What follows belongs to an exercise in optimizing a design on an open flow for small area and a short achievable clock period; a production flow would make more cautious choices.
RTL that was checked went through simulation tests only; none was proved equivalent to the original.
Not every run is shown, and edits may drop behaviour that the tests do not exercise.
For runs 6 to 13, only the layout was checked, not whether the RTL still works.

<file path="design/flow/config.mk">
export PLATFORM = sky130hd
export DESIGN_NAME = CONV
export DESIGN_NICKNAME = CONV
export VERILOG_FILES = /design/flow/design.v
export SDC_FILE = /design/flow/constraint.sdc
export NUM_CORES = 4
export LEC_CHECK = 0
export CAP_MARGIN = 20
export CORE_MARGIN = 2
export CORE_UTILIZATION = 40
export SLEW_MARGIN = 20
</file>
<file path="design/flow/constraint.sdc">
create_clock -name core_clock -period 10.0 [get_ports {clk}]
set_input_delay 2.0000 -clock core_clock [delete_from_list [all_inputs] [get_ports {clk}]]
set_output_delay 2.0000 -clock core_clock [all_outputs]
set_load 0.01 [all_outputs]
</file>
<file path="design/flow/design.v">
module CONV(
 input wire reset,  
 input wire clk,  
 input wire signed [7: 0] CONV_iData0,  
 input wire signed [7: 0] CONV_iData1,  
 output reg signed [15: 0] CONV_oData  
);
parameter LengthOfConv = 8;  
parameter InState = 4'b0001,ConvState = 4'b0010,OutState = 4'b0100,ClrState = 4'b1000;
reg signed [7:0] CONV_iData0reg[LengthOfConv - 1:0];
reg signed [7:0] CONV_iData1reg[LengthOfConv - 1:0];
reg [15:0] CONV_oDatareg[2*LengthOfConv - 2:0];
reg [7: 0] index_input;  
reg [7: 0] index_conv;
reg [7: 0] index_conv2;  
reg [7: 0] index_output;  
reg [7: 0] index_clr;  
reg [3:0] state,nextstate;
wire signed [7:0] conv_a = CONV_iData0reg[index_conv2[2:0]];
wire signed [7:0] conv_b = CONV_iData1reg[index_conv[2:0]];
wire signed [15:0] conv_prod = conv_a * conv_b;
wire conv_valid = (index_conv2 < LengthOfConv) && (index_conv < LengthOfConv);
wire [7:0] conv_idx = index_conv2 + index_conv;
integer i;
always @ (posedge clk)
begin
	if(reset == 0)
	begin
		for (i = 0; i < 2*LengthOfConv - 1; i = i + 1)
			CONV_oDatareg[i] <= 16'b0;
		index_input <= 8'b0;
		index_conv	<= 8'b0;
		index_conv2 <= 8'b0;
		index_output<= 8'b0;
		index_clr <= 8'b0;
		state <= InState;
		nextstate <= ConvState;
		CONV_oData <= 0;
	end
	else
	begin
		 if (state == InState)  
		begin
			begin
				CONV_iData0reg[index_input[2:0]] <= CONV_iData0;
				CONV_iData1reg[index_input[2:0]] <= CONV_iData1;
				index_input <= index_input + 8'b1;
				 CONV_oData <= 0;  
			end
			if(index_input >= LengthOfConv - 1)
			begin
				index_input <= 8'b0;
				state <= nextstate;
				nextstate  <= OutState;
			end
		end
		 if (state == ConvState)  
		begin
			  CONV_oData <= 0;  
			 if (conv_valid)
				CONV_oDatareg[conv_idx] <= CONV_oDatareg[conv_idx] + conv_prod;
			 if (index_conv2 == LengthOfConv)  
			begin
				index_conv2 <= 8'b0;
				index_conv <= index_conv + 8'b1;
			end
			else
				index_conv2 <= index_conv2 + 8'b1;
			if(index_conv  == LengthOfConv )
			begin
				index_conv <= 8'b0;
				index_conv2 <= 8'b0;
				state <= nextstate;
				nextstate  <= ClrState;
			end
		end
		 if (state == OutState)  
		begin
			CONV_oData <= CONV_oDatareg[index_output];
			index_output <= index_output + 8'b1;
			 if (index_output == LengthOfConv * 2-2)
			begin
				 index_output <= 8'b0;
				state <= nextstate;
				nextstate  <= InState;
			end
		end
		 if (state == ClrState)  
		begin
			 CONV_oData <= 0;  
			if (index_clr < LengthOfConv * 2 - 1)
				CONV_oDatareg[index_clr] <= 0;
			index_clr<= index_clr + 8'b1;
			if(index_clr  == LengthOfConv * 2 - 1 )
			begin
				index_clr <= 8'b0;
				state <= nextstate;
				nextstate  <= ConvState;
			end
		end
	end
end
endmodule
</file>
<file path="design/flow/run.sh">
#!/bin/bash
# synth_recipe.tcl (not shown) runs the flow's synth.tcl, then flattens the netlist and writes it again
# the make line also repeats each setting of config.mk as NAME=value (left out here)
make -C /OpenROAD-flow-scripts/flow DESIGN_CONFIG=/design/flow/config.mk WORK_HOME=/design/flow/orfs CLKGATE_MAP_FILE= SYNTH_SCRIPT=/design/flow/synth_recipe.tcl finish
</file>
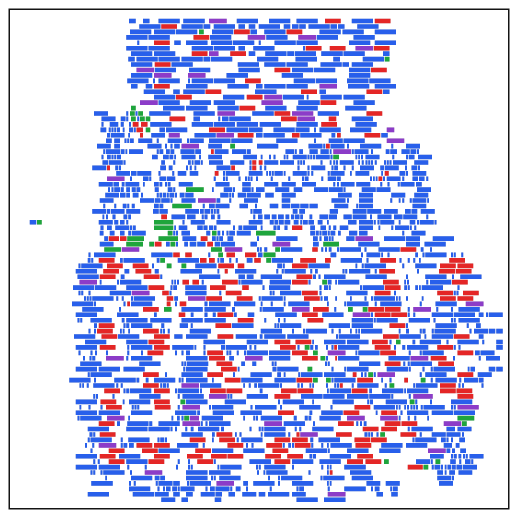
run_1/sizes.png
Scale: 2 px per um.
_6 and larger: in purple, cells 57. _0 and _1 cells: in blue, cells 1481. _3 and _4 cells: in green, cells 57. _2 cells: in red, cells 228.
design area: 0.0269 mm^2
nonclk buf count: 74
Area Growth Syn to Fin: 11.9%
Setup WS post-layout: 1.96 ns

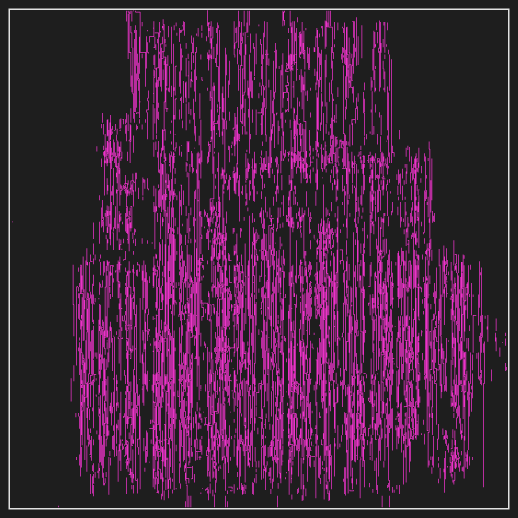
run_1/layer_met2.png
Scale: 2 px per um.
The layer carries 30.7 mm of wire. The layer holds 49% of the routed length.
vias: 14800
met2 Use GR: 33.8%
final wirelength: 62600 um

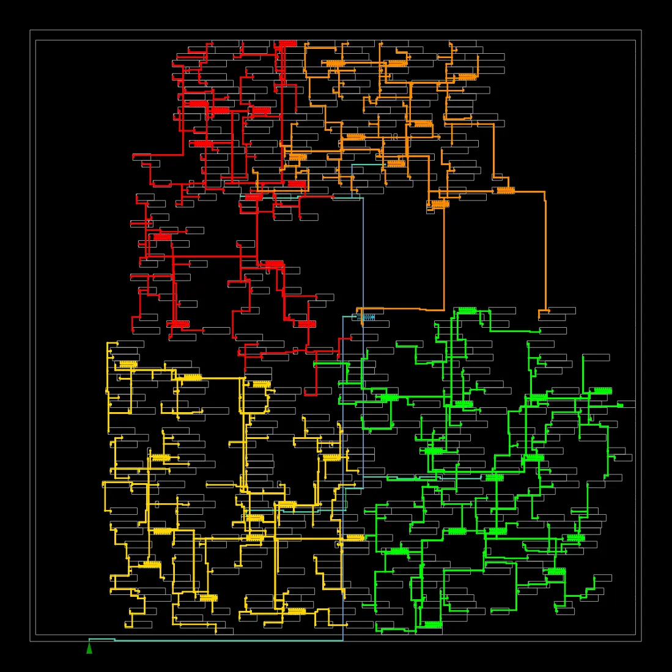
run_1/clock_tree.png
H-tree depth: 2
cts bufs inserted: 48
Clock Sinks: 458
seq_cells: 458

==> run 1: flip-flops by register name, indices dropped and copies added, names as in the netlist, 8 cells and up, named ones only <==
name            count
index_clr           8
CONV_iData1reg     64
index_conv2         8
index_conv          8
CONV_oDatareg     256
CONV_oData         16
index_input         8
index_output        8
CONV_iData0reg     64
==> run 1: cell type report <==
type	count	area share (%)
multi-input cells	1112	38.6
well taps	773	3.60
repair buffers	74	2.45
inverters	90	1.26
flip-flops and latches	458	48.5
clock buffers	66	4.88
clock inverters	23	0.778
==> run 1: critical path, delay by kind of cell, from the launching register on <==
kind	cells	cell delay, ns
buffers and inverters	4	0.67
adders and majority gates	8	4.27
xor gates and xnor gates	1	0.80
AOI/OAI and AO/OA	6	1.03
DFF	1	0.40
muxes	1	0.27
and+or+nand+nor	3	0.26
==> run 1: metal layers <==
metal / wire length, um / vias to the layer above / global-route usage [%]
li1: - / 6485 / -
met5: 0 / - / 0
met2: 30700 / 517 / 33.8
met4: 2020 / 0 / 7.36
met1: 26100 / 7643 / 27.3
met3: 3790 / 117 / 2.87
==> run 1: path summary, 6_finish.rpt <==
path | startpoint | endpoint | slack, ns
setup / recovery | index_conv2[0]$_SDFFE_PN0N_ | CONV_oDatareg[3][15]$_SDFFCE_PN0P_ | 1.96
hold / removal | nextstate[0]$_SDFF_PN0_ | nextstate[0]$_SDFF_PN0_ | 0.47
setup reg to reg | index_conv2[0]$_SDFFE_PN0N_ | CONV_oDatareg[3][15]$_SDFFCE_PN0P_ | 1.96
hold reg to reg | nextstate[0]$_SDFF_PN0_ | nextstate[0]$_SDFF_PN0_ | 0.47
==> run 1: stage by stage <==
step                      hold slack [ns]  utilization, %  setup slack [ns]  std cells
final                               0.469            45.4              1.96       2596
after global placement              0.440            42.8              2.14       2506
after global routing                0.485            45.4              1.65       2596
after CTS                           0.472            45.4              2.01       2596
after detailed placement            0.462            42.8              2.02       2507
after floorplan                     0.427               -              3.14       1754
==> impl_metrics.toml, run 1 <==
[die]
dieArea_mm2 = 0.0620
die-height_um = 249
initial_core_util_pct = 40.6

[synthesis]
synthFlopType = "edfxtp_1"
ys_types = 66
synth_nets = 1892
synth_area_leader_cell = "edfxtp_1"
syn_inst = 1754
synthAdderAreaFrac_pct = 8.51
synth-xor-area-share_pct = 1.93
yosys.area_share.simple_pct = 11.6
ys_top_cells_by_area = "edfxtp_1, mux4_2, dfxtp_1"
synth_compound_gate_area_share_pct = 3.10
syn_area_per_cell_um2 = 13.7
ys_seq_elements = 458
syn-cell-area_mm2 = 0.0240
yosysMostFrequentCell = "edfxtp_1"
synth.mux.area_fraction_pct = 17.5
async_flop_share_pct = 0

[grt]
gr-usage-all-layers_pct = 20.3
grt_max_degree = 65
grt_pass1_wl_um = 94700
grt_pass1_vias = 15200

[cells_and_area]
seqCellArea_mm2 = 0.0130
multi_input_area_mm2 = 0.0104
fillers = 5195
drive_above_1_share_pct = 18.8

[setup_path]
cp_slowest_cell = "fa_4"
path_class = "flop to flop"
path_max_fanout = 43
critPathMaxStageDelay_ns = 1.24
cp_common_cell = "fa_1"
cp_cell_sequence = "ha_4 > fa_4 > buf_4 > mux4_2 > nand2_1 > nand2_1 > a21oi_1 > fa_1 > inv_1 > fa_1 > inv_1 > fa_1 > inv_1 > fa_1 > fa_1 > ha_1 > o21a_1 > a2111oi_2 > o31ai_1 > a21o_1 > a21oi_2 > xnor2_2 > nor3_1"

[drt]
first_iter_violations = 1470
viasPerCell = 5.69
drc = 0
wl_per_cell_um = 24.1

[clocking]
post_cts_resized = 0
clock_tree.root_cell = "clkbuf_16"
cts_max_path_buffers = 3
cts-hold-fix-buffers = 0

[placed_design]
place.port_buffers = 33
hpwl_um = 40800
post_dp_cell_area_mm2 = 0.0253
gp_congestion = 0.796

[min_path]
hold_depth = 2
hp-class = "flop to flop"

[sta]
setup_violations = 0
fmax_ghz = 0.124
final_max_slew_viol_count = 0
hold_viol = 0
skew_ns = 0.0377
worstMarginPinSlew_ns = 1.11
fin_crit_sh_pct = 80.4
rsz0062_at_grt = "false"

[job]
maxCapViolations = 0

[run_status]
status = "complete, no violations"
run_1/cell_density.png
Scale: 1.5 px per um. 25 x 25 tiles, from white (low) to dark blue (high), 0 to 100% covered.
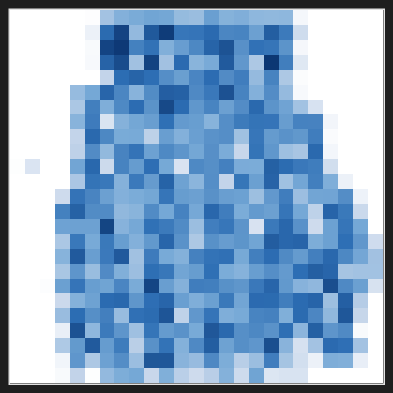

==> run 2, diff against run 1 <==
==> design/flow/design.v (replaced) <==
module CONV(
 input wire reset,  
 input wire clk,  
 input wire signed [7: 0] CONV_iData0,  
 input wire signed [7: 0] CONV_iData1,  
 output reg signed [15: 0] CONV_oData  
);
reg [6:0] cnt;           
reg [3:0] ii;            
reg [2:0] jj;            
reg signed [7:0] ra [0:8];   
reg [15:0] rl [0:7];     
reg [15:0] ru [0:7];     
reg signed [7:0] bj;     
reg [15:0] prod;         
wire signed [7:0] a_tap = ra[6];
wire signed [15:0] mul = a_tap * bj;
reg v_d, up_d, clr_d;    
wire load = (cnt < 7'd8);
wire in_block = (cnt >= 7'd7) && (cnt <= 7'd77);
wire valid = in_block && (ii != 4'd8);
wire upper = ({1'b0, ii} + {2'b0, jj}) >= 5'd8;
wire clear = (jj == 3'd0) || (ii == 4'd7);
wire [15:0] sel = up_d ? ru[7] : rl[7];
wire [15:0] sum = (clr_d ? 16'd0 : sel) + prod;
integer s;
always @(posedge clk) begin
	if (reset == 0) begin
		cnt <= 7'd0;
		v_d <= 1'b0;
		CONV_oData <= 16'd0;
	end else begin
		cnt <= (cnt == 7'd111) ? 7'd0 : cnt + 7'd1;
		v_d <= valid;
		if (cnt >= 7'd81 && cnt <= 7'd88)
			CONV_oData <= rl[0];
		else if (cnt >= 7'd89 && cnt <= 7'd95)
			CONV_oData <= ru[0];
		else
			CONV_oData <= 16'd0;
	end
	if (cnt == 7'd6) begin
		ii <= 4'd0;
		jj <= 3'd0;
	end else if (ii == 4'd8) begin
		ii <= 4'd0;
		jj <= jj + 3'd1;
	end else
		ii <= ii + 4'd1;
	up_d <= upper;
	clr_d <= clear;
	if (cnt == 7'd6 || ii == 4'd8)
		bj <= ru[5][7:0];
	prod <= mul;
	ra[0] <= load ? CONV_iData0 : ra[8];
	for (s = 1; s < 9; s = s + 1)
		ra[s] <= ra[s-1];
	for (s = 1; s < 8; s = s + 1) begin
		rl[s] <= rl[s-1];
		ru[s] <= ru[s-1];
	end
	rl[0] <= (v_d && !up_d) ? sum : rl[7];
	ru[0] <= load ? {ru[7][15:8], CONV_iData1} : (v_d && up_d) ? sum : ru[7];
end
endmodule
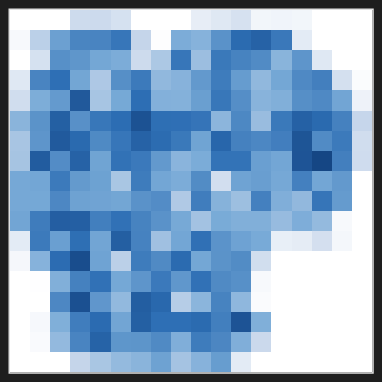
run_2/cell_density.png
Scale: 2 px per um. 18 x 18 tiles, from white (low) to dark blue (high), 0 to 100% covered.
The fullest tile reaches 91%. 19% of the tiles are nearly empty. The mean over all tiles is 43%. The emptiest ninth of the die: bottom right. 9.9% of the tiles are over 75% full.
Final Util: 47.8%
initial core utilization: 40.8%
core area: 0.0307 mm^2

==> run 2 against run 1 <==
Net effect:
- still clean
- first-iteration DRC count fell by 83%
- cell count fell by 42%
- worst hold slack got worse by 0.16 ns
- critical path depth fell by 7
- utilization rose by 2.4 points
- global-route usage fell by 7.2 points
- sequential share of layout area rose by 4.5 points
- worst setup slack improved by 3.4 ns
- non-clock buffer count fell by 38
==> impl_metrics.toml, run 2 <==
[sta]
fin_crit_sh_pct = 46.7
rsz0062_at_grt = "false"
fin_setup_tns_ns = 0
skew_ns = 0.0181
fmax_ghz = 0.214
period_minus_slack_ns = 4.67
setup_violations = 0
final_max_slew_viol_count = 0
slew_headroom_pct = 32.9
hold_viol = 0
worstMarginPinSlew_ns = 1.00

[drt]
num_vias = 6597
drtAntennaViolNets = 0
viasPerCell = 4.42
drc = 0
first_iter_violations = 246
drt_wl_total_um = 20400
wl_per_cell_um = 13.7
firstDrtPassIters = 4

[clocking]
cts_num_sinks = 385
htree_levels = 2
cts-hold-fix-buffers = 0
cts_setup_buffers = 0
cts_max_path_buffers = 3
insertion_delay_ns = 0.53
post_cts_resized = 0
clk_pin_slew_ns = 0.07
cts_tree = "built"
numCtsBuffers = 39
clock_tree.root_cell = "clkbuf_16"

[setup_path]
cp_common_cell = "inv_1"
cp_cell_sequence = "nand2_1 > inv_1 > fa_1 > inv_1 > fa_1 > inv_1 > fa_1 > inv_1 > fa_1 > inv_1 > ha_1 > or3_1 > a311oi_1 > o41ai_1 > a21oi_1 > xnor2_1"
worstSetupEndpointType = "flop"
start_kind = "flop"
critPathMaxStageDelay_ns = 0.60
critPathArrivalTime_ns = 5.12
cp_slowest_cell = "fa_1"
path_max_fanout = 8
critPathRequiredTime_ns = 10.44
path_class = "flop to flop"

[grt]
grt_use_met3_pct = 2.62
grt_use_met2_pct = 20.6
grt_busiest_layer = "met2"
grt_pass1_wl_um = 34300
antenna_found_initial = 0
use_met1_pct = 17.6
grt_pass1_vias = 6807
gr-usage-all-layers_pct = 13.1
grt_max_degree = 29
overflow = 0

[synthesis]
synth_top_area_share_pct = 60.1
ys_types = 52
yosysSeqAreaShare_pct = 62.1
syn_area_per_cell_um2 = 12.4
yosysMostFrequentCell = "dfxtp_1"
async_flop_share_pct = 0
synth-xor-area-share_pct = 2.72
syn-cell-area_mm2 = 0.0125
synthAdderAreaFrac_pct = 14.6
synth_nets = 1140
synth-edff-count = 8
ys_warn_count = 4
yosys.area_share.simple_pct = 9.32
synth_compound_gate_area_share_pct = 5.16
synth_area_leader_cell = "dfxtp_1"
ys_top_cells_by_area = "dfxtp_1, fa_1, ha_1"
syn_inst = 1010
synth_top_family_by_area = "adder cells"
ys_seq_elements = 385
synthFlopType = "dfxtp_1"
yosys-top-cells-count = "dfxtp_1, inv_1, fa_1"
synth.mux.area_fraction_pct = 2.58

[job]
maxCapViolations = 0

[placed_design]
place.port_buffers = 33
gp_congestion = 0.789
hpwl_um = 14200

[die]
ios = 34
rows = 64
die_w_um = 181
die-height_um = 181
dieArea_mm2 = 0.0328

[cells_and_area]
drive_above_1_share_pct = 8.47
final_cell_mix = "dfxtp_1, inv_1, fa_1, nand2_1, ha_1"
diodes = 0
nets = 1197
final_common_cell = "dfxtp_1"

[run_status]
status = "complete, no violations"

[min_path]
hp-class = "flop to flop"
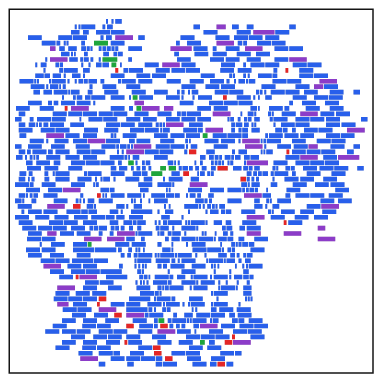
run_2/sizes.png
Scale: 2 px per um.
_3 and _4 cells: in green, cells 13. _6 and larger: in purple, cells 55. _2 cells: in red, cells 25. _0 and _1 cells: in blue, cells 1005.
nonclk buf count: 36
Area Growth Syn to Fin: 17.1%
design area: 0.0147 mm^2
Setup WS post-layout: 5.33 ns

run 2: worst paths after layout:
path | start | to | slack [ns] | depth (start not counted)
setup / recovery | bj[2]$_DFFE_PP_ | prod[14]$_DFF_P_ | 5.33 | 16
hold / removal | ra[5][1]$_DFF_P_ | ra[6][1]$_DFF_P_ | 0.31 | 0
setup reg to reg | bj[2]$_DFFE_PP_ | prod[14]$_DFF_P_ | 5.33 | 16
hold reg to reg | ra[5][1]$_DFF_P_ | ra[6][1]$_DFF_P_ | 0.31 | 0
run 2: cell families after synthesis:
logic type / after synthesis
flops: 385
simple gates: 223
buf+inv: 117
fa+ha+maj: 112
compound gates: 103
xor+xnor: 39
mux: 31
run 2: worst max-delay path, delay by kind of cell (launching register included):
kind	cells	cell delay, ns
AO/OA/AOI/OAI	3	0.60
XOR/XNOR	1	0.12
adder cells (fa/ha/maj)	5	2.43
buffers and inverters	5	0.38
flip-flops	1	0.48
AND/OR/NAND/NOR	2	0.57
run 2: routing by layer:
metal | share of wire [%] | routed length, um
met1 | 50 | 10200
met2 | 43 | 8820
met3 | 3.0 | 617
met4 | 3.7 | 762
met5 | 0 | 0
run 2: per-stage QoR:
| stage | hold WS, ns | setup WS (ns) | cells | util (%) | instance area [um^2] |
|---|---|---|---|---|---|
| floorplan | 0.310 | 5.61 | 1010 | - | 12500 |
| global placement | 0.310 | 5.39 | 1422 | 43.3 | 13300 |
| detailed placement | 0.312 | 5.32 | 1422 | 43.3 | 13300 |
| CTS | 0.315 | 5.29 | 1494 | 47.8 | 14700 |
| global route | 0.321 | 5.00 | 1494 | 47.8 | 14700 |
| finish | 0.314 | 5.33 | 1494 | 47.8 | 14700 |
run 2: layout make-up:
type | instances | area (um^2)
sequential | 385 | 7790
multi-input combinational | 508 | 4320
clock buffer | 50 | 1120
timing repair buffer | 36 | 353
inverter | 97 | 364
tap | 396 | 495
fill | 2795 | 16000
clock inverter | 22 | 260
run_2/io_placement.png
Scale: 2 px per um. Pins as bars across the die edge, other pins in gray.
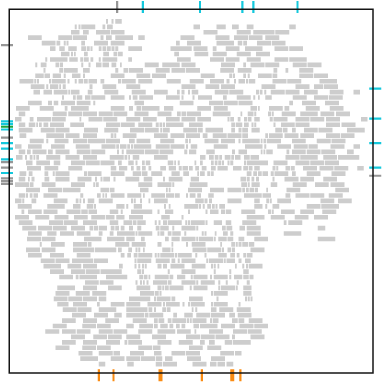

==> run 3, diff against run 2 <==
--- a/design/flow/design.v
+++ b/design/flow/design.v
@@ -9,11 +9,35 @@
 reg [3:0] ii;            
 reg [2:0] jj;            
-reg signed [7:0] ra [0:8];   
+reg [7:0] ra [0:8];      
 reg [15:0] rl [0:7];     
 reg [15:0] ru [0:7];     
-reg signed [7:0] bj;     
-reg [15:0] prod;         
-wire signed [7:0] a_tap = ra[6];
-wire signed [15:0] mul = a_tap * bj;
+reg [7:0] bj;            
+reg [8:0] nb;            
+reg [15:0] ps, pc;       
+function [9:0] bpp;
+	input [2:0] x;
+	input [7:0] b;
+	input [8:0] n;
+	case (x)
+		3'b001, 3'b010: bpp = {{2{b[7]}}, b};
+		3'b011:         bpp = {b[7], b, 1'b0};
+		3'b100:         bpp = {n, 1'b0};
+		3'b101, 3'b110: bpp = {n[8], n};
+		default:        bpp = 10'd0;
+	endcase
+endfunction
+wire [7:0] a_tap = ra[6];
+wire [9:0] pp0 = bpp({a_tap[1:0], 1'b0}, bj, nb);
+wire [9:0] pp1 = bpp(a_tap[3:1], bj, nb);
+wire [9:0] pp2 = bpp(a_tap[5:3], bj, nb);
+wire [9:0] pp3 = bpp(a_tap[7:5], bj, nb);
+wire [15:0] r0 = {{6{pp0[9]}}, pp0};
+wire [15:0] r1 = {{4{pp1[9]}}, pp1, 2'b0};
+wire [15:0] r2 = {{2{pp2[9]}}, pp2, 4'b0};
+wire [15:0] r3 = {pp3, 6'b0};
+wire [15:0] s1 = r0 ^ r1 ^ r2;
+wire [15:0] c1 = {(r0[14:0] & r1[14:0]) | (r0[14:0] & r2[14:0]) | (r1[14:0] & r2[14:0]), 1'b0};
+wire [15:0] s2 = s1 ^ c1 ^ r3;
+wire [15:0] c2 = {(s1[14:0] & c1[14:0]) | (s1[14:0] & r3[14:0]) | (c1[14:0] & r3[14:0]), 1'b0};
 reg v_d, up_d, clr_d;    
 wire load = (cnt < 7'd8);
@@ -23,5 +47,8 @@
 wire clear = (jj == 3'd0) || (ii == 4'd7);
 wire [15:0] sel = up_d ? ru[7] : rl[7];
-wire [15:0] sum = (clr_d ? 16'd0 : sel) + prod;
+wire [15:0] base = clr_d ? 16'd0 : sel;
+wire [15:0] s3 = base ^ ps ^ pc;
+wire [15:0] c3 = {(base[14:0] & ps[14:0]) | (base[14:0] & pc[14:0]) | (ps[14:0] & pc[14:0]), 1'b0};
+wire [15:0] sum = s3 + c3;
 integer s;
 always @(posedge clk) begin
@@ -50,7 +77,10 @@
 	up_d <= upper;
 	clr_d <= clear;
-	if (cnt == 7'd6 || ii == 4'd8)
+	if (cnt == 7'd6 || ii == 4'd8) begin
 		bj <= ru[5][7:0];
-	prod <= mul;
+		nb <= 9'd0 - {ru[5][7], ru[5][7:0]};
+	end
+	ps <= s2;
+	pc <= c2;
 	ra[0] <= load ? CONV_iData0 : ra[8];
 	for (s = 1; s < 9; s = s + 1)
--- a/design/flow/config.mk
+++ b/design/flow/config.mk
@@ -8,4 +8,4 @@
 export CAP_MARGIN = 20
 export CORE_MARGIN = 2
-export CORE_UTILIZATION = 40
+export CORE_UTILIZATION = 70
 export SLEW_MARGIN = 20
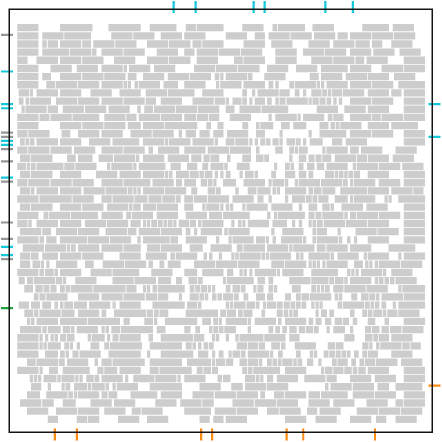
run_3/io_placement.png
Scale: 3 px per um. Pins as bars across the die edge, other pins in gray.
CONV_oData: in cyan, pins 16, direction output, edge 8 left, 6 top, 2 right. reset: in green, pins 1, direction input, edge left. CONV_iData0: in orange, pins 8, direction input, edge 7 bottom, 1 right.
All pins by edge: 18 left, 7 bottom, 6 top, 3 right.
PortBufs: 33
Die Y: 141 um
Die W: 141 um

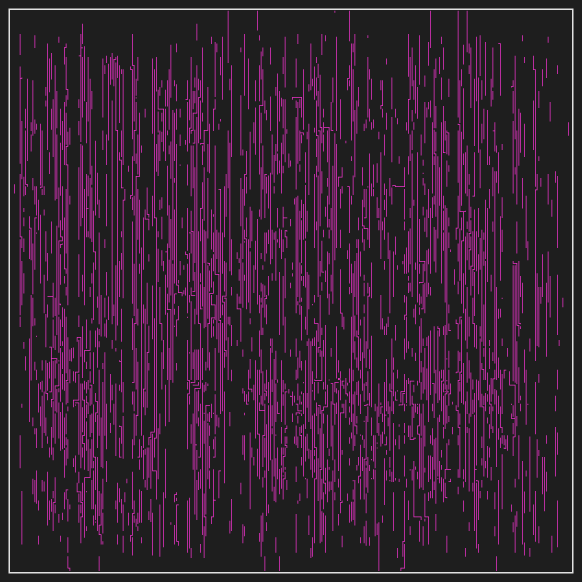
run_3/layer_met2.png
Scale: 4 px per um.
final wirelength: 25300 um
met2 Use GR: 45.5%
vias: 7650

==> run 3 against run 2 <==
Net effect:
- count of clock-buffer cells in the layout decreased by 1
- synthesized cell count up 10%
- utilization increased by 33 points
- first-iteration DRC count rose by 80%
- critical path depth down 15
- register-to-register slack better by 1.3 ns
- die area shrank 40%
- routed wire length rose by 24%
- synthesized area up 4.0%
- clock skew shrank 0.0027 ns
- critical path type is now flop to output pin
- largest cell class unchanged
==> impl_metrics.toml, run 3 <==
[clocking]
cts_num_sinks = 405
cts_tree = "built"
cts_max_path_buffers = 3
numCtsBuffers = 37
cts_setup_buffers = 0
post_cts_resized = 0
clk_pin_slew_ns = 0.06
cts-hold-fix-buffers = 0

[setup_path]
path_delay_family = "buffers and inverters"
worstSetupEndpointType = "output pin"
start_kind = "flop"
r2r_start = "up_d$_DFF_P_"
ff2ff_setup_slack_ns = 6.65
critPathRequiredTime_ns = 8.00
cp_cell_sequence = "clkdlybuf4s50_1"

[die]
initial_core_util_pct = 71.9
core_area_mm2 = 0.0181
dieArea_mm2 = 0.0197

[cells_and_area]
drive_above_1_share_pct = 8.62
stdcell_count = 1401
diodes = 0
final_cell_mix = "dfxtp_1, inv_1, nand2_1, a21oi_1, nor2_1"

[sta]
rsz0062_at_grt = "false"
final_max_slew_viol_count = 0
period_minus_slack_ns = 3.42
fin_crit_sh_pct = 34.2
fin_setup_tns_ns = 0
worstMarginPinSlew_ns = 0.964
slew_headroom_pct = 35.6

[grt]
gr-usage-all-layers_pct = 26.7
grt_pass1_vias = 7840

[job]
maxCapViolations = 0

[drt]
firstDrtPassIters = 6
drtAntennaViolNets = 0

[placed_design]
post_dp_cell_area_mm2 = 0.0135

[min_path]
hold_start = "ru[1][9]$_DFF_P_"

[synthesis]
synth.mux.area_fraction_pct = 5.02
synth_nets = 1199
syn_inst = 1113
ys_seq_elements = 405

[run_status]
status = "complete, no violations"
==> run 3: cell count changes after synthesis, sizes merged, moves of 19 or more <==
| cell | change |
|---|---|
| fa | -25 |
| nand2 | +21 |
| ha | -19 |
| and2 | -40 |
| mux2i | +24 |
| a21oi | +35 |
==> run 3: stage by stage <==
| stage | hold WS, ns | util [%] | setup WS (ns) |
|---|---|---|---|
| final | 0.321 | 81.3 | 6.58 |
| after global routing | 0.325 | 81.3 | 6.53 |
| after CTS | 0.316 | 81.2 | 6.56 |
| after detailed placement | 0.312 | 74.4 | 6.54 |
| after global placement | 0.310 | 74.4 | 6.61 |
| after floorplan | 0.310 | - | 6.84 |
==> run 3: routing by layer <==
layer	track usage, %	routed length, um	up-vias
li1	-	-	3728
met1	34.8	11000	3644
met2	45.5	12300	219
met3	4.51	1300	59
met4	9.05	685	0
met5	0	0	-
==> run 3: area by class of cell <==
type	instances	area [um^2]
clock buffers	49	1020
clock inverters	17	214
fillers	1034	3400
inverters	110	413
multi-input cells	551	4160
flip-flops and latches	405	8270
well taps	229	287
repair buffers	40	383
==> run 3: kinds of logic after synthesis <==
family / after synthesis
flops: 405
simple gates: 204
compound gates: 185
buf+inv: 157
fa+ha+maj: 68
mux: 61
xor+xnor: 33
==> run 3: worst paths after layout <==
path	end	depth (start not counted)
worst max-delay path	CONV_oData[6]	1
worst min-delay path	ru[2][9]$_DFF_P_	0
worst max register to register	rl[0][14]$_DFF_P_	12
worst min register to register	ru[2][9]$_DFF_P_	0
run_3/sizes.png
Scale: 3 px per um.
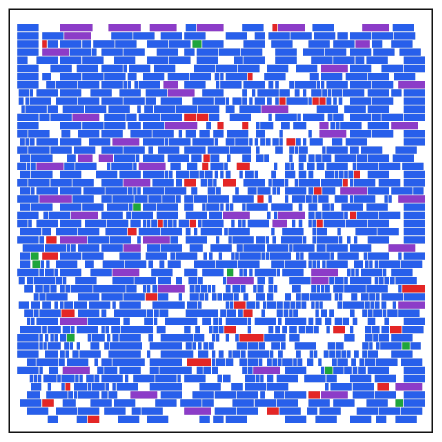

==> run 4, diff against run 3 <==
--- a/design/flow/config.mk
+++ b/design/flow/config.mk
@@ -9,3 +9,4 @@
 export CORE_MARGIN = 2
 export CORE_UTILIZATION = 70
+export CTS_BUF_LIST = sky130_fd_sc_hd__clkbuf_4
 export SLEW_MARGIN = 20
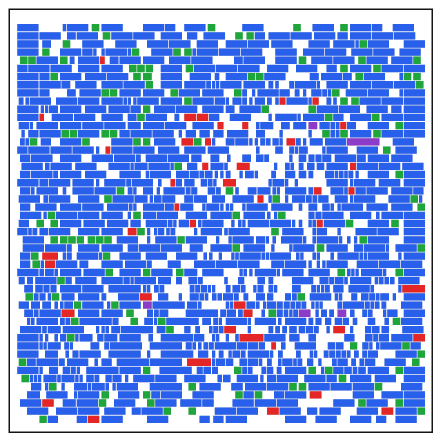
run_4/sizes.png
Scale: 3 px per um.
_2 cells: in red, cells 43. _6 and larger: in purple, cells 5. _0 and _1 cells: in blue, cells 1080. _3 and _4 cells: in green, cells 144.
Area Growth Syn to Fin: 12.7%
nonclk buf count: 40
design area: 0.0147 mm^2
Setup WS post-layout: 6.37 ns

==> run 4 against run 3 <==
Net effect:
- fmax down 5.9%
- synthesized area unchanged
- global-route usage up 0.086 points
- largest cell class unchanged
- synthesized cell count unchanged
- still clean
- count of clock-buffer cells in the layout up 86
==> impl_metrics.toml, run 4 <==
[run_status]
status = "complete, no violations"

[die]
ios = 34
dieArea_mm2 = 0.0197
initial_core_util_pct = 71.9
die_w_um = 141
rows = 49
core_area_mm2 = 0.0181
die-height_um = 141

[setup_path]
worstSetupEndpointType = "output pin"
critPathLaunch = "CONV_oData[11]$_SDFF_PN0_"
critPathArrivalTime_ns = 1.63
path_delay_family = "buffers and inverters"
cp_cell_sequence = "clkdlybuf4s50_1"
path_class = "flop to output pin"
critPathRequiredTime_ns = 8.00
r2r_start = "up_d$_DFF_P_"
cp_slowest_cell = "clkdlybuf4s50_1"
path_max_fanout = 1
start_kind = "flop"
path_buf_inv = 1
critPathMaxStageDelay_ns = 0.55

[clocking]
numCtsBuffers = 91
cts_num_sinks = 405
cts_max_path_buffers = 3
cts-hold-fix-buffers = 0
clk_pin_slew_ns = 0.08
post_cts_resized = 0
cts_tree = "built"
cts_setup_buffers = 0
clock_tree.root_cell = "clkbuf_4"
htree_levels = 3

[placed_design]
place.port_buffers = 33
hpwl_um = 15200
gp_congestion = 0.874
place_ws_ns = 6.54
post_dp_cell_area_mm2 = 0.0135

[sta]
period_minus_slack_ns = 3.63
fin_crit_sh_pct = 36.3
rsz0062_at_grt = "false"
final_max_slew_viol_count = 0
setup_violations = 0
slew_headroom_pct = 37.7
fmax_ghz = 0.275
fin_setup_tns_ns = 0
hold_viol = 0
worstMarginPinSlew_ns = 0.933
skew_ns = 0.0537

[grt]
grt_busiest_layer = "met2"
grt_use_met3_pct = 5.74
grt_use_met2_pct = 44.7
grt_pass1_vias = 8107
use_met1_pct = 33.8
grt_max_degree = 40
gr-usage-all-layers_pct = 26.7
grt_pass1_wl_um = 40900
overflow = 0
antenna_found_initial = 1

[synthesis]
ys_warn_count = 4
yosysSeqAreaShare_pct = 63.4
ys_types = 60
syn-cell-area_mm2 = 0.0130
async_flop_share_pct = 0
synth_area_leader_cell = "dfxtp_1"
yosysMostFrequentCell = "dfxtp_1"
ys_top_cells_by_area = "dfxtp_1, fa_1, edfxtp_1"
syn_area_per_cell_um2 = 11.7
synth_nets = 1199
synth-edff-count = 16
syn_inst = 1113
ys_seq_elements = 405
yosys-top-cells-count = "dfxtp_1, inv_1, nand2_1"
synthFlopType = "dfxtp_1"
synth_top_area_share_pct = 59.7

[drt]
viasPerCell = 5.30
first_iter_violations = 558
drc = 0
wl_per_cell_um = 16.7
firstDrtPassIters = 6
num_vias = 7958
drtAntennaViolNets = 0
drt_wl_total_um = 25100

[cells_and_area]
final_common_cell = "dfxtp_1"
nets = 1285
final_cell_mix = "dfxtp_1, clkbuf_4, inv_1, nand2_1, a21oi_1"
drive_above_1_share_pct = 15.1

[min_path]
hold_start = "rl[1][7]$_DFF_P_"
hp-class = "flop to flop"

[job]
maxCapViolations = 0
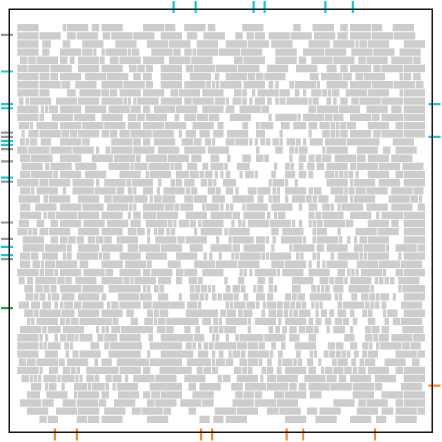
run_4/io_placement.png
Scale: 3 px per um. Pins as bars across the die edge, other pins in gray.
CONV_oData: in cyan, pins 16, direction output, edge 8 left, 6 top, 2 right. CONV_iData0: in orange, pins 8, direction input, edge 7 bottom, 1 right. reset: in green, pins 1, direction input, edge left.
All pins by edge: 18 left, 7 bottom, 6 top, 3 right.

run 4: cell counts after synthesis:
Identical to the previous run, type by type.
run 4: through the flow:
| step | util, % | hold slack [ns] | instances |
|---|---|---|---|
| 4_1_cts | 81.0 | 0.286 | 1501 |
| 2_1_floorplan | - | 0.310 | 1113 |
| 6_report | 81.0 | 0.294 | 1502 |
| 5_1_grt | 81.0 | 0.291 | 1502 |
| 3_5_place_dp | 74.4 | 0.312 | 1335 |
| 3_3_place_gp | 74.4 | 0.310 | 1335 |
run 4: worst paths after layout:
check	endpoint	slack (ns)	cells after the start
worst max register to register	rl[0][15]$_DFF_P_	6.75	12
worst min register to register	rl[2][7]$_DFF_P_	0.29	0
worst min-delay path	rl[2][7]$_DFF_P_	0.29	0
worst max-delay path	CONV_oData[11]	6.37	1
run 4: cells by family after synthesis:
kind of cell,Yosys count,share of synthesized area (%)
multiplexers,61,5.02
buffers and inverters,157,4.80
XOR/XNOR,33,2.22
AO/OA/AOI/OAI,185,8.87
AND/OR/NAND/NOR,204,7.36
flip-flops,405,63.4
adder cells (fa/ha/maj),68,8.36
run 4: cell type report:
type                       instances  area, um^2
clock inverter                    31         181
inverter                         110         413
timing repair buffer              40         383
multi-input combinational        551        4160
fill                            1084        3440
clock buffer                     135        1010
tap                              229         287
antenna                            1        2.50
sequential                       405        8270
run 4: layer usage:
metal  wire (um)  vias up
met5           0        -
met4         845        0
met3        1310       67
met2       12100      259
met1       10900     3732
li1            -     3900
run_4/layer_met2.png
Scale: 4 px per um.
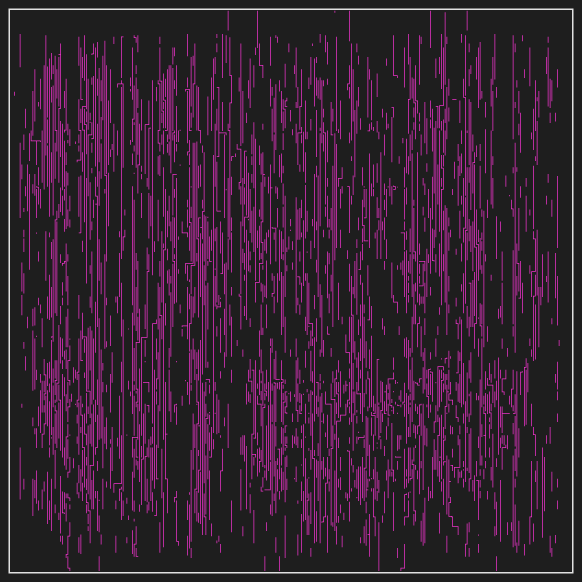

==> run 5, diff against run 4 <==
--- a/design/flow/config.mk
+++ b/design/flow/config.mk
@@ -8,5 +8,4 @@
 export CAP_MARGIN = 20
 export CORE_MARGIN = 2
-export CORE_UTILIZATION = 70
-export CTS_BUF_LIST = sky130_fd_sc_hd__clkbuf_4
+export CORE_UTILIZATION = 40
 export SLEW_MARGIN = 20
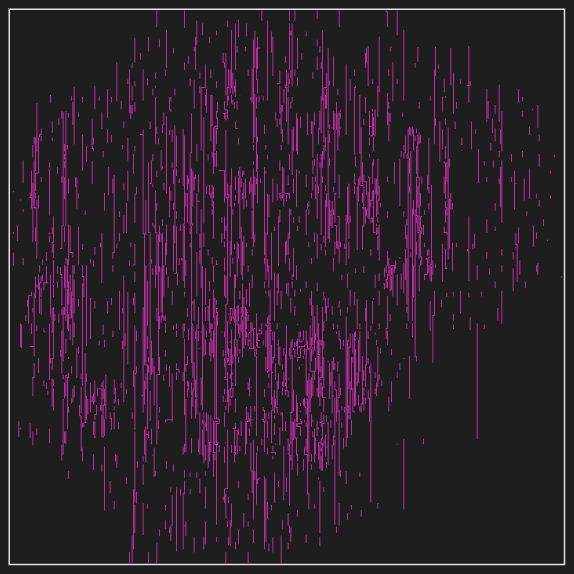
run_5/layer_met2.png
Scale: 3 px per um.
1022 nets have wire on it. The layer holds 45% of the routed length.
vias: 7358
met2 Use GR: 21.5%

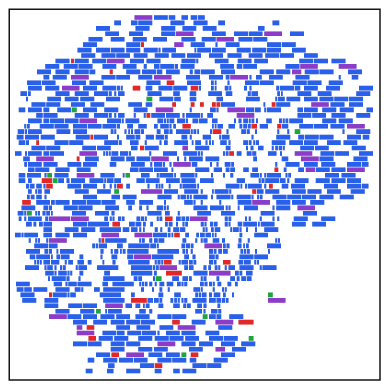
run_5/sizes.png
Scale: 2 px per um.
Area Growth Syn to Fin: 16.0%
nonclk buf count: 42
design area: 0.0151 mm^2
Setup WS post-layout: 6.58 ns

==> run 5 against run 4 <==
Net effect:
- still clean
- worst hold slack gained 0.0067 ns
- synthesized cell count unchanged
- count of clock-buffer cells in the layout down 83
- cell count rose by 7.9%
- worst setup slack better by 0.22 ns
- sequential share of layout area down 1.6 points
==> impl_metrics.toml, run 5 <==
[die]
initial_core_util_pct = 40.4
core_area_mm2 = 0.0323
ios = 34
die_w_um = 185
die-height_um = 185
rows = 66

[drt]
firstDrtPassIters = 4
viasPerCell = 4.54
first_iter_violations = 418
drt_wl_total_um = 22400
wl_per_cell_um = 13.8
drtAntennaViolNets = 0

[clocking]
insertion_delay_ns = 0.54
cts_tree = "built"
cts_max_path_buffers = 3
post_cts_resized = 0
cts_num_sinks = 405
numCtsBuffers = 41
htree_levels = 2
cts_setup_buffers = 0
cts-hold-fix-buffers = 0
clock_tree.root_cell = "clkbuf_16"
clk_pin_slew_ns = 0.07

[job]
maxCapViolations = 0

[synthesis]
syn_inst = 1113
synth_area_leader_cell = "dfxtp_1"
yosysMostFrequentCell = "dfxtp_1"
ys_seq_elements = 405
ys_types = 60
yosysSeqAreaShare_pct = 63.4
synthFlopType = "dfxtp_1"
synth_compound_gate_area_share_pct = 8.87
synth_nets = 1199
async_flop_share_pct = 0
synth.mux.area_fraction_pct = 5.02
ys_top_cells_by_area = "dfxtp_1, fa_1, edfxtp_1"
yosys.area_share.simple_pct = 7.36
ys_warn_count = 4
synth-xor-area-share_pct = 2.22
syn_area_per_cell_um2 = 11.7
synthAdderAreaFrac_pct = 8.36
yosys-top-cells-count = "dfxtp_1, inv_1, nand2_1"

[sta]
rsz0062_at_grt = "false"
fin_crit_sh_pct = 34.2
period_minus_slack_ns = 3.42
final_max_slew_viol_count = 0
slew_headroom_pct = 38.0
skew_ns = 0.0379
setup_violations = 0
worstMarginPinSlew_ns = 0.929
fmax_ghz = 0.293
fin_setup_tns_ns = 0

[cells_and_area]
fillers = 2933
nets = 1237
diodes = 0
drive_above_1_share_pct = 9.42
final_common_cell = "dfxtp_1"
final_cell_mix = "dfxtp_1, inv_1, nand2_1, a21oi_1, nor2_1"

[grt]
overflow = 0
grt_pass1_wl_um = 36400
grt_max_degree = 40
gr-usage-all-layers_pct = 13.7
antenna_found_initial = 0

[placed_design]
hpwl_um = 15100
place.port_buffers = 33

[setup_path]
path_max_fanout = 1
worstSetupEndpointType = "output pin"
critPathMaxStageDelay_ns = 0.55
path_buf_inv = 1
path_class = "flop to output pin"
start_kind = "flop"
cp_cell_sequence = "clkdlybuf4s50_1"
critPathArrivalTime_ns = 1.42

[run_status]
status = "complete, no violations"
## run 5: final cells by class
cell class | count | area [um^2] | area share (%)
flip-flops and latches | 405 | 8270 | 54.7
multi-input cells | 551 | 4160 | 27.5
inverters | 110 | 413 | 2.73
well taps | 442 | 553 | 3.65
clock buffers | 52 | 1150 | 7.60
clock inverters | 18 | 189 | 1.25
repair buffers | 42 | 398 | 2.63
## run 5: cells by family (layout without fill, tap and decap cells)
logic type / count (synthesis) / count (layout)
compound gates: 185 / 185
xor+xnor: 33 / 33
fa+ha+maj: 68 / 68
buf+inv: 157 / 222
flops: 405 / 405
mux: 61 / 61
simple gates: 204 / 204
## run 5: per-layer routing
metal,global-route usage [%],up-vias,wire (um)
met2,21.5,141,9990
met5,0,-,0
met3,2.98,67,993
li1,-,3728,-
met4,6.05,0,834
met1,18.1,3422,10600
## run 5: per-stage QoR
step / setup WS (ns) / hold slack [ns] / cells / utilization, %
after detailed placement: 6.57 / 0.312 / 1550 / 42.7
after global routing: 6.52 / 0.308 / 1620 / 46.9
after CTS: 6.54 / 0.305 / 1620 / 46.9
final: 6.58 / 0.301 / 1620 / 46.9
after global placement: 6.59 / 0.310 / 1550 / 42.7
after floorplan: 6.84 / 0.310 / 1113 / -
## run 5: worst paths after layout
path,from,to,slack (ns),cells after the start
hold / removal,ru[6][11]$_DFF_P_,ru[7][11]$_DFF_P_,0.30,0
hold reg to reg,ru[6][11]$_DFF_P_,ru[7][11]$_DFF_P_,0.30,0
setup reg to reg,up_d$_DFF_P_,rl[0][14]$_DFF_P_,6.82,12
setup / recovery,CONV_oData[15]$_SDFF_PN0_,CONV_oData[15],6.58,1
run_5/io_placement.png
Scale: 2 px per um. Pins as bars across the die edge, other pins in gray.
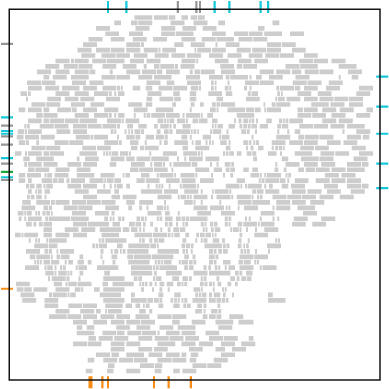

==> run 6, diff against run 5 <==
--- a/design/flow/design.v
+++ b/design/flow/design.v
@@ -40,12 +40,12 @@
 wire [15:0] s2 = s1 ^ c1 ^ r3;
 wire [15:0] c2 = {(s1[14:0] & c1[14:0]) | (s1[14:0] & r3[14:0]) | (c1[14:0] & r3[14:0]), 1'b0};
-reg v_d, up_d, clr_d;    
+reg v_d, up_d, zu_d;     
 wire load = (cnt < 7'd8);
 wire in_block = (cnt >= 7'd7) && (cnt <= 7'd77);
 wire valid = in_block && (ii != 4'd8);
 wire upper = ({1'b0, ii} + {2'b0, jj}) >= 5'd8;
-wire clear = (jj == 3'd0) || (ii == 4'd7);
+wire zero_u = (ii == 4'd0);     
 wire [15:0] sel = up_d ? ru[7] : rl[7];
-wire [15:0] base = clr_d ? 16'd0 : sel;
+wire [15:0] base = sel;
 wire [15:0] s3 = base ^ ps ^ pc;
 wire [15:0] c3 = {(base[14:0] & ps[14:0]) | (base[14:0] & pc[14:0]) | (ps[14:0] & pc[14:0]), 1'b0};
@@ -76,5 +76,5 @@
 		ii <= ii + 4'd1;
 	up_d <= upper;
-	clr_d <= clear;
+	zu_d <= zero_u;
 	if (cnt == 7'd6 || ii == 4'd8) begin
 		bj <= ru[5][7:0];
@@ -90,6 +90,6 @@
 		ru[s] <= ru[s-1];
 	end
-	rl[0] <= (v_d && !up_d) ? sum : rl[7];
-	ru[0] <= load ? {ru[7][15:8], CONV_iData1} : (v_d && up_d) ? sum : ru[7];
+	rl[0] <= load ? 16'd0 : (v_d && !up_d) ? sum : rl[7];
+	ru[0] <= load ? {ru[7][15:8], CONV_iData1} : (v_d && up_d) ? sum : (v_d && zu_d) ? 16'd0 : ru[7];
 end
 endmodule
--- a/design/flow/config.mk
+++ b/design/flow/config.mk
@@ -8,4 +8,7 @@
 export CAP_MARGIN = 20
 export CORE_MARGIN = 2
-export CORE_UTILIZATION = 40
+export CORE_UTILIZATION = 70
+export CTS_BUF_LIST = sky130_fd_sc_hd__clkbuf_16
+export CTS_CLUSTER_DIAMETER = 50
+export CTS_CLUSTER_SIZE = 20
 export SLEW_MARGIN = 20
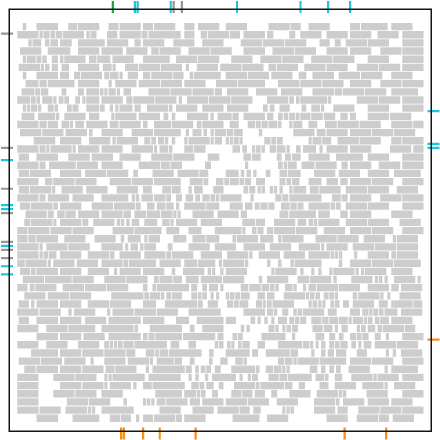
run_6/io_placement.png
Scale: 3 px per um. Pins as bars across the die edge, other pins in gray.
CONV_iData0: in orange, pins 8, direction input, edge 7 bottom, 1 right. reset: in green, pins 1, direction input, edge top. CONV_oData: in cyan, pins 16, direction output, edge 7 top, 6 left, 3 right.
All pins by edge: 13 left, 10 top, 7 bottom, 4 right.
Die Y: 140 um
Die W: 140 um

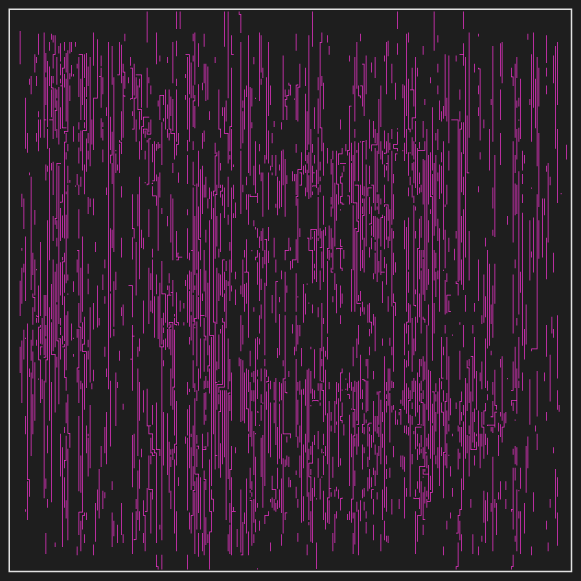
run_6/layer_met2.png
Scale: 4 px per um.
final wirelength: 24500 um
vias: 7591
met2 Use GR: 40.8%

==> run 6 against run 5 <==
Net effect:
- worst hold slack better by 0.022 ns
- synthesized area down 0.54%
- first-iteration DRC count up 20%
- global-route usage up 12 points
- utilization is 33 points higher
- non-clock buffer count down 3
- die area down 42%
- clock skew shrank 0.023 ns
- critical path depth is 10 higher
- worst setup slack lost 0.36 ns
==> impl_metrics.toml, run 6 <==
[sta]
fin_crit_sh_pct = 37.7
fin_setup_tns_ns = 0
worstMarginPinSlew_ns = 1.03
holdWs_ns = 0.323
rsz0062_at_grt = "false"
setup_violations = 0
skew_ns = 0.0146
fmax_ghz = 0.265
hold_viol = 0

[synthesis]
synth_top_area_share_pct = 60.0
synth_nets = 1176
synth_area_leader_cell = "dfxtp_1"
ys_top_cells_by_area = "dfxtp_1, fa_1, edfxtp_1"
ys_warn_count = 4
yosys-top-cells-count = "dfxtp_1, nand2_1, inv_1"
yosysMostFrequentCell = "dfxtp_1"
syn-cell-area_mm2 = 0.0130
synthFlopType = "dfxtp_1"

[cells_and_area]
finish.instance_area_mm2 = 0.0144
fillers = 1076
multi_input_area_mm2 = 0.00430
utilization_pct = 79.8
nets = 1198
seqCellArea_mm2 = 0.00827
drive_above_1_share_pct = 7.17
stdcell_count = 1359

[setup_path]
critPathArrivalTime_ns = 4.28
reg2reg_depth = 11
ff2ff_setup_slack_ns = 6.23
r2r-end = "rl[0][13]$_SDFF_PP0_"
worstSetupEndpointType = "flop"
critPathRequiredTime_ns = 10.51
path_class = "flop to flop"
start_kind = "flop"
path_max_fanout = 21
r2r_start = "up_d$_DFF_P_"

[clocking]
clock_tree.root_cell = "clkbuf_16"
cts_max_path_buffers = 3
post_cts_resized = 0
cts_setup_buffers = 0

[drt]
firstDrtPassIters = 5
drtAntennaViolNets = 0
wl_per_cell_um = 18.0

[placed_design]
post_dp_cell_area_mm2 = 0.0134
place.port_buffers = 33
placed_cells = 1310

[min_path]
holdPathEnd = "rl[5][5]$_DFF_P_"
hold_depth = 0

[grt]
grt_pass1_wl_um = 39400
overflow = 0
grt_pass1_vias = 7556

[run_status]
status = "complete, no violations"

[die]
rows = 49
initial_core_util_pct = 71.8

[job]
maxCapViolations = 0
-- run 6: layout make-up --
type / count / share of cell area, %
Clock inverter: 19 / 1.60
Tap cell: 229 / 1.99
Clock buffer: 30 / 5.20
Inverter: 57 / 1.48
Timing Repair Buffer: 39 / 2.60
Multi-Input combinational cell: 580 / 29.8
Sequential cell: 405 / 57.3
-- run 6: per-stage QoR --
| stage | setup WS [ns] |
|---|---|
| after floorplan | 6.61 |
| after global placement | 6.38 |
| after detailed placement | 6.35 |
| after CTS | 6.27 |
| after global routing | 5.98 |
| final | 6.23 |
-- run 6: layer usage --
metal	GRT usage (%)	up-vias	share of wire, %
met5	0	-	0
met4	9.57	0	3.5
met3	4.68	64	5.5
met2	40.8	206	46
met1	35.2	3622	45
li1	-	3699	-
-- run 6: cells by family (layout without fill, tap and decap cells) --
logic type      Yosys count  count (layout)  share of synthesized area (%)
fa+ha+maj                67              67                           8.31
buf+inv                 106             145                           3.18
simple gates            259             259                           9.53
mux                      42              42                           4.20
xor+xnor                 32              32                           2.16
compound gates          180             180                           8.91
flops                   405             405                           63.7
-- run 6: critical path, cell delays in order (launching register included) --
cell and delay, ns:
dfxtp_1 1.00, mux2_2 0.42, ha_1 0.27, ha_1 0.18
inv_1 0.06, fa_1 0.41, nor2b_1 0.18, o2111ai_1 0.17
a21oi_1 0.26, o21bai_1 0.16, or4_1 0.48, nand3_1 0.09
-- run 6: worst max path at each step --
stage / cells after the start / end / start
2_1_floorplan: 11 / rl[0][15]$_SDFF_PP0_ / up_d$_DFF_P_
3_3_place_gp: 11 / rl[0][13]$_SDFF_PP0_ / up_d$_DFF_P_
3_5_place_dp: 11 / rl[0][13]$_SDFF_PP0_ / up_d$_DFF_P_
4_1_cts: 11 / rl[0][13]$_SDFF_PP0_ / up_d$_DFF_P_
5_1_grt: 11 / rl[0][13]$_SDFF_PP0_ / up_d$_DFF_P_
6_report: 11 / rl[0][13]$_SDFF_PP0_ / up_d$_DFF_P_
run_6/clock_tree.png
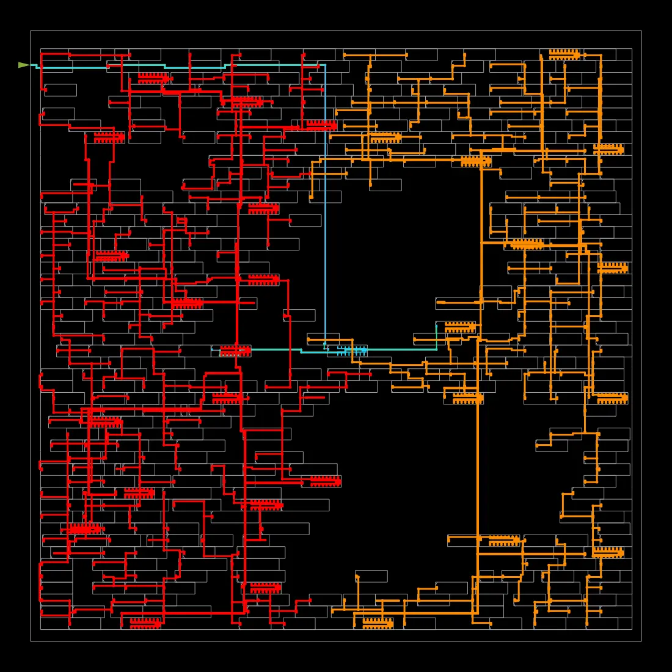

==> run 7, diff against run 6 <==
--- a/design/flow/config.mk
+++ b/design/flow/config.mk
@@ -9,6 +9,6 @@
 export CORE_MARGIN = 2
 export CORE_UTILIZATION = 70
-export CTS_BUF_LIST = sky130_fd_sc_hd__clkbuf_16
-export CTS_CLUSTER_DIAMETER = 50
-export CTS_CLUSTER_SIZE = 20
+export CTS_BUF_LIST = sky130_fd_sc_hd__clkbuf_8
+export CTS_CLUSTER_DIAMETER = 40
+export CTS_CLUSTER_SIZE = 16
 export SLEW_MARGIN = 20
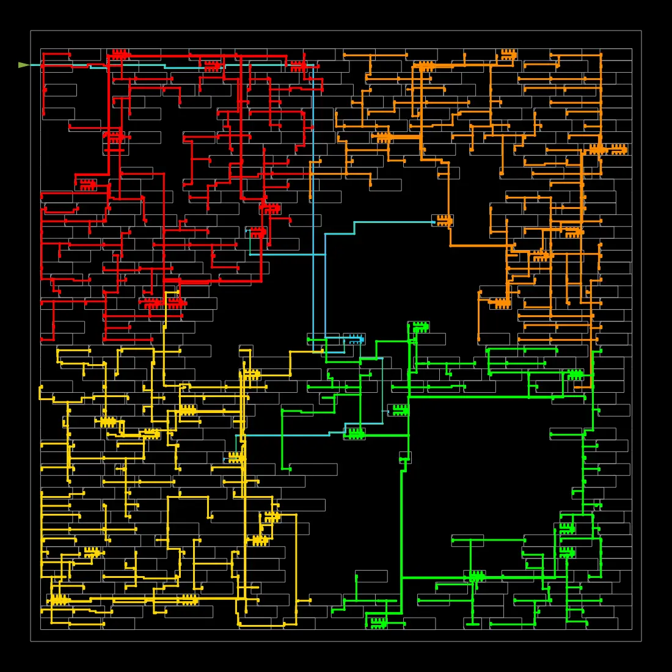
run_7/clock_tree.png
seq_cells: 405
Clock Sinks: 405
cts bufs inserted: 37

==> run 7 against run 6 <==
Net effect:
- still clean
- utilization decreased by 1.2 points
- worst setup slack worse by 0.00080 ns
- global-route usage shrank 0.84 points
- worst hold slack got worse by 0.00062 ns
- register-to-register slack hardly changed
- clock skew grew 0.0030 ns
- critical endpoint unchanged
- highest routed layer unchanged
==> impl_metrics.toml, run 7 <==
[clocking]
cts-hold-fix-buffers = 0
clk_pin_slew_ns = 0.10
htree_levels = 2
cts_tree = "built"
cts_setup_buffers = 0
clock_tree.root_cell = "clkbuf_8"
insertion_delay_ns = 0.54

[cells_and_area]
final_common_cell = "dfxtp_1"
fillers = 1120
multi_input_area_mm2 = 0.00430
nets = 1205
drive_above_1_share_pct = 8.22
seqCellArea_mm2 = 0.00827
final_cell_mix = "dfxtp_1, nand2_1, inv_1, a21oi_1, nor2_1"
diodes = 0

[sta]
rsz0062_at_grt = "false"
worstMarginPinSlew_ns = 0.999
fin_crit_sh_pct = 37.7
skew_ns = 0.0176
slew_headroom_pct = 33.3
hold_viol = 0
fmax_ghz = 0.265
setup_violations = 0
fin_setup_tns_ns = 0
holdWs_ns = 0.323

[drt]
wl_per_cell_um = 17.1
drtAntennaViolNets = 0
num_vias = 7572
viasPerCell = 5.51
drt_wl_total_um = 23500
first_iter_violations = 587
drc = 0
firstDrtPassIters = 6

[setup_path]
worstSetupEndpointType = "flop"
path_max_fanout = 21
path_class = "flop to flop"
critPathArrivalTime_ns = 4.25
critPathRequiredTime_ns = 10.48
cp_common_cell = "ha_1"
path_delay_family = "flip-flops"
path_buf_inv = 1
critPathMaxStageDelay_ns = 0.99
cp_cell_sequence = "mux2_2 > ha_1 > ha_1 > inv_1 > fa_1 > nor2b_1 > o2111ai_1 > a21oi_1 > o21bai_1 > or4_1 > nand3_1"
start_kind = "flop"

[grt]
antenna_found_initial = 0
grt_busiest_layer = "met2"
grt_use_met2_pct = 38.6
gr-usage-all-layers_pct = 24.7
grt_use_met3_pct = 4.85
use_met1_pct = 34.6
grt_pass1_wl_um = 38000
grt_max_degree = 43
grt_pass1_vias = 7340
overflow = 0

[placed_design]
place.port_buffers = 33
post_dp_cell_area_mm2 = 0.0134
gp_congestion = 0.867

[synthesis]
synth_nets = 1176
ys_top_cells_by_area = "dfxtp_1, fa_1, edfxtp_1"
syn-cell-area_mm2 = 0.0130
async_flop_share_pct = 0
ys_warn_count = 4
yosys-top-cells-count = "dfxtp_1, nand2_1, inv_1"
syn_inst = 1091
synth_area_leader_cell = "dfxtp_1"
synth_top_area_share_pct = 60.0
synth-edff-count = 16
ys_seq_elements = 405
yosysSeqAreaShare_pct = 63.7
yosysMostFrequentCell = "dfxtp_1"

[run_status]
status = "complete, no violations"

[die]
initial_core_util_pct = 71.8
dieArea_mm2 = 0.0196
core_area_mm2 = 0.0181
die_w_um = 140

[min_path]
hp-class = "flop to flop"
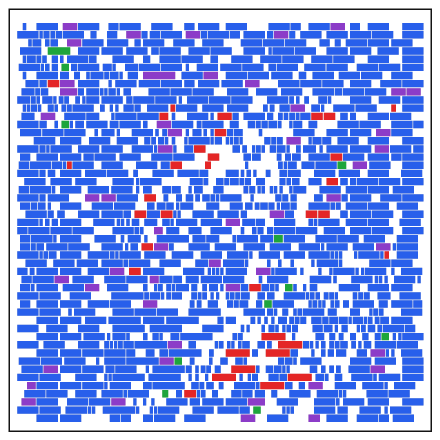
run_7/sizes.png
Scale: 3 px per um.
Area Growth Syn to Fin: 9.44%
Setup WS post-layout: 6.23 ns
design area: 0.0142 mm^2
nonclk buf count: 39

-- run 7: cell counts after synthesis --
No cell type changed its count.
-- run 7: cell families (layout without fill, tap and decap cells) --
group / count (synthesis) / in the layout / share of synthesized area [%]
xor gates and xnor gates: 32 / 32 / 2.16
buffers and inverters: 106 / 159 / 3.18
AOI/OAI and AO/OA: 180 / 180 / 8.91
muxes: 42 / 42 / 4.20
and+or+nand+nor: 259 / 259 / 9.53
DFF: 405 / 405 / 63.7
adders and majority gates: 67 / 67 / 8.31
-- run 7: layout make-up --
cell class,instances,share of cell area (%)
inverter,57,1.51
sequential,405,58.2
clock buffer,42,4.07
multi-input combinational,580,30.3
tap,229,2.02
clock inverter,21,1.28
timing repair buffer,39,2.64
-- run 7: worst paths after layout --
path               startpoint              endpoint  slack, ns  depth (start not counted)
max              up_d$_DFF_P_  rl[0][13]$_SDFF_PP0_       6.23                         11
min          ra[4][1]$_DFF_P_      ra[5][1]$_DFF_P_       0.32                          0
max reg2reg      up_d$_DFF_P_  rl[0][13]$_SDFF_PP0_       6.23                         11
min reg2reg  ra[4][1]$_DFF_P_      ra[5][1]$_DFF_P_       0.32                          0
-- run 7: per-stage QoR --
stage                     utilization [%]  instances  worst slack (ns)
final                                78.5       1373              6.23
after global routing                 78.5       1373              6.01
after CTS                            78.5       1373              6.28
after detailed placement             74.3       1310              6.35
after global placement               74.3       1310              6.38
after floorplan                         -       1091              6.61
-- run 7: layer usage --
metal | wire length [um] | up-vias
li1 | - | 3722
met3 | 1370 | 59
met5 | 0 | -
met1 | 10800 | 3566
met4 | 728 | 0
met2 | 10700 | 225
==> run 8, diff against run 7 <==
--- a/design/flow/config.mk
+++ b/design/flow/config.mk
@@ -6,4 +6,5 @@
 export NUM_CORES = 4
 export LEC_CHECK = 0
+export ABC_CLOCK_PERIOD_IN_PS = 2500
 export CAP_MARGIN = 20
 export CORE_MARGIN = 2
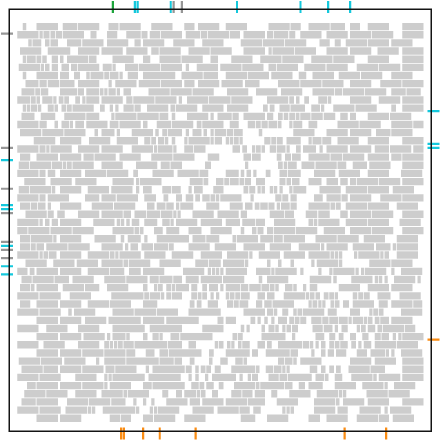
run_8/io_placement.png
Scale: 3 px per um. Pins as bars across the die edge, other pins in gray.

==> run 8 against run 7 <==
Net effect:
- fmax is the same
- first-iteration DRC count did not move
- highest routed layer unchanged
- still clean
- via count unchanged
- clock skew did not move
- flip-flop and latch count unchanged
- count of clock-buffer cells in the layout is the same
- largest cell class unchanged
- utilization is the same
- global-route usage unchanged
- cell count is the same
- worst setup slack is the same
==> impl_metrics.toml, run 8 <==
[sta]
worstMarginPinSlew_ns = 0.999
fmax_ghz = 0.265
setup_violations = 0
skew_ns = 0.0176
period_minus_slack_ns = 3.77
hold_viol = 0
slew_headroom_pct = 33.3
fin_setup_tns_ns = 0
rsz0062_at_grt = "false"
final_max_slew_viol_count = 0
fin_crit_sh_pct = 37.7

[setup_path]
worstSetupEndpointType = "flop"
cp_common_cell = "ha_1"
critPathMaxStageDelay_ns = 0.99
cp_slowest_cell = "dfxtp_1"
critPathArrivalTime_ns = 4.25
path_class = "flop to flop"
start_kind = "flop"
path_max_fanout = 21
cp_cell_sequence = "mux2_2 > ha_1 > ha_1 > inv_1 > fa_1 > nor2b_1 > o2111ai_1 > a21oi_1 > o21bai_1 > or4_1 > nand3_1"
critPathRequiredTime_ns = 10.48

[clocking]
post_cts_resized = 0
cts_num_sinks = 405
clk_pin_slew_ns = 0.10
cts_max_path_buffers = 3
cts-hold-fix-buffers = 0
htree_levels = 2
cts_setup_buffers = 0
numCtsBuffers = 37

[synthesis]
ys_types = 59
syn-cell-area_mm2 = 0.0130
synth_top_area_share_pct = 60.0
synth-edff-count = 16
yosysSeqAreaShare_pct = 63.7
ys_seq_elements = 405
synth_nets = 1176
syn_area_per_cell_um2 = 11.9
ys_warn_count = 4
synth_area_leader_cell = "dfxtp_1"
yosysMostFrequentCell = "dfxtp_1"
syn_inst = 1091
yosys-top-cells-count = "dfxtp_1, nand2_1, inv_1"
ys_top_cells_by_area = "dfxtp_1, fa_1, edfxtp_1"

[run_status]
status = "complete, no violations"

[cells_and_area]
area.growth.synth_to_final_pct = 9.44
final_cell_mix = "dfxtp_1, nand2_1, inv_1, a21oi_1, nor2_1"
nets = 1205
drive_above_1_share_pct = 8.22
final_common_cell = "dfxtp_1"
diodes = 0

[die]
rows = 49
die-height_um = 140
ios = 34
dieArea_mm2 = 0.0196
initial_core_util_pct = 71.8

[drt]
firstDrtPassIters = 6
drc = 0
first_iter_violations = 587
wl_per_cell_um = 17.1
num_vias = 7572
drtAntennaViolNets = 0
viasPerCell = 5.51

[grt]
grt_max_degree = 43
overflow = 0
antenna_found_initial = 0
grt_pass1_wl_um = 38000
grt_pass1_vias = 7340
gr-usage-all-layers_pct = 24.7

[placed_design]
gp_congestion = 0.867
place.port_buffers = 33

[min_path]
hp-class = "flop to flop"
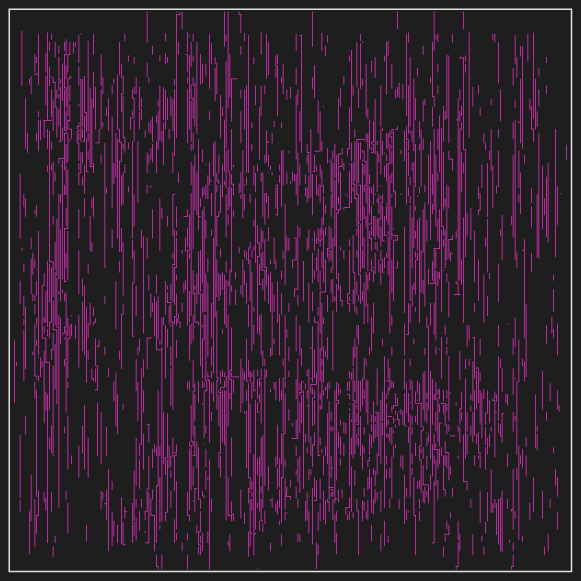
run_8/layer_met2.png
Scale: 4 px per um.
The wires run mostly vertical. 1022 nets have wire on it. The longest straight run is 45.7 um. The layer carries 10700 um of wire.
met2 Use GR: 38.6%
final wirelength: 23500 um

-- run 8: cell counts after synthesis --
Identical to the previous run, type by type.
-- run 8: stage by stage --
step	setup WS, ns	instances	utilization [%]	cell area [um^2]
floorplan	6.61	1091	-	13000
global placement	6.38	1310	74.3	13400
detailed placement	6.35	1310	74.3	13400
CTS	6.28	1373	78.5	14200
global route	6.01	1373	78.5	14200
finish	6.23	1373	78.5	14200
-- run 8: path summary, 6_finish.rpt --
check	slack, ns	endpoint	cells past startpoint	start
setup / recovery	6.23	rl[0][13]$_SDFF_PP0_	11	up_d$_DFF_P_
hold / removal	0.32	ra[5][1]$_DFF_P_	0	ra[4][1]$_DFF_P_
setup reg to reg	6.23	rl[0][13]$_SDFF_PP0_	11	up_d$_DFF_P_
hold reg to reg	0.32	ra[5][1]$_DFF_P_	0	ra[4][1]$_DFF_P_
-- run 8: critical path: cells and delay by family (launching register included) --
| family | cells | cell delay, ns |
|---|---|---|
| simple gates | 3 | 0.76 |
| mux | 1 | 0.42 |
| fa+ha+maj | 3 | 0.86 |
| buf+inv | 1 | 0.06 |
| flops | 1 | 0.99 |
| compound gates | 3 | 0.62 |
-- run 8: layout make-up --
class,count,area [um^2]
Inverter,57,214
Clock buffer,42,578
Fill cell,1120,3880
Clock inverter,21,181
Multi-Input combinational cell,580,4300
Tap cell,229,287
Sequential cell,405,8270
Timing Repair Buffer,39,375
-- run 8: cell families (layout without fill, tap and decap cells) --
group,count (synthesis),in the layout,share of synthesized area (%)
flip-flops,405,405,63.7
buffers and inverters,106,159,3.18
AND/OR/NAND/NOR,259,259,9.53
multiplexers,42,42,4.20
AO/OA/AOI/OAI,180,180,8.91
XOR/XNOR,32,32,2.16
adder cells (fa/ha/maj),67,67,8.31
-- run 8: metal layers --
layer | up-vias | track usage [%] | wire [um]
li1 | 3722 | - | -
met1 | 3566 | 34.6 | 10800
met2 | 225 | 38.6 | 10700
met3 | 59 | 4.85 | 1370
met4 | 0 | 8.98 | 728
met5 | - | 0 | 0
run_8/cell_density.png
Scale: 3 px per um. 14 x 14 tiles, from white (low) to dark blue (high), 0 to 100% covered.
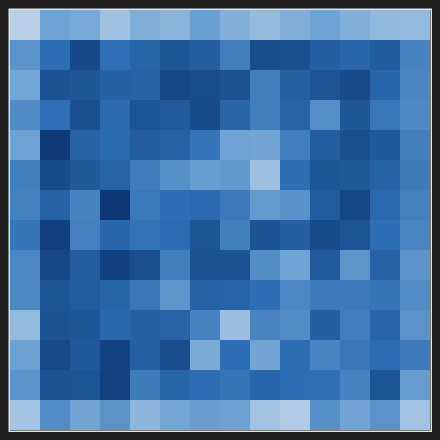

==> run 9, diff against run 8 <==
==> design/flow/flow/run.sh (new file) <==
#!/bin/bash
# Standard layout, with stronger port buffers and timing repair aimed at a
# shorter period than the constraint (the constraint itself is unchanged).
set -uo pipefail
export BUFFER_PORTS_ARGS="-buffer_cell sky130_fd_sc_hd__buf_2"
export SETUP_SLACK_MARGIN=7.0
bash standard.sh > standard_flow.log 2>&1
==> design/flow/standard.sh (new file) <==
#!/bin/bash
# synth_recipe.tcl (not shown) runs the flow's synth.tcl, then flattens the netlist and writes it again
# the make line also repeats each setting of config.mk as NAME=value (left out here)
make -C /OpenROAD-flow-scripts/flow DESIGN_CONFIG=/design/flow/config.mk WORK_HOME=/design/flow/orfs CLKGATE_MAP_FILE= SYNTH_SCRIPT=/design/flow/synth_recipe.tcl "${@:-finish}"
--- a/design/flow/config.mk
+++ b/design/flow/config.mk
@@ -6,5 +6,4 @@
 export NUM_CORES = 4
 export LEC_CHECK = 0
-export ABC_CLOCK_PERIOD_IN_PS = 2500
 export CAP_MARGIN = 20
 export CORE_MARGIN = 2
removed: design/flow/run.sh
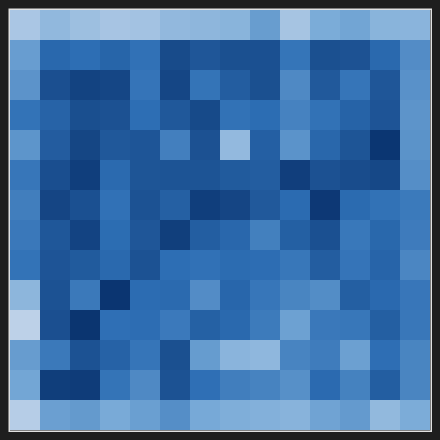
run_9/cell_density.png
Scale: 3 px per um. 14 x 14 tiles, from white (low) to dark blue (high), 0 to 100% covered.
The mean over all tiles is 72%. 49% of the tiles are over 75% full. The fullest tile reaches 98%.
Final Util: 79.8%
core area: 0.0181 mm^2
initial core utilization: 71.8%

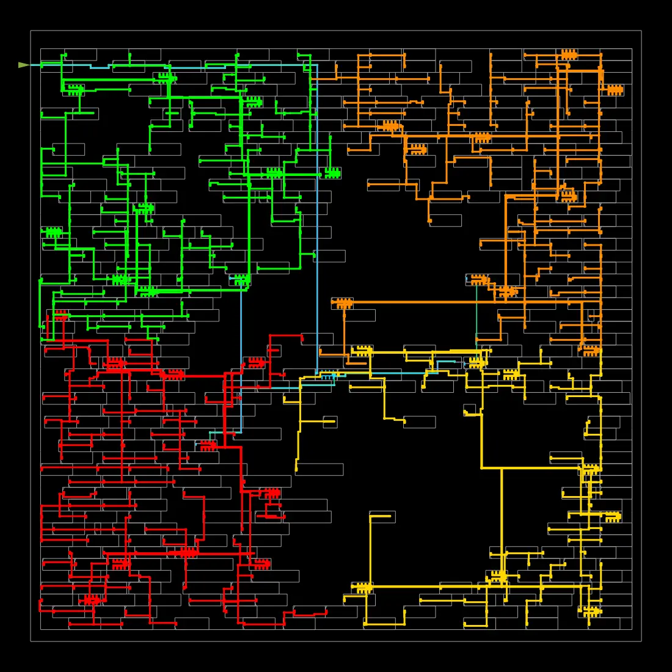
run_9/clock_tree.png
Root Buffer: clkbuf_8
cts bufs inserted: 39

==> run 9 against run 8 <==
Net effect:
- highest routed layer unchanged
- non-clock buffer count is 13 higher
- utilization increased by 1.3 points
- critical path depth decreased by 10
- cell count grew 1.0%
- via count rose by 2.0%
- register-to-register slack gained 0.80 ns
- flip-flop and latch count did not move
- synthesized cell count stayed put
- worst hold slack got worse by 0.0071 ns
- final area is 1.7% higher
==> impl_metrics.toml, run 9 <==
[sta]
fin_crit_sh_pct = 30.0
final_max_slew_viol_count = 0
setup_violations = 0
skew_ns = 0.0216
fmax_ghz = 0.333
rsz0062_at_grt = "true"
period_minus_slack_ns = 3.00
fin_setup_tns_ns = 0

[setup_path]
cp_cell_sequence = "buf_6"
path_buf_inv = 1
critPathMaxStageDelay_ns = 0.36
start_kind = "flop"
r2r_start = "up_d$_DFF_P_"
ff2ff_setup_slack_ns = 7.03
reg2reg_depth = 10
cp_slowest_cell = "dfxtp_2"
critical_path_depth = 1
path_max_fanout = 1
critPathArrivalTime_ns = 1.00
path_delay_family = "flip-flops"
r2r-end = "rl[0][13]$_SDFF_PP0_"
critPathRequiredTime_ns = 8.00

[drt]
firstDrtPassIters = 7
wl_per_cell_um = 17.8
drtAntennaViolNets = 0
first_iter_violations = 512

[cells_and_area]
fillers = 1052
final_cell_mix = "dfxtp_1, nand2_1, inv_1, a21oi_1, nor2_1"
diodes = 0
final_common_cell = "dfxtp_1"
drive_above_1_share_pct = 15.7
area.growth.synth_to_final_pct = 11.3

[synthesis]
synthFlopType = "dfxtp_1"
synth_top_area_share_pct = 60.0
synth-edff-count = 16
synth_nets = 1176
yosys-top-cells-count = "dfxtp_1, nand2_1, inv_1"
syn_inst = 1091
yosysMostFrequentCell = "dfxtp_1"
syn_area_per_cell_um2 = 11.9

[placed_design]
post_dp_cell_area_mm2 = 0.0133
hpwl_um = 15900
place.port_buffers = 33
gp_congestion = 0.869

[clocking]
cts_max_path_buffers = 3
cts_num_sinks = 405
cts_tree = "built"
htree_levels = 2
insertion_delay_ns = 0.54

[min_path]
hold_start = "rl[1][6]$_DFF_P_"

[die]
die_w_um = 140
die-height_um = 140

[run_status]
status = "complete, no violations"
## run 9: cell counts after synthesis
Identical to the previous run, type by type.
## run 9: how the worst min path moves through the flow
stage,to,slack [ns],cells past startpoint
after floorplan,ra[1][0]$_DFF_P_,0.31,0
after global placement,ru[5][5]$_DFF_P_,0.31,0
after detailed placement,ra[3][5]$_DFF_P_,0.31,0
after CTS,rl[6][15]$_DFF_P_,0.32,0
after global routing,rl[2][6]$_DFF_P_,0.32,0
final,rl[2][6]$_DFF_P_,0.32,0
## run 9: area by class of cell
type | instances | area (um^2) | area share, %
Inverter | 57 | 214 | 1.48
Clock inverter | 23 | 219 | 1.52
Tap cell | 229 | 287 | 1.98
Timing Repair Buffer | 52 | 377 | 2.61
Clock buffer | 41 | 564 | 3.91
Sequential cell | 405 | 8290 | 57.4
Multi-Input combinational cell | 580 | 4490 | 31.1
## run 9: kinds of logic (layout without fill, tap and decap cells)
family	after synthesis	in the layout	share of synthesized area (%)
compound gates	180	180	8.91
xor+xnor	32	32	2.16
fa+ha+maj	67	67	8.31
buf+inv	106	173	3.18
flops	405	405	63.7
mux	42	42	4.20
simple gates	259	259	9.53
## run 9: stage by stage
step / setup slack (ns) / cells / hold WS, ns
2_1_floorplan: 7.00 / 1091 / 0.310
3_3_place_gp: 6.37 / 1310 / 0.310
3_5_place_dp: 6.26 / 1310 / 0.312
4_1_cts: 6.95 / 1382 / 0.320
5_1_grt: 6.94 / 1387 / 0.320
6_report: 7.00 / 1387 / 0.315
## run 9: layer usage
layer	share of wire, %	track usage, %	up-vias
met2	47	41.4	222
met5	0	0	-
met1	45	34.1	3699
met4	2.6	8.72	0
li1	-	-	3749
met3	5.8	4.51	51
## run 9: what timing repair did
action	CTS	global route
pin swaps	1	6
endpoints found under the setup margin	33	43
resized for setup	20	46
setup buffers	8	5
hold endpoints to repair	0	0
run_9/io_placement.png
Scale: 3 px per um. Pins as bars across the die edge, other pins in gray.
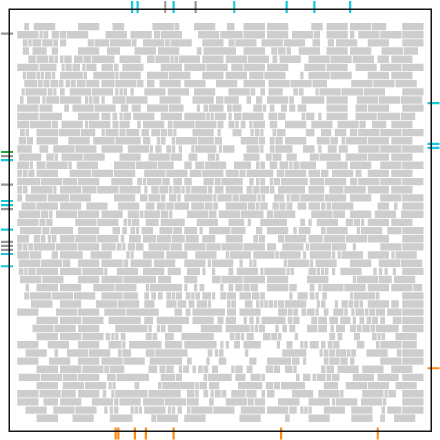

==> run 10, diff against run 9 <==
--- a/design/flow/design.v
+++ b/design/flow/design.v
@@ -10,9 +10,10 @@
 reg [2:0] jj;            
 reg [7:0] ra [0:8];      
-reg [15:0] rl [0:7];     
-reg [15:0] ru [0:7];     
+reg [15:0] rf [0:7];     
+reg [15:0] rs [0:7];     
 reg [7:0] bj;            
 reg [8:0] nb;            
 reg [15:0] ps, pc;       
+reg clr_d, sw_d;         
 function [9:0] bpp;
 	input [2:0] x;
@@ -27,4 +28,9 @@
 	endcase
 endfunction
+wire load = (cnt < 7'd8);
+wire in_block = (cnt >= 7'd7) && (cnt <= 7'd77);
+wire valid = in_block && (ii != 4'd8);
+wire clear = (jj == 3'd0) || (ii == 4'd7);
+wire swap = (jj != 3'd0) && (ii == 4'd7);
 wire [7:0] a_tap = ra[6];
 wire [9:0] pp0 = bpp({a_tap[1:0], 1'b0}, bj, nb);
@@ -40,12 +46,6 @@
 wire [15:0] s2 = s1 ^ c1 ^ r3;
 wire [15:0] c2 = {(s1[14:0] & c1[14:0]) | (s1[14:0] & r3[14:0]) | (c1[14:0] & r3[14:0]), 1'b0};
-reg v_d, up_d, zu_d;     
-wire load = (cnt < 7'd8);
-wire in_block = (cnt >= 7'd7) && (cnt <= 7'd77);
-wire valid = in_block && (ii != 4'd8);
-wire upper = ({1'b0, ii} + {2'b0, jj}) >= 5'd8;
-wire zero_u = (ii == 4'd0);     
-wire [15:0] sel = up_d ? ru[7] : rl[7];
-wire [15:0] base = sel;
+wire [15:0] f_in = rf[7];
+wire [15:0] base = clr_d ? 16'd0 : f_in;
 wire [15:0] s3 = base ^ ps ^ pc;
 wire [15:0] c3 = {(base[14:0] & ps[14:0]) | (base[14:0] & pc[14:0]) | (ps[14:0] & pc[14:0]), 1'b0};
@@ -55,13 +55,11 @@
 	if (reset == 0) begin
 		cnt <= 7'd0;
-		v_d <= 1'b0;
 		CONV_oData <= 16'd0;
 	end else begin
 		cnt <= (cnt == 7'd111) ? 7'd0 : cnt + 7'd1;
-		v_d <= valid;
-		if (cnt >= 7'd81 && cnt <= 7'd88)
-			CONV_oData <= rl[0];
-		else if (cnt >= 7'd89 && cnt <= 7'd95)
-			CONV_oData <= ru[0];
+		if (cnt >= 7'd81 && cnt <= 7'd87)
+			CONV_oData <= rs[0];
+		else if (cnt >= 7'd88 && cnt <= 7'd95)
+			CONV_oData <= rf[0];
 		else
 			CONV_oData <= 16'd0;
@@ -75,21 +73,26 @@
 	end else
 		ii <= ii + 4'd1;
-	up_d <= upper;
-	zu_d <= zero_u;
+	clr_d <= clear && valid && reset;
+	sw_d <= swap && valid && reset;
 	if (cnt == 7'd6 || ii == 4'd8) begin
-		bj <= ru[5][7:0];
-		nb <= 9'd0 - {ru[5][7], ru[5][7:0]};
+		bj <= rs[5][7:0];
+		nb <= 9'd0 - {rs[5][7], rs[5][7:0]};
 	end
-	ps <= s2;
-	pc <= c2;
+	if (valid && reset) begin
+		ps <= s2;
+		pc <= c2;
+	end else begin
+		ps <= 16'd0;
+		pc <= 16'd0;
+	end
 	ra[0] <= load ? CONV_iData0 : ra[8];
 	for (s = 1; s < 9; s = s + 1)
 		ra[s] <= ra[s-1];
 	for (s = 1; s < 8; s = s + 1) begin
-		rl[s] <= rl[s-1];
-		ru[s] <= ru[s-1];
+		rf[s] <= rf[s-1];
+		rs[s] <= rs[s-1];
 	end
-	rl[0] <= load ? 16'd0 : (v_d && !up_d) ? sum : rl[7];
-	ru[0] <= load ? {ru[7][15:8], CONV_iData1} : (v_d && up_d) ? sum : (v_d && zu_d) ? 16'd0 : ru[7];
+	rf[0] <= sum;
+	rs[0] <= load ? {rs[7][15:8], CONV_iData1} : sw_d ? f_in : rs[7];
 end
 endmodule
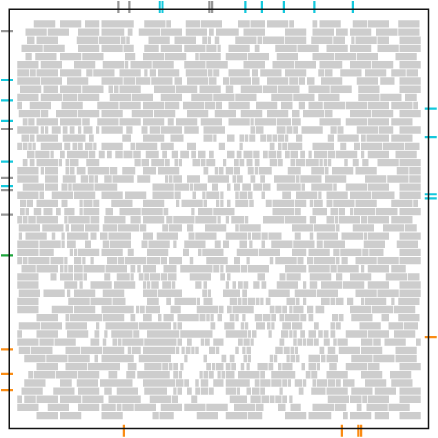
run_10/io_placement.png
Scale: 3 px per um. Pins as bars across the die edge, other pins in gray.
reset: in green, pins 1, direction input, edge left. CONV_iData0: in orange, pins 8, direction input, edge 4 bottom, 3 left, 1 right. CONV_oData: in cyan, pins 16, direction output, edge 7 top, 5 left, 4 right.
All pins by edge: 14 left, 11 top, 5 right, 4 bottom.
Die Y: 139 um
Die W: 139 um

==> run 10 against run 9 <==
Net effect:
- still clean
- sequential share of layout area is 1.9 points higher
- die area is 1.3% lower
- worst hold slack better by 0.012 ns
- non-clock buffer count is 12 lower
- first-iteration DRC count is 15% lower
- count of clock-buffer cells in the layout is 2 higher
- register-to-register slack better by 0.23 ns
- fmax is 0.43% higher
- worst setup slack better by 0.013 ns
- largest cell class unchanged
==> impl_metrics.toml, run 10 <==
[cells_and_area]
drive_above_1_share_pct = 11.3
nets = 1181
final_common_cell = "dfxtp_1"
area.growth.synth_to_final_pct = 8.84
diodes = 0
final_cell_mix = "dfxtp_1, inv_1, nand2_1, a21oi_1, o21ai_0"

[placed_design]
hpwl_um = 15000
gp_congestion = 0.863
place_ws_ns = 6.85
place.port_buffers = 33

[sta]
skew_ns = 0.0141
fin_setup_tns_ns = 0
setup_violations = 0
fin_crit_sh_pct = 29.9
final_max_slew_viol_count = 0
slew_headroom_pct = 27.6
hold_viol = 0
setup_ws_ns = 7.01
period_minus_slack_ns = 2.99
worstMarginPinSlew_ns = 1.08

[grt]
gr-usage-all-layers_pct = 22.9
overflow = 0
grt_max_degree = 41
antenna_found_initial = 0
grt_pass1_wl_um = 35100
grt_busiest_layer = "met2"
grt_pass1_vias = 6992
use_met1_pct = 30.6
grt_use_met3_pct = 3.89

[setup_path]
r2r-end = "rf[0][12]$_DFF_P_"
start_kind = "flop"
path_max_fanout = 1
critPathArrivalTime_ns = 0.99
critPathMaxStageDelay_ns = 0.32
cp_cell_sequence = "buf_2"
ff2ff_setup_slack_ns = 7.26
critPathRequiredTime_ns = 8.00
worstSetupEndpointType = "output pin"
path_delay_family = "flip-flops"
reg2reg_depth = 9

[clocking]
htree_levels = 2
clk_pin_slew_ns = 0.09
numCtsBuffers = 37
cts-hold-fix-buffers = 0
insertion_delay_ns = 0.55
cts_tree = "built"
clock_tree.root_cell = "clkbuf_8"

[synthesis]
ys_warn_count = 4
yosysMostFrequentCell = "dfxtp_1"
ys_seq_elements = 404
async_flop_share_pct = 0
ys_top_cells_by_area = "dfxtp_1, fa_1, edfxtp_1"
syn_area_per_cell_um2 = 12.0
synth_area_leader_cell = "dfxtp_1"
ys_types = 56
yosys-top-cells-count = "dfxtp_1, inv_1, nand2_1"
synth_nets = 1147
yosysSeqAreaShare_pct = 64.4
synthFlopType = "dfxtp_1"
syn_inst = 1065
synth_top_area_share_pct = 60.6
syn-cell-area_mm2 = 0.0128

[min_path]
holdPathEnd = "rs[6][14]$_DFF_P_"
hp-class = "flop to flop"
hold_start = "rs[5][14]$_DFF_P_"

[drt]
drt_wl_total_um = 21500
drc = 0
first_iter_violations = 433
wl_per_cell_um = 15.9
drtAntennaViolNets = 0
num_vias = 7128

[die]
dieArea_mm2 = 0.0194
rows = 49
ios = 34

[run_status]
status = "complete, no violations"

[job]
maxCapViolations = 0
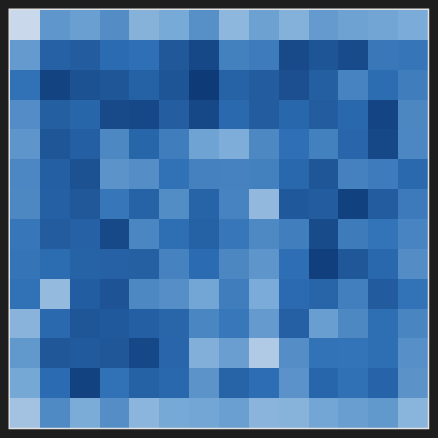
run_10/cell_density.png
Scale: 3 px per um. 14 x 14 tiles, from white (low) to dark blue (high), 0 to 100% covered.
Final Util: 77.6%
core area: 0.0180 mm^2
initial core utilization: 71.3%

run 10: area by class of cell:
class,instances,area [um^2]
clock buffer,43,592
fill,1147,4020
sequential,404,8260
timing repair buffer,40,255
clock inverter,21,185
multi-input combinational,540,4080
inverter,76,285
tap,229,287
run 10: logic make-up after synthesis:
logic type                 share of synthesized area, %
muxes                                              4.15
adders and majority gates                          8.07
and+or+nand+nor                                    9.38
xor gates and xnor gates                           2.09
DFF                                                64.4
buffers and inverters                              3.77
AOI/OAI and AO/OA                                  8.16
run 10: metrics by stage:
stage          cell area [um^2]  util (%)  instances  hold WS, ns
2_1_floorplan             12800         -       1065        0.310
4_1_cts                   13900      77.4       1353        0.328
3_5_place_dp              13100      73.0       1289        0.312
6_report                  13900      77.6       1353        0.327
3_3_place_gp              13100      73.0       1289        0.310
5_1_grt                   13900      77.6       1353        0.330
run 10: timing repair:
action / CTS / global route
buffers inserted: 0 / 0
gates resized for setup: 2 / 14
setup endpoints to repair: 27 / 34
run 10: worst register-to-register path: cells and delay by family (launching register included):
family | cells | cell delay, ns
compound gates | 3 | 0.81
fa+ha+maj | 2 | 0.82
xor+xnor | 1 | 0.15
buf+inv | 1 | 0.04
flops | 1 | 0.43
simple gates | 2 | 0.42
run 10: worst max path at each step:
stage / start / end / slack, ns / cells after the start
final: CONV_oData[2]$_SDFF_PN0_ / CONV_oData[2] / 7.01 / 1
after global routing: CONV_oData[6]$_SDFF_PN0_ / CONV_oData[6] / 6.97 / 1
after CTS: CONV_oData[3]$_SDFF_PN0_ / CONV_oData[3] / 6.97 / 1
after detailed placement: reset / ps[0]$_SDFF_PN0_ / 6.85 / 5
after global placement: reset / sw_d$_DFF_P_ / 6.87 / 5
after floorplan: ra[6][1]$_DFF_P_ / ps[13]$_SDFF_PN0_ / 7.07 / 7
run 10: routing by layer:
layer	up-vias	routed length, um
met4	0	555
li1	3582	-
met1	3352	9590
met5	-	0
met3	44	1010
met2	150	10400
run_10/sizes.png
Scale: 3 px per um.
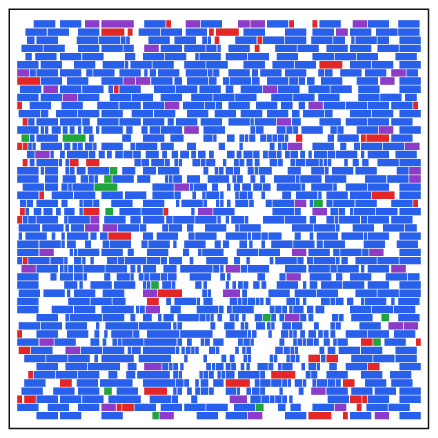

==> run 11, diff against run 10 <==
--- a/design/flow/flow/run.sh
+++ b/design/flow/flow/run.sh
@@ -4,4 +4,4 @@
 set -uo pipefail
 export BUFFER_PORTS_ARGS="-buffer_cell sky130_fd_sc_hd__buf_2"
-export SETUP_SLACK_MARGIN=7.0
+export SETUP_SLACK_MARGIN=7.3
 bash standard.sh > standard_flow.log 2>&1
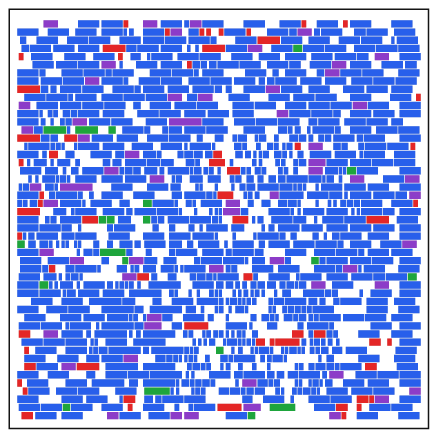
run_11/sizes.png
Scale: 3 px per um.
nonclk buf count: 40
Area Growth Syn to Fin: 9.66%
Setup WS post-layout: 7.00 ns

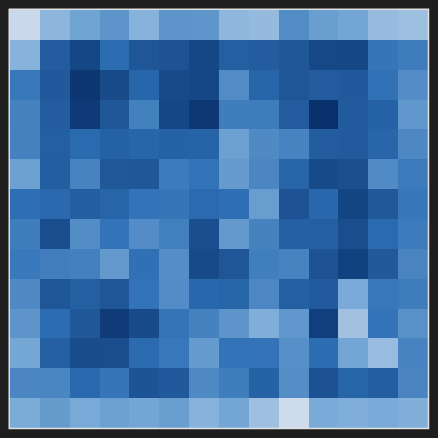
run_11/cell_density.png
Scale: 3 px per um. 14 x 14 tiles, from white (low) to dark blue (high), 0 to 100% covered.
The fullest tile reaches 99%. The mean over all tiles is 71%. 45% of the tiles are over 75% full.
Final Util: 78.2%

==> run 11 against run 10 <==
Net effect:
- still clean on timing, DRC and antenna
- via count up 1.2%
- routed wire length up 1.7%
- cell count about the same
- register-to-register slack better by 0.18 ns
- critical path type unchanged
- highest routed layer unchanged
==> impl_metrics.toml, run 11 <==
[synthesis]
synth_area_leader_cell = "dfxtp_1"
synth_top_area_share_pct = 60.6
ys_seq_elements = 404
synth-edff-count = 16
ys_top_cells_by_area = "dfxtp_1, fa_1, edfxtp_1"
synthFlopType = "dfxtp_1"
syn_inst = 1065
yosysMostFrequentCell = "dfxtp_1"
yosys-top-cells-count = "dfxtp_1, inv_1, nand2_1"
yosysSeqAreaShare_pct = 64.4
async_flop_share_pct = 0
ys_types = 56
syn_area_per_cell_um2 = 12.0
ys_warn_count = 4
syn-cell-area_mm2 = 0.0128
synth_nets = 1147

[drt]
viasPerCell = 5.32
wl_per_cell_um = 16.2
drtAntennaViolNets = 0
num_vias = 7210
first_iter_violations = 440
drt_wl_total_um = 21900
firstDrtPassIters = 5

[setup_path]
cp_cell_sequence = "buf_2"
path_delay_family = "flip-flops"
path_max_fanout = 1
start_kind = "flop"
worstSetupEndpointType = "output pin"
path_buf_inv = 1
critPathMaxStageDelay_ns = 0.32
cp_slowest_cell = "dfxtp_1"
path_class = "flop to output pin"
critPathRequiredTime_ns = 8.00

[sta]
hold_viol = 0
fin_crit_sh_pct = 30.0
slew_headroom_pct = 32.6
final_max_slew_viol_count = 0
fmax_ghz = 0.334
worstMarginPinSlew_ns = 1.01
rsz0062_at_grt = "true"
holdWs_ns = 0.309
period_minus_slack_ns = 3.00
skew_ns = 0.0369
fin_setup_tns_ns = 0
setup_violations = 0

[die]
die-height_um = 139
initial_core_util_pct = 71.3
dieArea_mm2 = 0.0194
rows = 49
die_w_um = 139
core_area_mm2 = 0.0180

[grt]
gr-usage-all-layers_pct = 23.5
grt_max_degree = 41
grt_pass1_wl_um = 36200
antenna_found_initial = 0
grt_pass1_vias = 7315

[clocking]
insertion_delay_ns = 0.55
cts_setup_buffers = 0
clk_pin_slew_ns = 0.09
numCtsBuffers = 39
cts_max_path_buffers = 3
htree_levels = 2
clock_tree.root_cell = "clkbuf_8"
cts_num_sinks = 404
cts-hold-fix-buffers = 0

[placed_design]
hpwl_um = 14700
place_ws_ns = 6.79
gp_congestion = 0.865
place.port_buffers = 33

[cells_and_area]
nets = 1183
final_cell_mix = "dfxtp_1, inv_1, nand2_1, a21oi_1, o21ai_0"
finish.instance_area_mm2 = 0.0140
drive_above_1_share_pct = 12.5
diodes = 0

[job]
maxCapViolations = 0

[run_status]
status = "complete, no violations"

[min_path]
hp-class = "flop to flop"
## run 11: cell counts after synthesis
No cell type changed its count.
## run 11: final cells by class
type / instances / area [um^2]
Clock buffer: 41 / 564
Clock inverter: 24 / 253
Multi-Input combinational cell: 540 / 4110
Sequential cell: 404 / 8270
Inverter: 76 / 290
Fill cell: 1168 / 3920
Tap cell: 229 / 287
Timing Repair Buffer: 40 / 275
## run 11: cell families (layout without fill, tap and decap cells)
group / count (synthesis) / count (layout) / share of synthesized area, %
AND/OR/NAND/NOR: 230 / 230 / 9.38
AO/OA/AOI/OAI: 170 / 170 / 8.16
multiplexers: 47 / 47 / 4.15
XOR/XNOR: 29 / 29 / 2.09
adder cells (fa/ha/maj): 64 / 64 / 8.07
buffers and inverters: 121 / 181 / 3.77
flip-flops: 404 / 404 / 64.4
## run 11: metrics by stage
stage	cells
2_1_floorplan	1065
3_3_place_gp	1288
3_5_place_dp	1288
4_1_cts	1353
5_1_grt	1354
6_report	1354
## run 11: routing by layer
metal	track usage, %	share of wire, %	vias to the layer above
li1	-	-	3588
met4	8.24	2.8	0
met1	31.5	45	3413
met3	3.89	4.7	39
met2	39.1	48	170
met5	0	0	-
## run 11: what timing repair did
action	4_1_cts	5_1_grt
endpoints found under the setup margin	46	68
pin swaps	0	1
resized for setup	13	25
## run 11: worst paths after layout
kind                                          startpoint                to  slack (ns)  cells after the start
worst max-delay path            CONV_oData[3]$_SDFF_PN0_     CONV_oData[3]        7.00                      1
worst min-delay path                    ra[5][4]$_DFF_P_  ra[6][4]$_DFF_P_        0.31                      0
worst min register to register          ra[5][4]$_DFF_P_  ra[6][4]$_DFF_P_        0.31                      0
worst max register to register           nb[5]$_DFFE_PP_  ps[7]$_SDFF_PN0_        7.44                      6
run_11/layer_met2.png
Scale: 4 px per um.
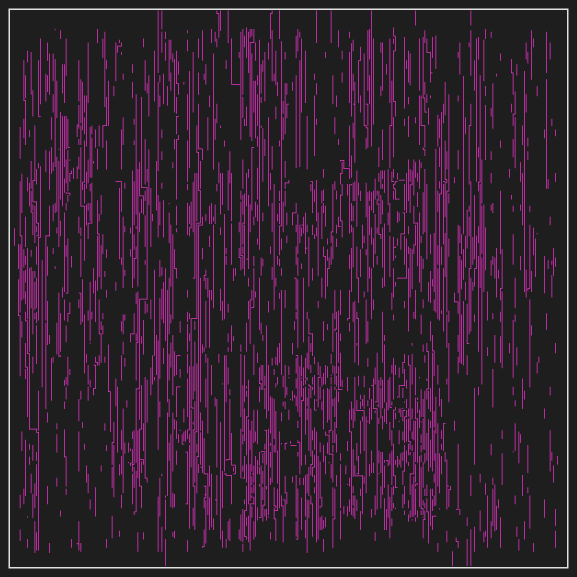

--- run 12 (changed files replaced; the others as in run 11) ---
==> design/flow/design.v <==
module CONV(
 input wire reset,  
 input wire clk,  
 input wire signed [7: 0] CONV_iData0,  
 input wire signed [7: 0] CONV_iData1,  
 output reg signed [15: 0] CONV_oData  
);
reg [6:0] cnt;           
reg [3:0] ii;            
reg [2:0] jj;            
reg [7:0] ra [0:8];      
reg [15:0] rf [0:7];     
reg [15:0] rs [0:7];     
reg [7:0] bj;            
reg [15:0] ps, pc;       
reg clr_d, sw_d;         
wire load = (cnt < 7'd8);
wire in_block = (cnt >= 7'd7) && (cnt <= 7'd77);
wire valid = in_block && (ii != 4'd8);
wire clear = (jj == 3'd0) || (ii == 4'd7);
wire swap = (jj != 3'd0) && (ii == 4'd7);
wire [7:0] ma = ra[6];
wire [7:0] mb = bj;
wire t1 = (ma[0] & mb[6]) ^ (ma[1] & mb[5]);
wire t2 = (ma[0] & mb[6]) & (ma[1] & mb[5]);
wire t3 = ~(ma[0] & mb[7]) ^ (ma[1] & mb[6]) ^ (ma[2] & mb[5]);
wire t4 = (~(ma[0] & mb[7]) & (ma[1] & mb[6])) | (~(ma[0] & mb[7]) & (ma[2] & mb[5])) | ((ma[1] & mb[6]) & (ma[2] & mb[5]));
wire t5 = (ma[3] & mb[4]) ^ (ma[4] & mb[3]);
wire t6 = (ma[3] & mb[4]) & (ma[4] & mb[3]);
wire t7 = ~(ma[1] & mb[7]) ^ (ma[2] & mb[6]) ^ (ma[3] & mb[5]);
wire t8 = (~(ma[1] & mb[7]) & (ma[2] & mb[6])) | (~(ma[1] & mb[7]) & (ma[3] & mb[5])) | ((ma[2] & mb[6]) & (ma[3] & mb[5]));
wire t9 = (ma[4] & mb[4]) ^ (ma[5] & mb[3]) ^ (ma[6] & mb[2]);
wire t10 = ((ma[4] & mb[4]) & (ma[5] & mb[3])) | ((ma[4] & mb[4]) & (ma[6] & mb[2])) | ((ma[5] & mb[3]) & (ma[6] & mb[2]));
wire t11 = ~(ma[2] & mb[7]) ^ (ma[3] & mb[6]) ^ (ma[4] & mb[5]);
wire t12 = (~(ma[2] & mb[7]) & (ma[3] & mb[6])) | (~(ma[2] & mb[7]) & (ma[4] & mb[5])) | ((ma[3] & mb[6]) & (ma[4] & mb[5]));
wire t13 = (ma[0] & mb[4]) ^ (ma[1] & mb[3]);
wire t14 = (ma[0] & mb[4]) & (ma[1] & mb[3]);
wire t15 = (ma[0] & mb[5]) ^ (ma[1] & mb[4]) ^ (ma[2] & mb[3]);
wire t16 = ((ma[0] & mb[5]) & (ma[1] & mb[4])) | ((ma[0] & mb[5]) & (ma[2] & mb[3])) | ((ma[1] & mb[4]) & (ma[2] & mb[3]));
wire t17 = (ma[3] & mb[2]) ^ (ma[4] & mb[1]);
wire t18 = (ma[3] & mb[2]) & (ma[4] & mb[1]);
wire t19 = t1 ^ (ma[2] & mb[4]) ^ (ma[3] & mb[3]);
wire t20 = (t1 & (ma[2] & mb[4])) | (t1 & (ma[3] & mb[3])) | ((ma[2] & mb[4]) & (ma[3] & mb[3]));
wire t21 = (ma[4] & mb[2]) ^ (ma[5] & mb[1]) ^ (ma[6] & mb[0]);
wire t22 = ((ma[4] & mb[2]) & (ma[5] & mb[1])) | ((ma[4] & mb[2]) & (ma[6] & mb[0])) | ((ma[5] & mb[1]) & (ma[6] & mb[0]));
wire t23 = t2 ^ t3 ^ t5;
wire t24 = (t2 & t3) | (t2 & t5) | (t3 & t5);
wire t25 = (ma[5] & mb[2]) ^ (ma[6] & mb[1]) ^ ~(ma[7] & mb[0]);
wire t26 = ((ma[5] & mb[2]) & (ma[6] & mb[1])) | ((ma[5] & mb[2]) & ~(ma[7] & mb[0])) | ((ma[6] & mb[1]) & ~(ma[7] & mb[0]));
wire t27 = t4 ^ t6 ^ t7;
wire t28 = (t4 & t6) | (t4 & t7) | (t6 & t7);
wire t29 = t9 ^ ~(ma[7] & mb[1]) ^ 1'b1;
wire t30 = (t9 & ~(ma[7] & mb[1])) | (t9 & 1'b1) | (~(ma[7] & mb[1]) & 1'b1);
wire t31 = t8 ^ t10 ^ t11;
wire t32 = (t8 & t10) | (t8 & t11) | (t10 & t11);
wire t33 = (ma[5] & mb[4]) ^ (ma[6] & mb[3]) ^ ~(ma[7] & mb[2]);
wire t34 = ((ma[5] & mb[4]) & (ma[6] & mb[3])) | ((ma[5] & mb[4]) & ~(ma[7] & mb[2])) | ((ma[6] & mb[3]) & ~(ma[7] & mb[2]));
wire t35 = t12 ^ ~(ma[3] & mb[7]) ^ (ma[4] & mb[6]);
wire t36 = (t12 & ~(ma[3] & mb[7])) | (t12 & (ma[4] & mb[6])) | (~(ma[3] & mb[7]) & (ma[4] & mb[6]));
wire t37 = (ma[5] & mb[5]) ^ (ma[6] & mb[4]) ^ ~(ma[7] & mb[3]);
wire t38 = ((ma[5] & mb[5]) & (ma[6] & mb[4])) | ((ma[5] & mb[5]) & ~(ma[7] & mb[3])) | ((ma[6] & mb[4]) & ~(ma[7] & mb[3]));
wire t39 = ~(ma[4] & mb[7]) ^ (ma[5] & mb[6]) ^ (ma[6] & mb[5]);
wire t40 = (~(ma[4] & mb[7]) & (ma[5] & mb[6])) | (~(ma[4] & mb[7]) & (ma[6] & mb[5])) | ((ma[5] & mb[6]) & (ma[6] & mb[5]));
wire t41 = (ma[0] & mb[3]) ^ (ma[1] & mb[2]);
wire t42 = (ma[0] & mb[3]) & (ma[1] & mb[2]);
wire t43 = t13 ^ (ma[2] & mb[2]) ^ (ma[3] & mb[1]);
wire t44 = (t13 & (ma[2] & mb[2])) | (t13 & (ma[3] & mb[1])) | ((ma[2] & mb[2]) & (ma[3] & mb[1]));
wire t45 = t14 ^ t15 ^ t17;
wire t46 = (t14 & t15) | (t14 & t17) | (t15 & t17);
wire t47 = t16 ^ t18 ^ t19;
wire t48 = (t16 & t18) | (t16 & t19) | (t18 & t19);
wire t49 = t20 ^ t22 ^ t23;
wire t50 = (t20 & t22) | (t20 & t23) | (t22 & t23);
wire t51 = t24 ^ t26 ^ t27;
wire t52 = (t24 & t26) | (t24 & t27) | (t26 & t27);
wire t53 = t28 ^ t30 ^ t31;
wire t54 = (t28 & t30) | (t28 & t31) | (t30 & t31);
wire t55 = t32 ^ t34 ^ t35;
wire t56 = (t32 & t34) | (t32 & t35) | (t34 & t35);
wire t57 = t36 ^ t38 ^ t39;
wire t58 = (t36 & t38) | (t36 & t39) | (t38 & t39);
wire t59 = t40 ^ ~(ma[5] & mb[7]) ^ (ma[6] & mb[6]);
wire t60 = (t40 & ~(ma[5] & mb[7])) | (t40 & (ma[6] & mb[6])) | (~(ma[5] & mb[7]) & (ma[6] & mb[6]));
wire t61 = (ma[0] & mb[2]) ^ (ma[1] & mb[1]);
wire t62 = (ma[0] & mb[2]) & (ma[1] & mb[1]);
wire t63 = t41 ^ (ma[2] & mb[1]) ^ (ma[3] & mb[0]);
wire t64 = (t41 & (ma[2] & mb[1])) | (t41 & (ma[3] & mb[0])) | ((ma[2] & mb[1]) & (ma[3] & mb[0]));
wire t65 = t42 ^ t43 ^ (ma[4] & mb[0]);
wire t66 = (t42 & t43) | (t42 & (ma[4] & mb[0])) | (t43 & (ma[4] & mb[0]));
wire t67 = t44 ^ t45 ^ (ma[5] & mb[0]);
wire t68 = (t44 & t45) | (t44 & (ma[5] & mb[0])) | (t45 & (ma[5] & mb[0]));
wire t69 = t46 ^ t47 ^ t21;
wire t70 = (t46 & t47) | (t46 & t21) | (t47 & t21);
wire t71 = t48 ^ t49 ^ t25;
wire t72 = (t48 & t49) | (t48 & t25) | (t49 & t25);
wire t73 = t50 ^ t51 ^ t29;
wire t74 = (t50 & t51) | (t50 & t29) | (t51 & t29);
wire t75 = t52 ^ t53 ^ t33;
wire t76 = (t52 & t53) | (t52 & t33) | (t53 & t33);
wire t77 = t54 ^ t55 ^ t37;
wire t78 = (t54 & t55) | (t54 & t37) | (t55 & t37);
wire t79 = t56 ^ t57 ^ ~(ma[7] & mb[4]);
wire t80 = (t56 & t57) | (t56 & ~(ma[7] & mb[4])) | (t57 & ~(ma[7] & mb[4]));
wire t81 = t58 ^ t59 ^ ~(ma[7] & mb[5]);
wire t82 = (t58 & t59) | (t58 & ~(ma[7] & mb[5])) | (t59 & ~(ma[7] & mb[5]));
wire t83 = t60 ^ ~(ma[6] & mb[7]) ^ ~(ma[7] & mb[6]);
wire t84 = (t60 & ~(ma[6] & mb[7])) | (t60 & ~(ma[7] & mb[6])) | (~(ma[6] & mb[7]) & ~(ma[7] & mb[6]));
wire [15:0] m_s = {1'b1, t84, t82, t80, t78, t76, t74, t72, t70, t68, t66, t64, t62, t61, (ma[0] & mb[1]), (ma[0] & mb[0])};
wire [15:0] m_c = {1'b0, (ma[7] & mb[7]), t83, t81, t79, t77, t75, t73, t71, t69, t67, t65, t63, (ma[2] & mb[0]), (ma[1] & mb[0]), 1'b0};
wire [15:0] f_in = rf[7];
wire [15:0] base = clr_d ? 16'd0 : f_in;
wire [15:0] s3 = base ^ ps ^ pc;
wire [15:0] c3 = {(base[14:0] & ps[14:0]) | (base[14:0] & pc[14:0]) | (ps[14:0] & pc[14:0]), 1'b0};
wire [15:0] sum = s3 + c3;
integer s;
always @(posedge clk) begin
	if (reset == 0) begin
		cnt <= 7'd0;
		CONV_oData <= 16'd0;
	end else begin
		cnt <= (cnt == 7'd111) ? 7'd0 : cnt + 7'd1;
		if (cnt >= 7'd81 && cnt <= 7'd87)
			CONV_oData <= rs[0];
		else if (cnt >= 7'd88 && cnt <= 7'd95)
			CONV_oData <= rf[0];
		else
			CONV_oData <= 16'd0;
	end
	if (cnt == 7'd6) begin
		ii <= 4'd0;
		jj <= 3'd0;
	end else if (ii == 4'd8) begin
		ii <= 4'd0;
		jj <= jj + 3'd1;
	end else
		ii <= ii + 4'd1;
	clr_d <= clear && valid && reset;
	sw_d <= swap && valid && reset;
	if (cnt == 7'd6 || ii == 4'd8)
		bj <= rs[5][7:0];
	if (valid && reset) begin
		ps <= m_s;
		pc <= m_c;
	end else begin
		ps <= 16'd0;
		pc <= 16'd0;
	end
	ra[0] <= load ? CONV_iData0 : ra[8];
	for (s = 1; s < 9; s = s + 1)
		ra[s] <= ra[s-1];
	for (s = 1; s < 8; s = s + 1) begin
		rf[s] <= rf[s-1];
		rs[s] <= rs[s-1];
	end
	rf[0] <= sum;
	rs[0] <= load ? {rs[7][15:8], CONV_iData1} : sw_d ? f_in : rs[7];
end
endmodule
==> design/flow/flow/run.sh <==
#!/bin/bash
# Standard layout, with stronger port buffers and timing repair aimed at a
# shorter period than the constraint (the constraint itself is unchanged).
set -uo pipefail
export BUFFER_PORTS_ARGS="-buffer_cell sky130_fd_sc_hd__buf_2"
export SETUP_SLACK_MARGIN=7.0
bash standard.sh > standard_flow.log 2>&1
==> design/flow/config.mk <==
export PLATFORM = sky130hd
export DESIGN_NAME = CONV
export DESIGN_NICKNAME = CONV
export VERILOG_FILES = /design/flow/design.v
export SDC_FILE = /design/flow/constraint.sdc
export NUM_CORES = 4
export LEC_CHECK = 0
export CAP_MARGIN = 20
export CORE_MARGIN = 2
export CORE_UTILIZATION = 70
export CTS_BUF_LIST = sky130_fd_sc_hd__clkbuf_16
export CTS_CLUSTER_DIAMETER = 50
export CTS_CLUSTER_SIZE = 20
export SLEW_MARGIN = 20
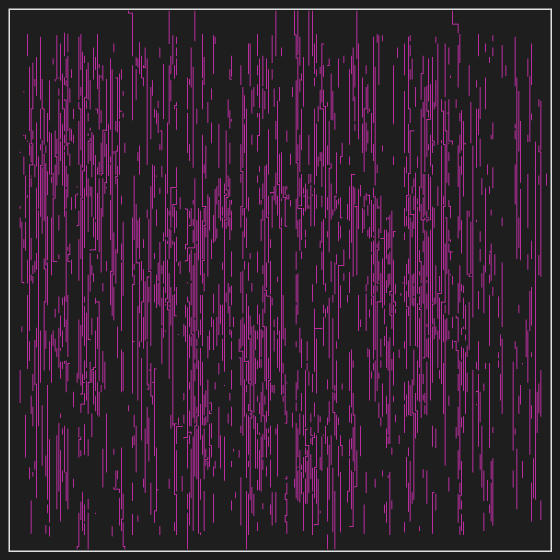
run_12/layer_met2.png
Scale: 4 px per um.
The longest straight run is 89.4 um. 941 nets have wire on it.
vias: 6210
met2 Use GR: 42.3%
final wirelength: 20400 um

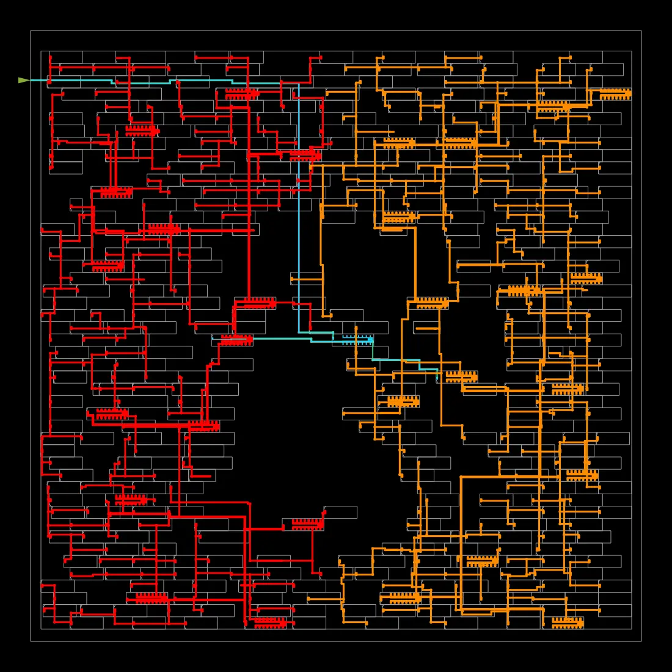
run_12/clock_tree.png
H-tree depth: 1
Clock Sinks: 398
cts bufs inserted: 30
seq_cells: 398

==> run 12 against run 11 <==
Net effect:
- still clean on timing, DRC and antenna
- cell count decreased by 11%
- critical path depth unchanged
- first-iteration DRC count decreased by 36%
- sequential share of layout area increased by 0.49 points
- count of clock-buffer cells in the layout decreased by 10
- synthesized area decreased by 6.1%
- final area decreased by 3.3%
- fmax decreased by 0.75%
- via count decreased by 14%
- register-to-register slack got worse by 0.34 ns
- utilization increased by 3.2 points
==> impl_metrics.toml, run 12 <==
[setup_path]
start_kind = "flop"
r2r_start = "bj[7]$_DFFE_PP_"
path_delay_family = "flip-flops"
path_buf_inv = 1
path_class = "flop to output pin"
critPathArrivalTime_ns = 1.02
critPathLaunch = "CONV_oData[1]$_SDFF_PN0_"
cp_cell_sequence = "buf_2"
critPathRequiredTime_ns = 8.00
worstSetupEndpointType = "output pin"
cp_slowest_cell = "dfxtp_1"
path_max_fanout = 1
critPathMaxStageDelay_ns = 0.33

[sta]
final_max_slew_viol_count = 0
hold_viol = 0
setup_violations = 0
fin_setup_tns_ns = 0
fmax_ghz = 0.331
setup_ws_ns = 6.98
skew_ns = 0.0163
period_minus_slack_ns = 3.02
slew_headroom_pct = 50.5
rsz0062_at_grt = "true"
fin_crit_sh_pct = 30.2

[synthesis]
synthFlopType = "dfxtp_1"
synth-edff-count = 8
synth_nets = 1018
synth-xor-area-share_pct = 1.38
syn_area_per_cell_um2 = 13.1
syn_inst = 920
ys_top_cells_by_area = "dfxtp_1, fa_1, and2_1"
synth_compound_gate_area_share_pct = 4.71
ys_seq_elements = 398
ys_warn_count = 4
synthAdderAreaFrac_pct = 11.4
yosys.area_share.simple_pct = 9.16
ys_types = 52
yosysMostFrequentCell = "dfxtp_1"
yosysSeqAreaShare_pct = 66.9
synth_top_family_by_area = "adder cells"
synth.mux.area_fraction_pct = 2.33

[placed_design]
post_dp_cell_area_mm2 = 0.0124
place_ws_ns = 6.77
gp_congestion = 0.829

[grt]
overflow = 0
gr-usage-all-layers_pct = 23.6
use_met1_pct = 29.7
grt_pass1_vias = 6605
grt_busiest_layer = "met2"
grt_use_met3_pct = 4.02
grt_max_degree = 33
antenna_found_initial = 0

[cells_and_area]
final_common_cell = "dfxtp_1"
utilization_pct = 81.4
diodes = 0
finish.instance_area_mm2 = 0.0136
final_cell_mix = "dfxtp_1, inv_1, and2_1, fa_1, nand2_1"
area.growth.synth_to_final_pct = 12.9

[die]
die-height_um = 135
dieArea_mm2 = 0.0183
die_w_um = 135
initial_core_util_pct = 72.0
rows = 47
ios = 34

[job]
maxCapViolations = 0

[clocking]
clock_tree.root_cell = "clkbuf_16"
cts_tree = "built"
cts_max_path_buffers = 3
insertion_delay_ns = 0.55
clk_pin_slew_ns = 0.08

[drt]
wl_met2_um = 10400
drc = 0
top_layer = "met4"
wl_met3_um = 790
drtAntennaViolNets = 0
first_iter_violations = 281
viasPerCell = 5.13
met1_length_um = 8810
wl_per_cell_um = 16.8

[run_status]
status = "complete, no violations"

[min_path]
hp-class = "flop to flop"
hold_start = "rf[5][2]$_DFF_P_"
## run 12: cell types whose count changed after synthesis, moves of 16 or more
cell      delta
a21oi_1     -35
fa_1        +19
clkbuf_1    -16
o21ai_0     -33
nand2_1     -22
and2_1      +30
nor2_1      -19
inv_1       +26
## run 12: worst paths after layout
path / slack (ns) / depth (start not counted) / end
setup reg to reg: 7.10 / 9 / pc[7]$_SDFF_PN0_
setup / recovery: 6.98 / 1 / CONV_oData[1]
hold reg to reg: 0.32 / 0 / rf[6][2]$_DFF_P_
hold / removal: 0.32 / 0 / rf[6][2]$_DFF_P_
## run 12: per-stage QoR
| step | instances | hold WS, ns |
|---|---|---|
| final | 1210 | 0.322 |
| after global routing | 1210 | 0.326 |
| after CTS | 1206 | 0.325 |
| after detailed placement | 1155 | 0.312 |
| after global placement | 1155 | 0.310 |
| after floorplan | 920 | 0.310 |
## run 12: layout make-up
type / instances / area (um^2)
multi-input combinational: 399 / 3510
sequential: 398 / 8070
clock inverter: 19 / 295
inverter: 101 / 379
timing repair buffer: 42 / 289
fill: 904 / 3110
clock buffer: 31 / 776
tap: 220 / 275
## run 12: cell families (layout without fill, tap and decap cells)
| family | Yosys count | after routing |
|---|---|---|
| flip-flops | 398 | 398 |
| buffers and inverters | 123 | 193 |
| multiplexers | 26 | 26 |
| AO/OA/AOI/OAI | 77 | 77 |
| adder cells (fa/ha/maj) | 80 | 80 |
| AND/OR/NAND/NOR | 197 | 197 |
| XOR/XNOR | 19 | 19 |
## run 12: what timing repair did
| item | in CTS | in global routing |
|---|---|---|
| gates cloned | 0 | 0 |
| endpoints found under the setup margin | 11 | 28 |
| pin swaps | 0 | 2 |
| buffers inserted | 1 | 4 |
| hold buffers | 0 | 0 |
| resized for setup | 10 | 17 |
run_12/cell_density.png
Scale: 3 px per um. 14 x 14 tiles, from white (low) to dark blue (high), 0 to 100% covered.
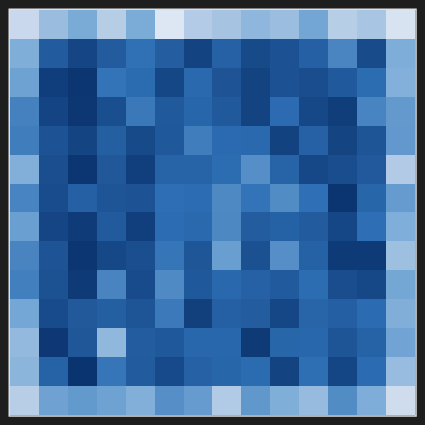

==> run 13, diff against run 12 <==
--- a/design/flow/config.mk
+++ b/design/flow/config.mk
@@ -9,6 +9,6 @@
 export CORE_MARGIN = 2
 export CORE_UTILIZATION = 70
-export CTS_BUF_LIST = sky130_fd_sc_hd__clkbuf_16
-export CTS_CLUSTER_DIAMETER = 50
-export CTS_CLUSTER_SIZE = 20
+export CTS_BUF_LIST = sky130_fd_sc_hd__clkbuf_8
+export CTS_CLUSTER_DIAMETER = 40
+export CTS_CLUSTER_SIZE = 16
 export SLEW_MARGIN = 20
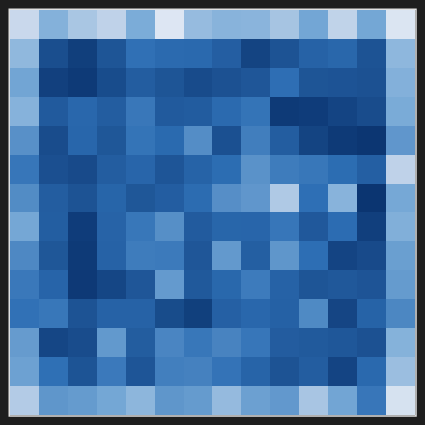
run_13/cell_density.png
Scale: 3 px per um. 14 x 14 tiles, from white (low) to dark blue (high), 0 to 100% covered.
The densest ninth of the die: left middle. The mean over all tiles is 71%. The fullest tile reaches 98%.
core area: 0.0167 mm^2
Final Util: 79.7%

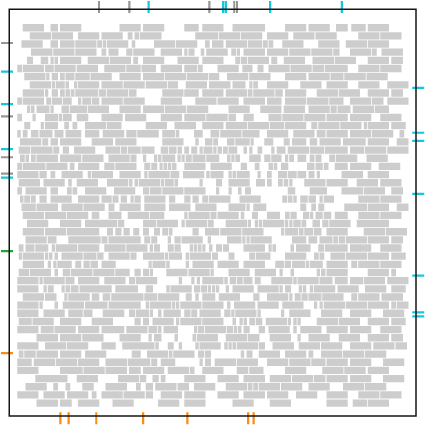
run_13/io_placement.png
Scale: 3 px per um. Pins as bars across the die edge, other pins in gray.
CONV_iData0: in orange, pins 8, direction input, edge 7 bottom, 1 left. reset: in green, pins 1, direction input, edge left. CONV_oData: in cyan, pins 16, direction output, edge 7 right, 5 top, 4 left.
All pins by edge: 10 left, 10 top, 7 bottom, 7 right.
Die Y: 135 um
Die W: 135 um

==> run 13 against run 12 <==
Net effect:
- still clean on timing, DRC and antenna
- synthesized cell count stayed put
- utilization is 1.7 points lower
- register-to-register slack worse by 0.03 ns
- non-clock buffer count shrank 1
- final area fell by 2.0%
- first-iteration DRC count down 16%
- clock skew is 0.011 ns higher
==> impl_metrics.toml, run 13 <==
[sta]
holdWs_ns = 0.320
skew_ns = 0.0275
final_max_slew_viol_count = 0
rsz0062_at_grt = "true"
hold_viol = 0
fin_crit_sh_pct = 29.8

[job]
maxCapViolations = 0

[synthesis]
yosysSeqAreaShare_pct = 66.9
syn_inst = 920
async_flop_share_pct = 0
synth-edff-count = 8
yosys-top-cells-count = "dfxtp_1, inv_1, and2_1"
ys_types = 52
synth_nets = 1018

[drt]
wl_per_cell_um = 16.0
drt_wl_total_um = 19600
top_layer = "met4"
drc = 0
drtAntennaViolNets = 0
viasPerCell = 4.99
firstDrtPassIters = 4
first_iter_violations = 235

[clocking]
numCtsBuffers = 37
insertion_delay_ns = 0.54
cts_num_sinks = 398
cts_max_path_buffers = 3
cts_tree = "built"
clk_pin_slew_ns = 0.10
clock_tree.root_cell = "clkbuf_8"

[setup_path]
critPathCapture = "CONV_oData[15]"
critPathArrivalTime_ns = 0.98
path_buf_inv = 1
critical_path_depth = 1
reg2reg_depth = 8
critPathMaxStageDelay_ns = 0.32
critPathRequiredTime_ns = 8.00
r2r-end = "pc[9]$_SDFF_PN0_"
worstSetupEndpointType = "output pin"

[die]
dieArea_mm2 = 0.0183
initial_core_util_pct = 72.0
rows = 47

[run_status]
status = "complete, no violations"

[placed_design]
gp_congestion = 0.829

[cells_and_area]
diodes = 0
final_cell_mix = "dfxtp_1, inv_1, and2_1, fa_1"

[grt]
grt_pass1_wl_um = 32100
grt_pass1_vias = 6501
grt_use_met3_pct = 4.58
[run 13: cell counts after synthesis]
Identical to the previous run, type by type.
[run 13: what timing repair did]
| item | 4_1_cts | 5_1_grt |
|---|---|---|
| endpoints found under the hold margin | 0 | 0 |
| endpoints found under the setup margin | 14 | 26 |
| gates resized for setup | 7 | 15 |
| pin swaps | 0 | 0 |
| buffers inserted | 1 | 3 |
[run 13: stage by stage]
stage          cells  area (um^2)
5_1_grt         1223        13300
3_5_place_dp    1155        12400
2_1_floorplan    920        12000
4_1_cts         1220        13200
6_report        1223        13300
3_3_place_gp    1155        12400
[run 13: logic make-up (layout without fill, tap and decap cells)]
kind of cell             Yosys count  after routing  share of synthesized area [%]
flip-flops                       398            398                           66.9
AND/OR/NAND/NOR                  197            197                           9.16
buffers and inverters            123            206                           4.09
adder cells (fa/ha/maj)           80             80                           11.4
AO/OA/AOI/OAI                     77             77                           4.71
multiplexers                      26             26                           2.33
XOR/XNOR                          19             19                           1.38
[run 13: worst min-delay path by stage]
| stage | start | end | slack (ns) | cells after the start |
|---|---|---|---|---|
| 6_report | rs[3][1]$_DFF_P_ | rs[4][1]$_DFF_P_ | 0.32 | 0 |
| 5_1_grt | ra[7][5]$_DFF_P_ | ra[8][5]$_DFF_P_ | 0.33 | 0 |
| 4_1_cts | ra[5][5]$_DFF_P_ | ra[6][5]$_DFF_P_ | 0.32 | 0 |
| 3_5_place_dp | rf[1][0]$_DFF_P_ | rf[2][0]$_DFF_P_ | 0.31 | 0 |
| 3_3_place_gp | rs[4][0]$_DFF_P_ | rs[5][0]$_DFF_P_ | 0.31 | 0 |
| 2_1_floorplan | ra[0][0]$_DFF_P_ | ra[1][0]$_DFF_P_ | 0.31 | 0 |
[run 13: final cells by class]
type | instances | area (um^2)
clock buffer | 42 | 578
clock inverter | 22 | 240
fill | 981 | 3390
inverter | 101 | 379
multi-input combinational | 399 | 3510
sequential | 398 | 8060
tap | 220 | 275
timing repair buffer | 41 | 269

## what the ideal ports hide
No port has a modelled driver above. Below, the same layouts with a new extraction and two added sets of constraints.
Step 1 sets driving cells, clkbuf_16 on the clock port and buf_2 on the other inputs (assumed; they add their load-dependent delay and slew).
Step 2, shift: input delay + t, output delay - t, t = (earliest + latest rising clock arrival at the registers) / 2. This alone moves slack from input paths to output paths.
Three values: ideal, step 1, step 2; two values: the first two.
run | shift t [ns] | setup WS [ns] | worst setup path after step 2 | worst slew at a driven data input, ns
run 1 | 0.647 | 1.965 / 1.965 / 1.965 | register to register | 0.05
run 2 | 0.565 | 5.327 / 5.327 / 5.327 | register to register | 0.04
run 3 | 0.564 | 6.580 / 6.534 / 6.434 | input to register | 0.04
run 4 | 0.738 | 6.367 / 6.327 / 6.431 | input to register | 0.06
run 5 | 0.566 | 6.583 / 6.533 / 6.568 | input to register | 0.03
run 6 | 0.608 | 6.226 / 6.226 / 6.226 | register to register | 0.05
run 7 | 0.577 | 6.225 / 6.225 / 6.225 | register to register | 0.05
run 8 | 0.577 | 6.225 / 6.225 / 6.225 | register to register | 0.05
run 9 | 0.572 | 6.996 / 6.954 / 7.006 | input to register | 0.03
run 10 | 0.583 | 7.009 / 6.971 / 6.848 | input to register | 0.04
run 11 | 0.576 | 7.005 / 6.964 / 6.908 | input to register | 0.04
run 12 | 0.585 | 6.982 / 6.938 / 6.788 | input to register | 0.03
run 13 | 0.568 | 7.015 / 6.974 / 6.759 | input to register | 0.04
After both steps setup and hold are still met in every run listed. The setup slack of run 13, which loses most, moves by -0.041 ns with the drivers and by -0.256 ns with both steps.
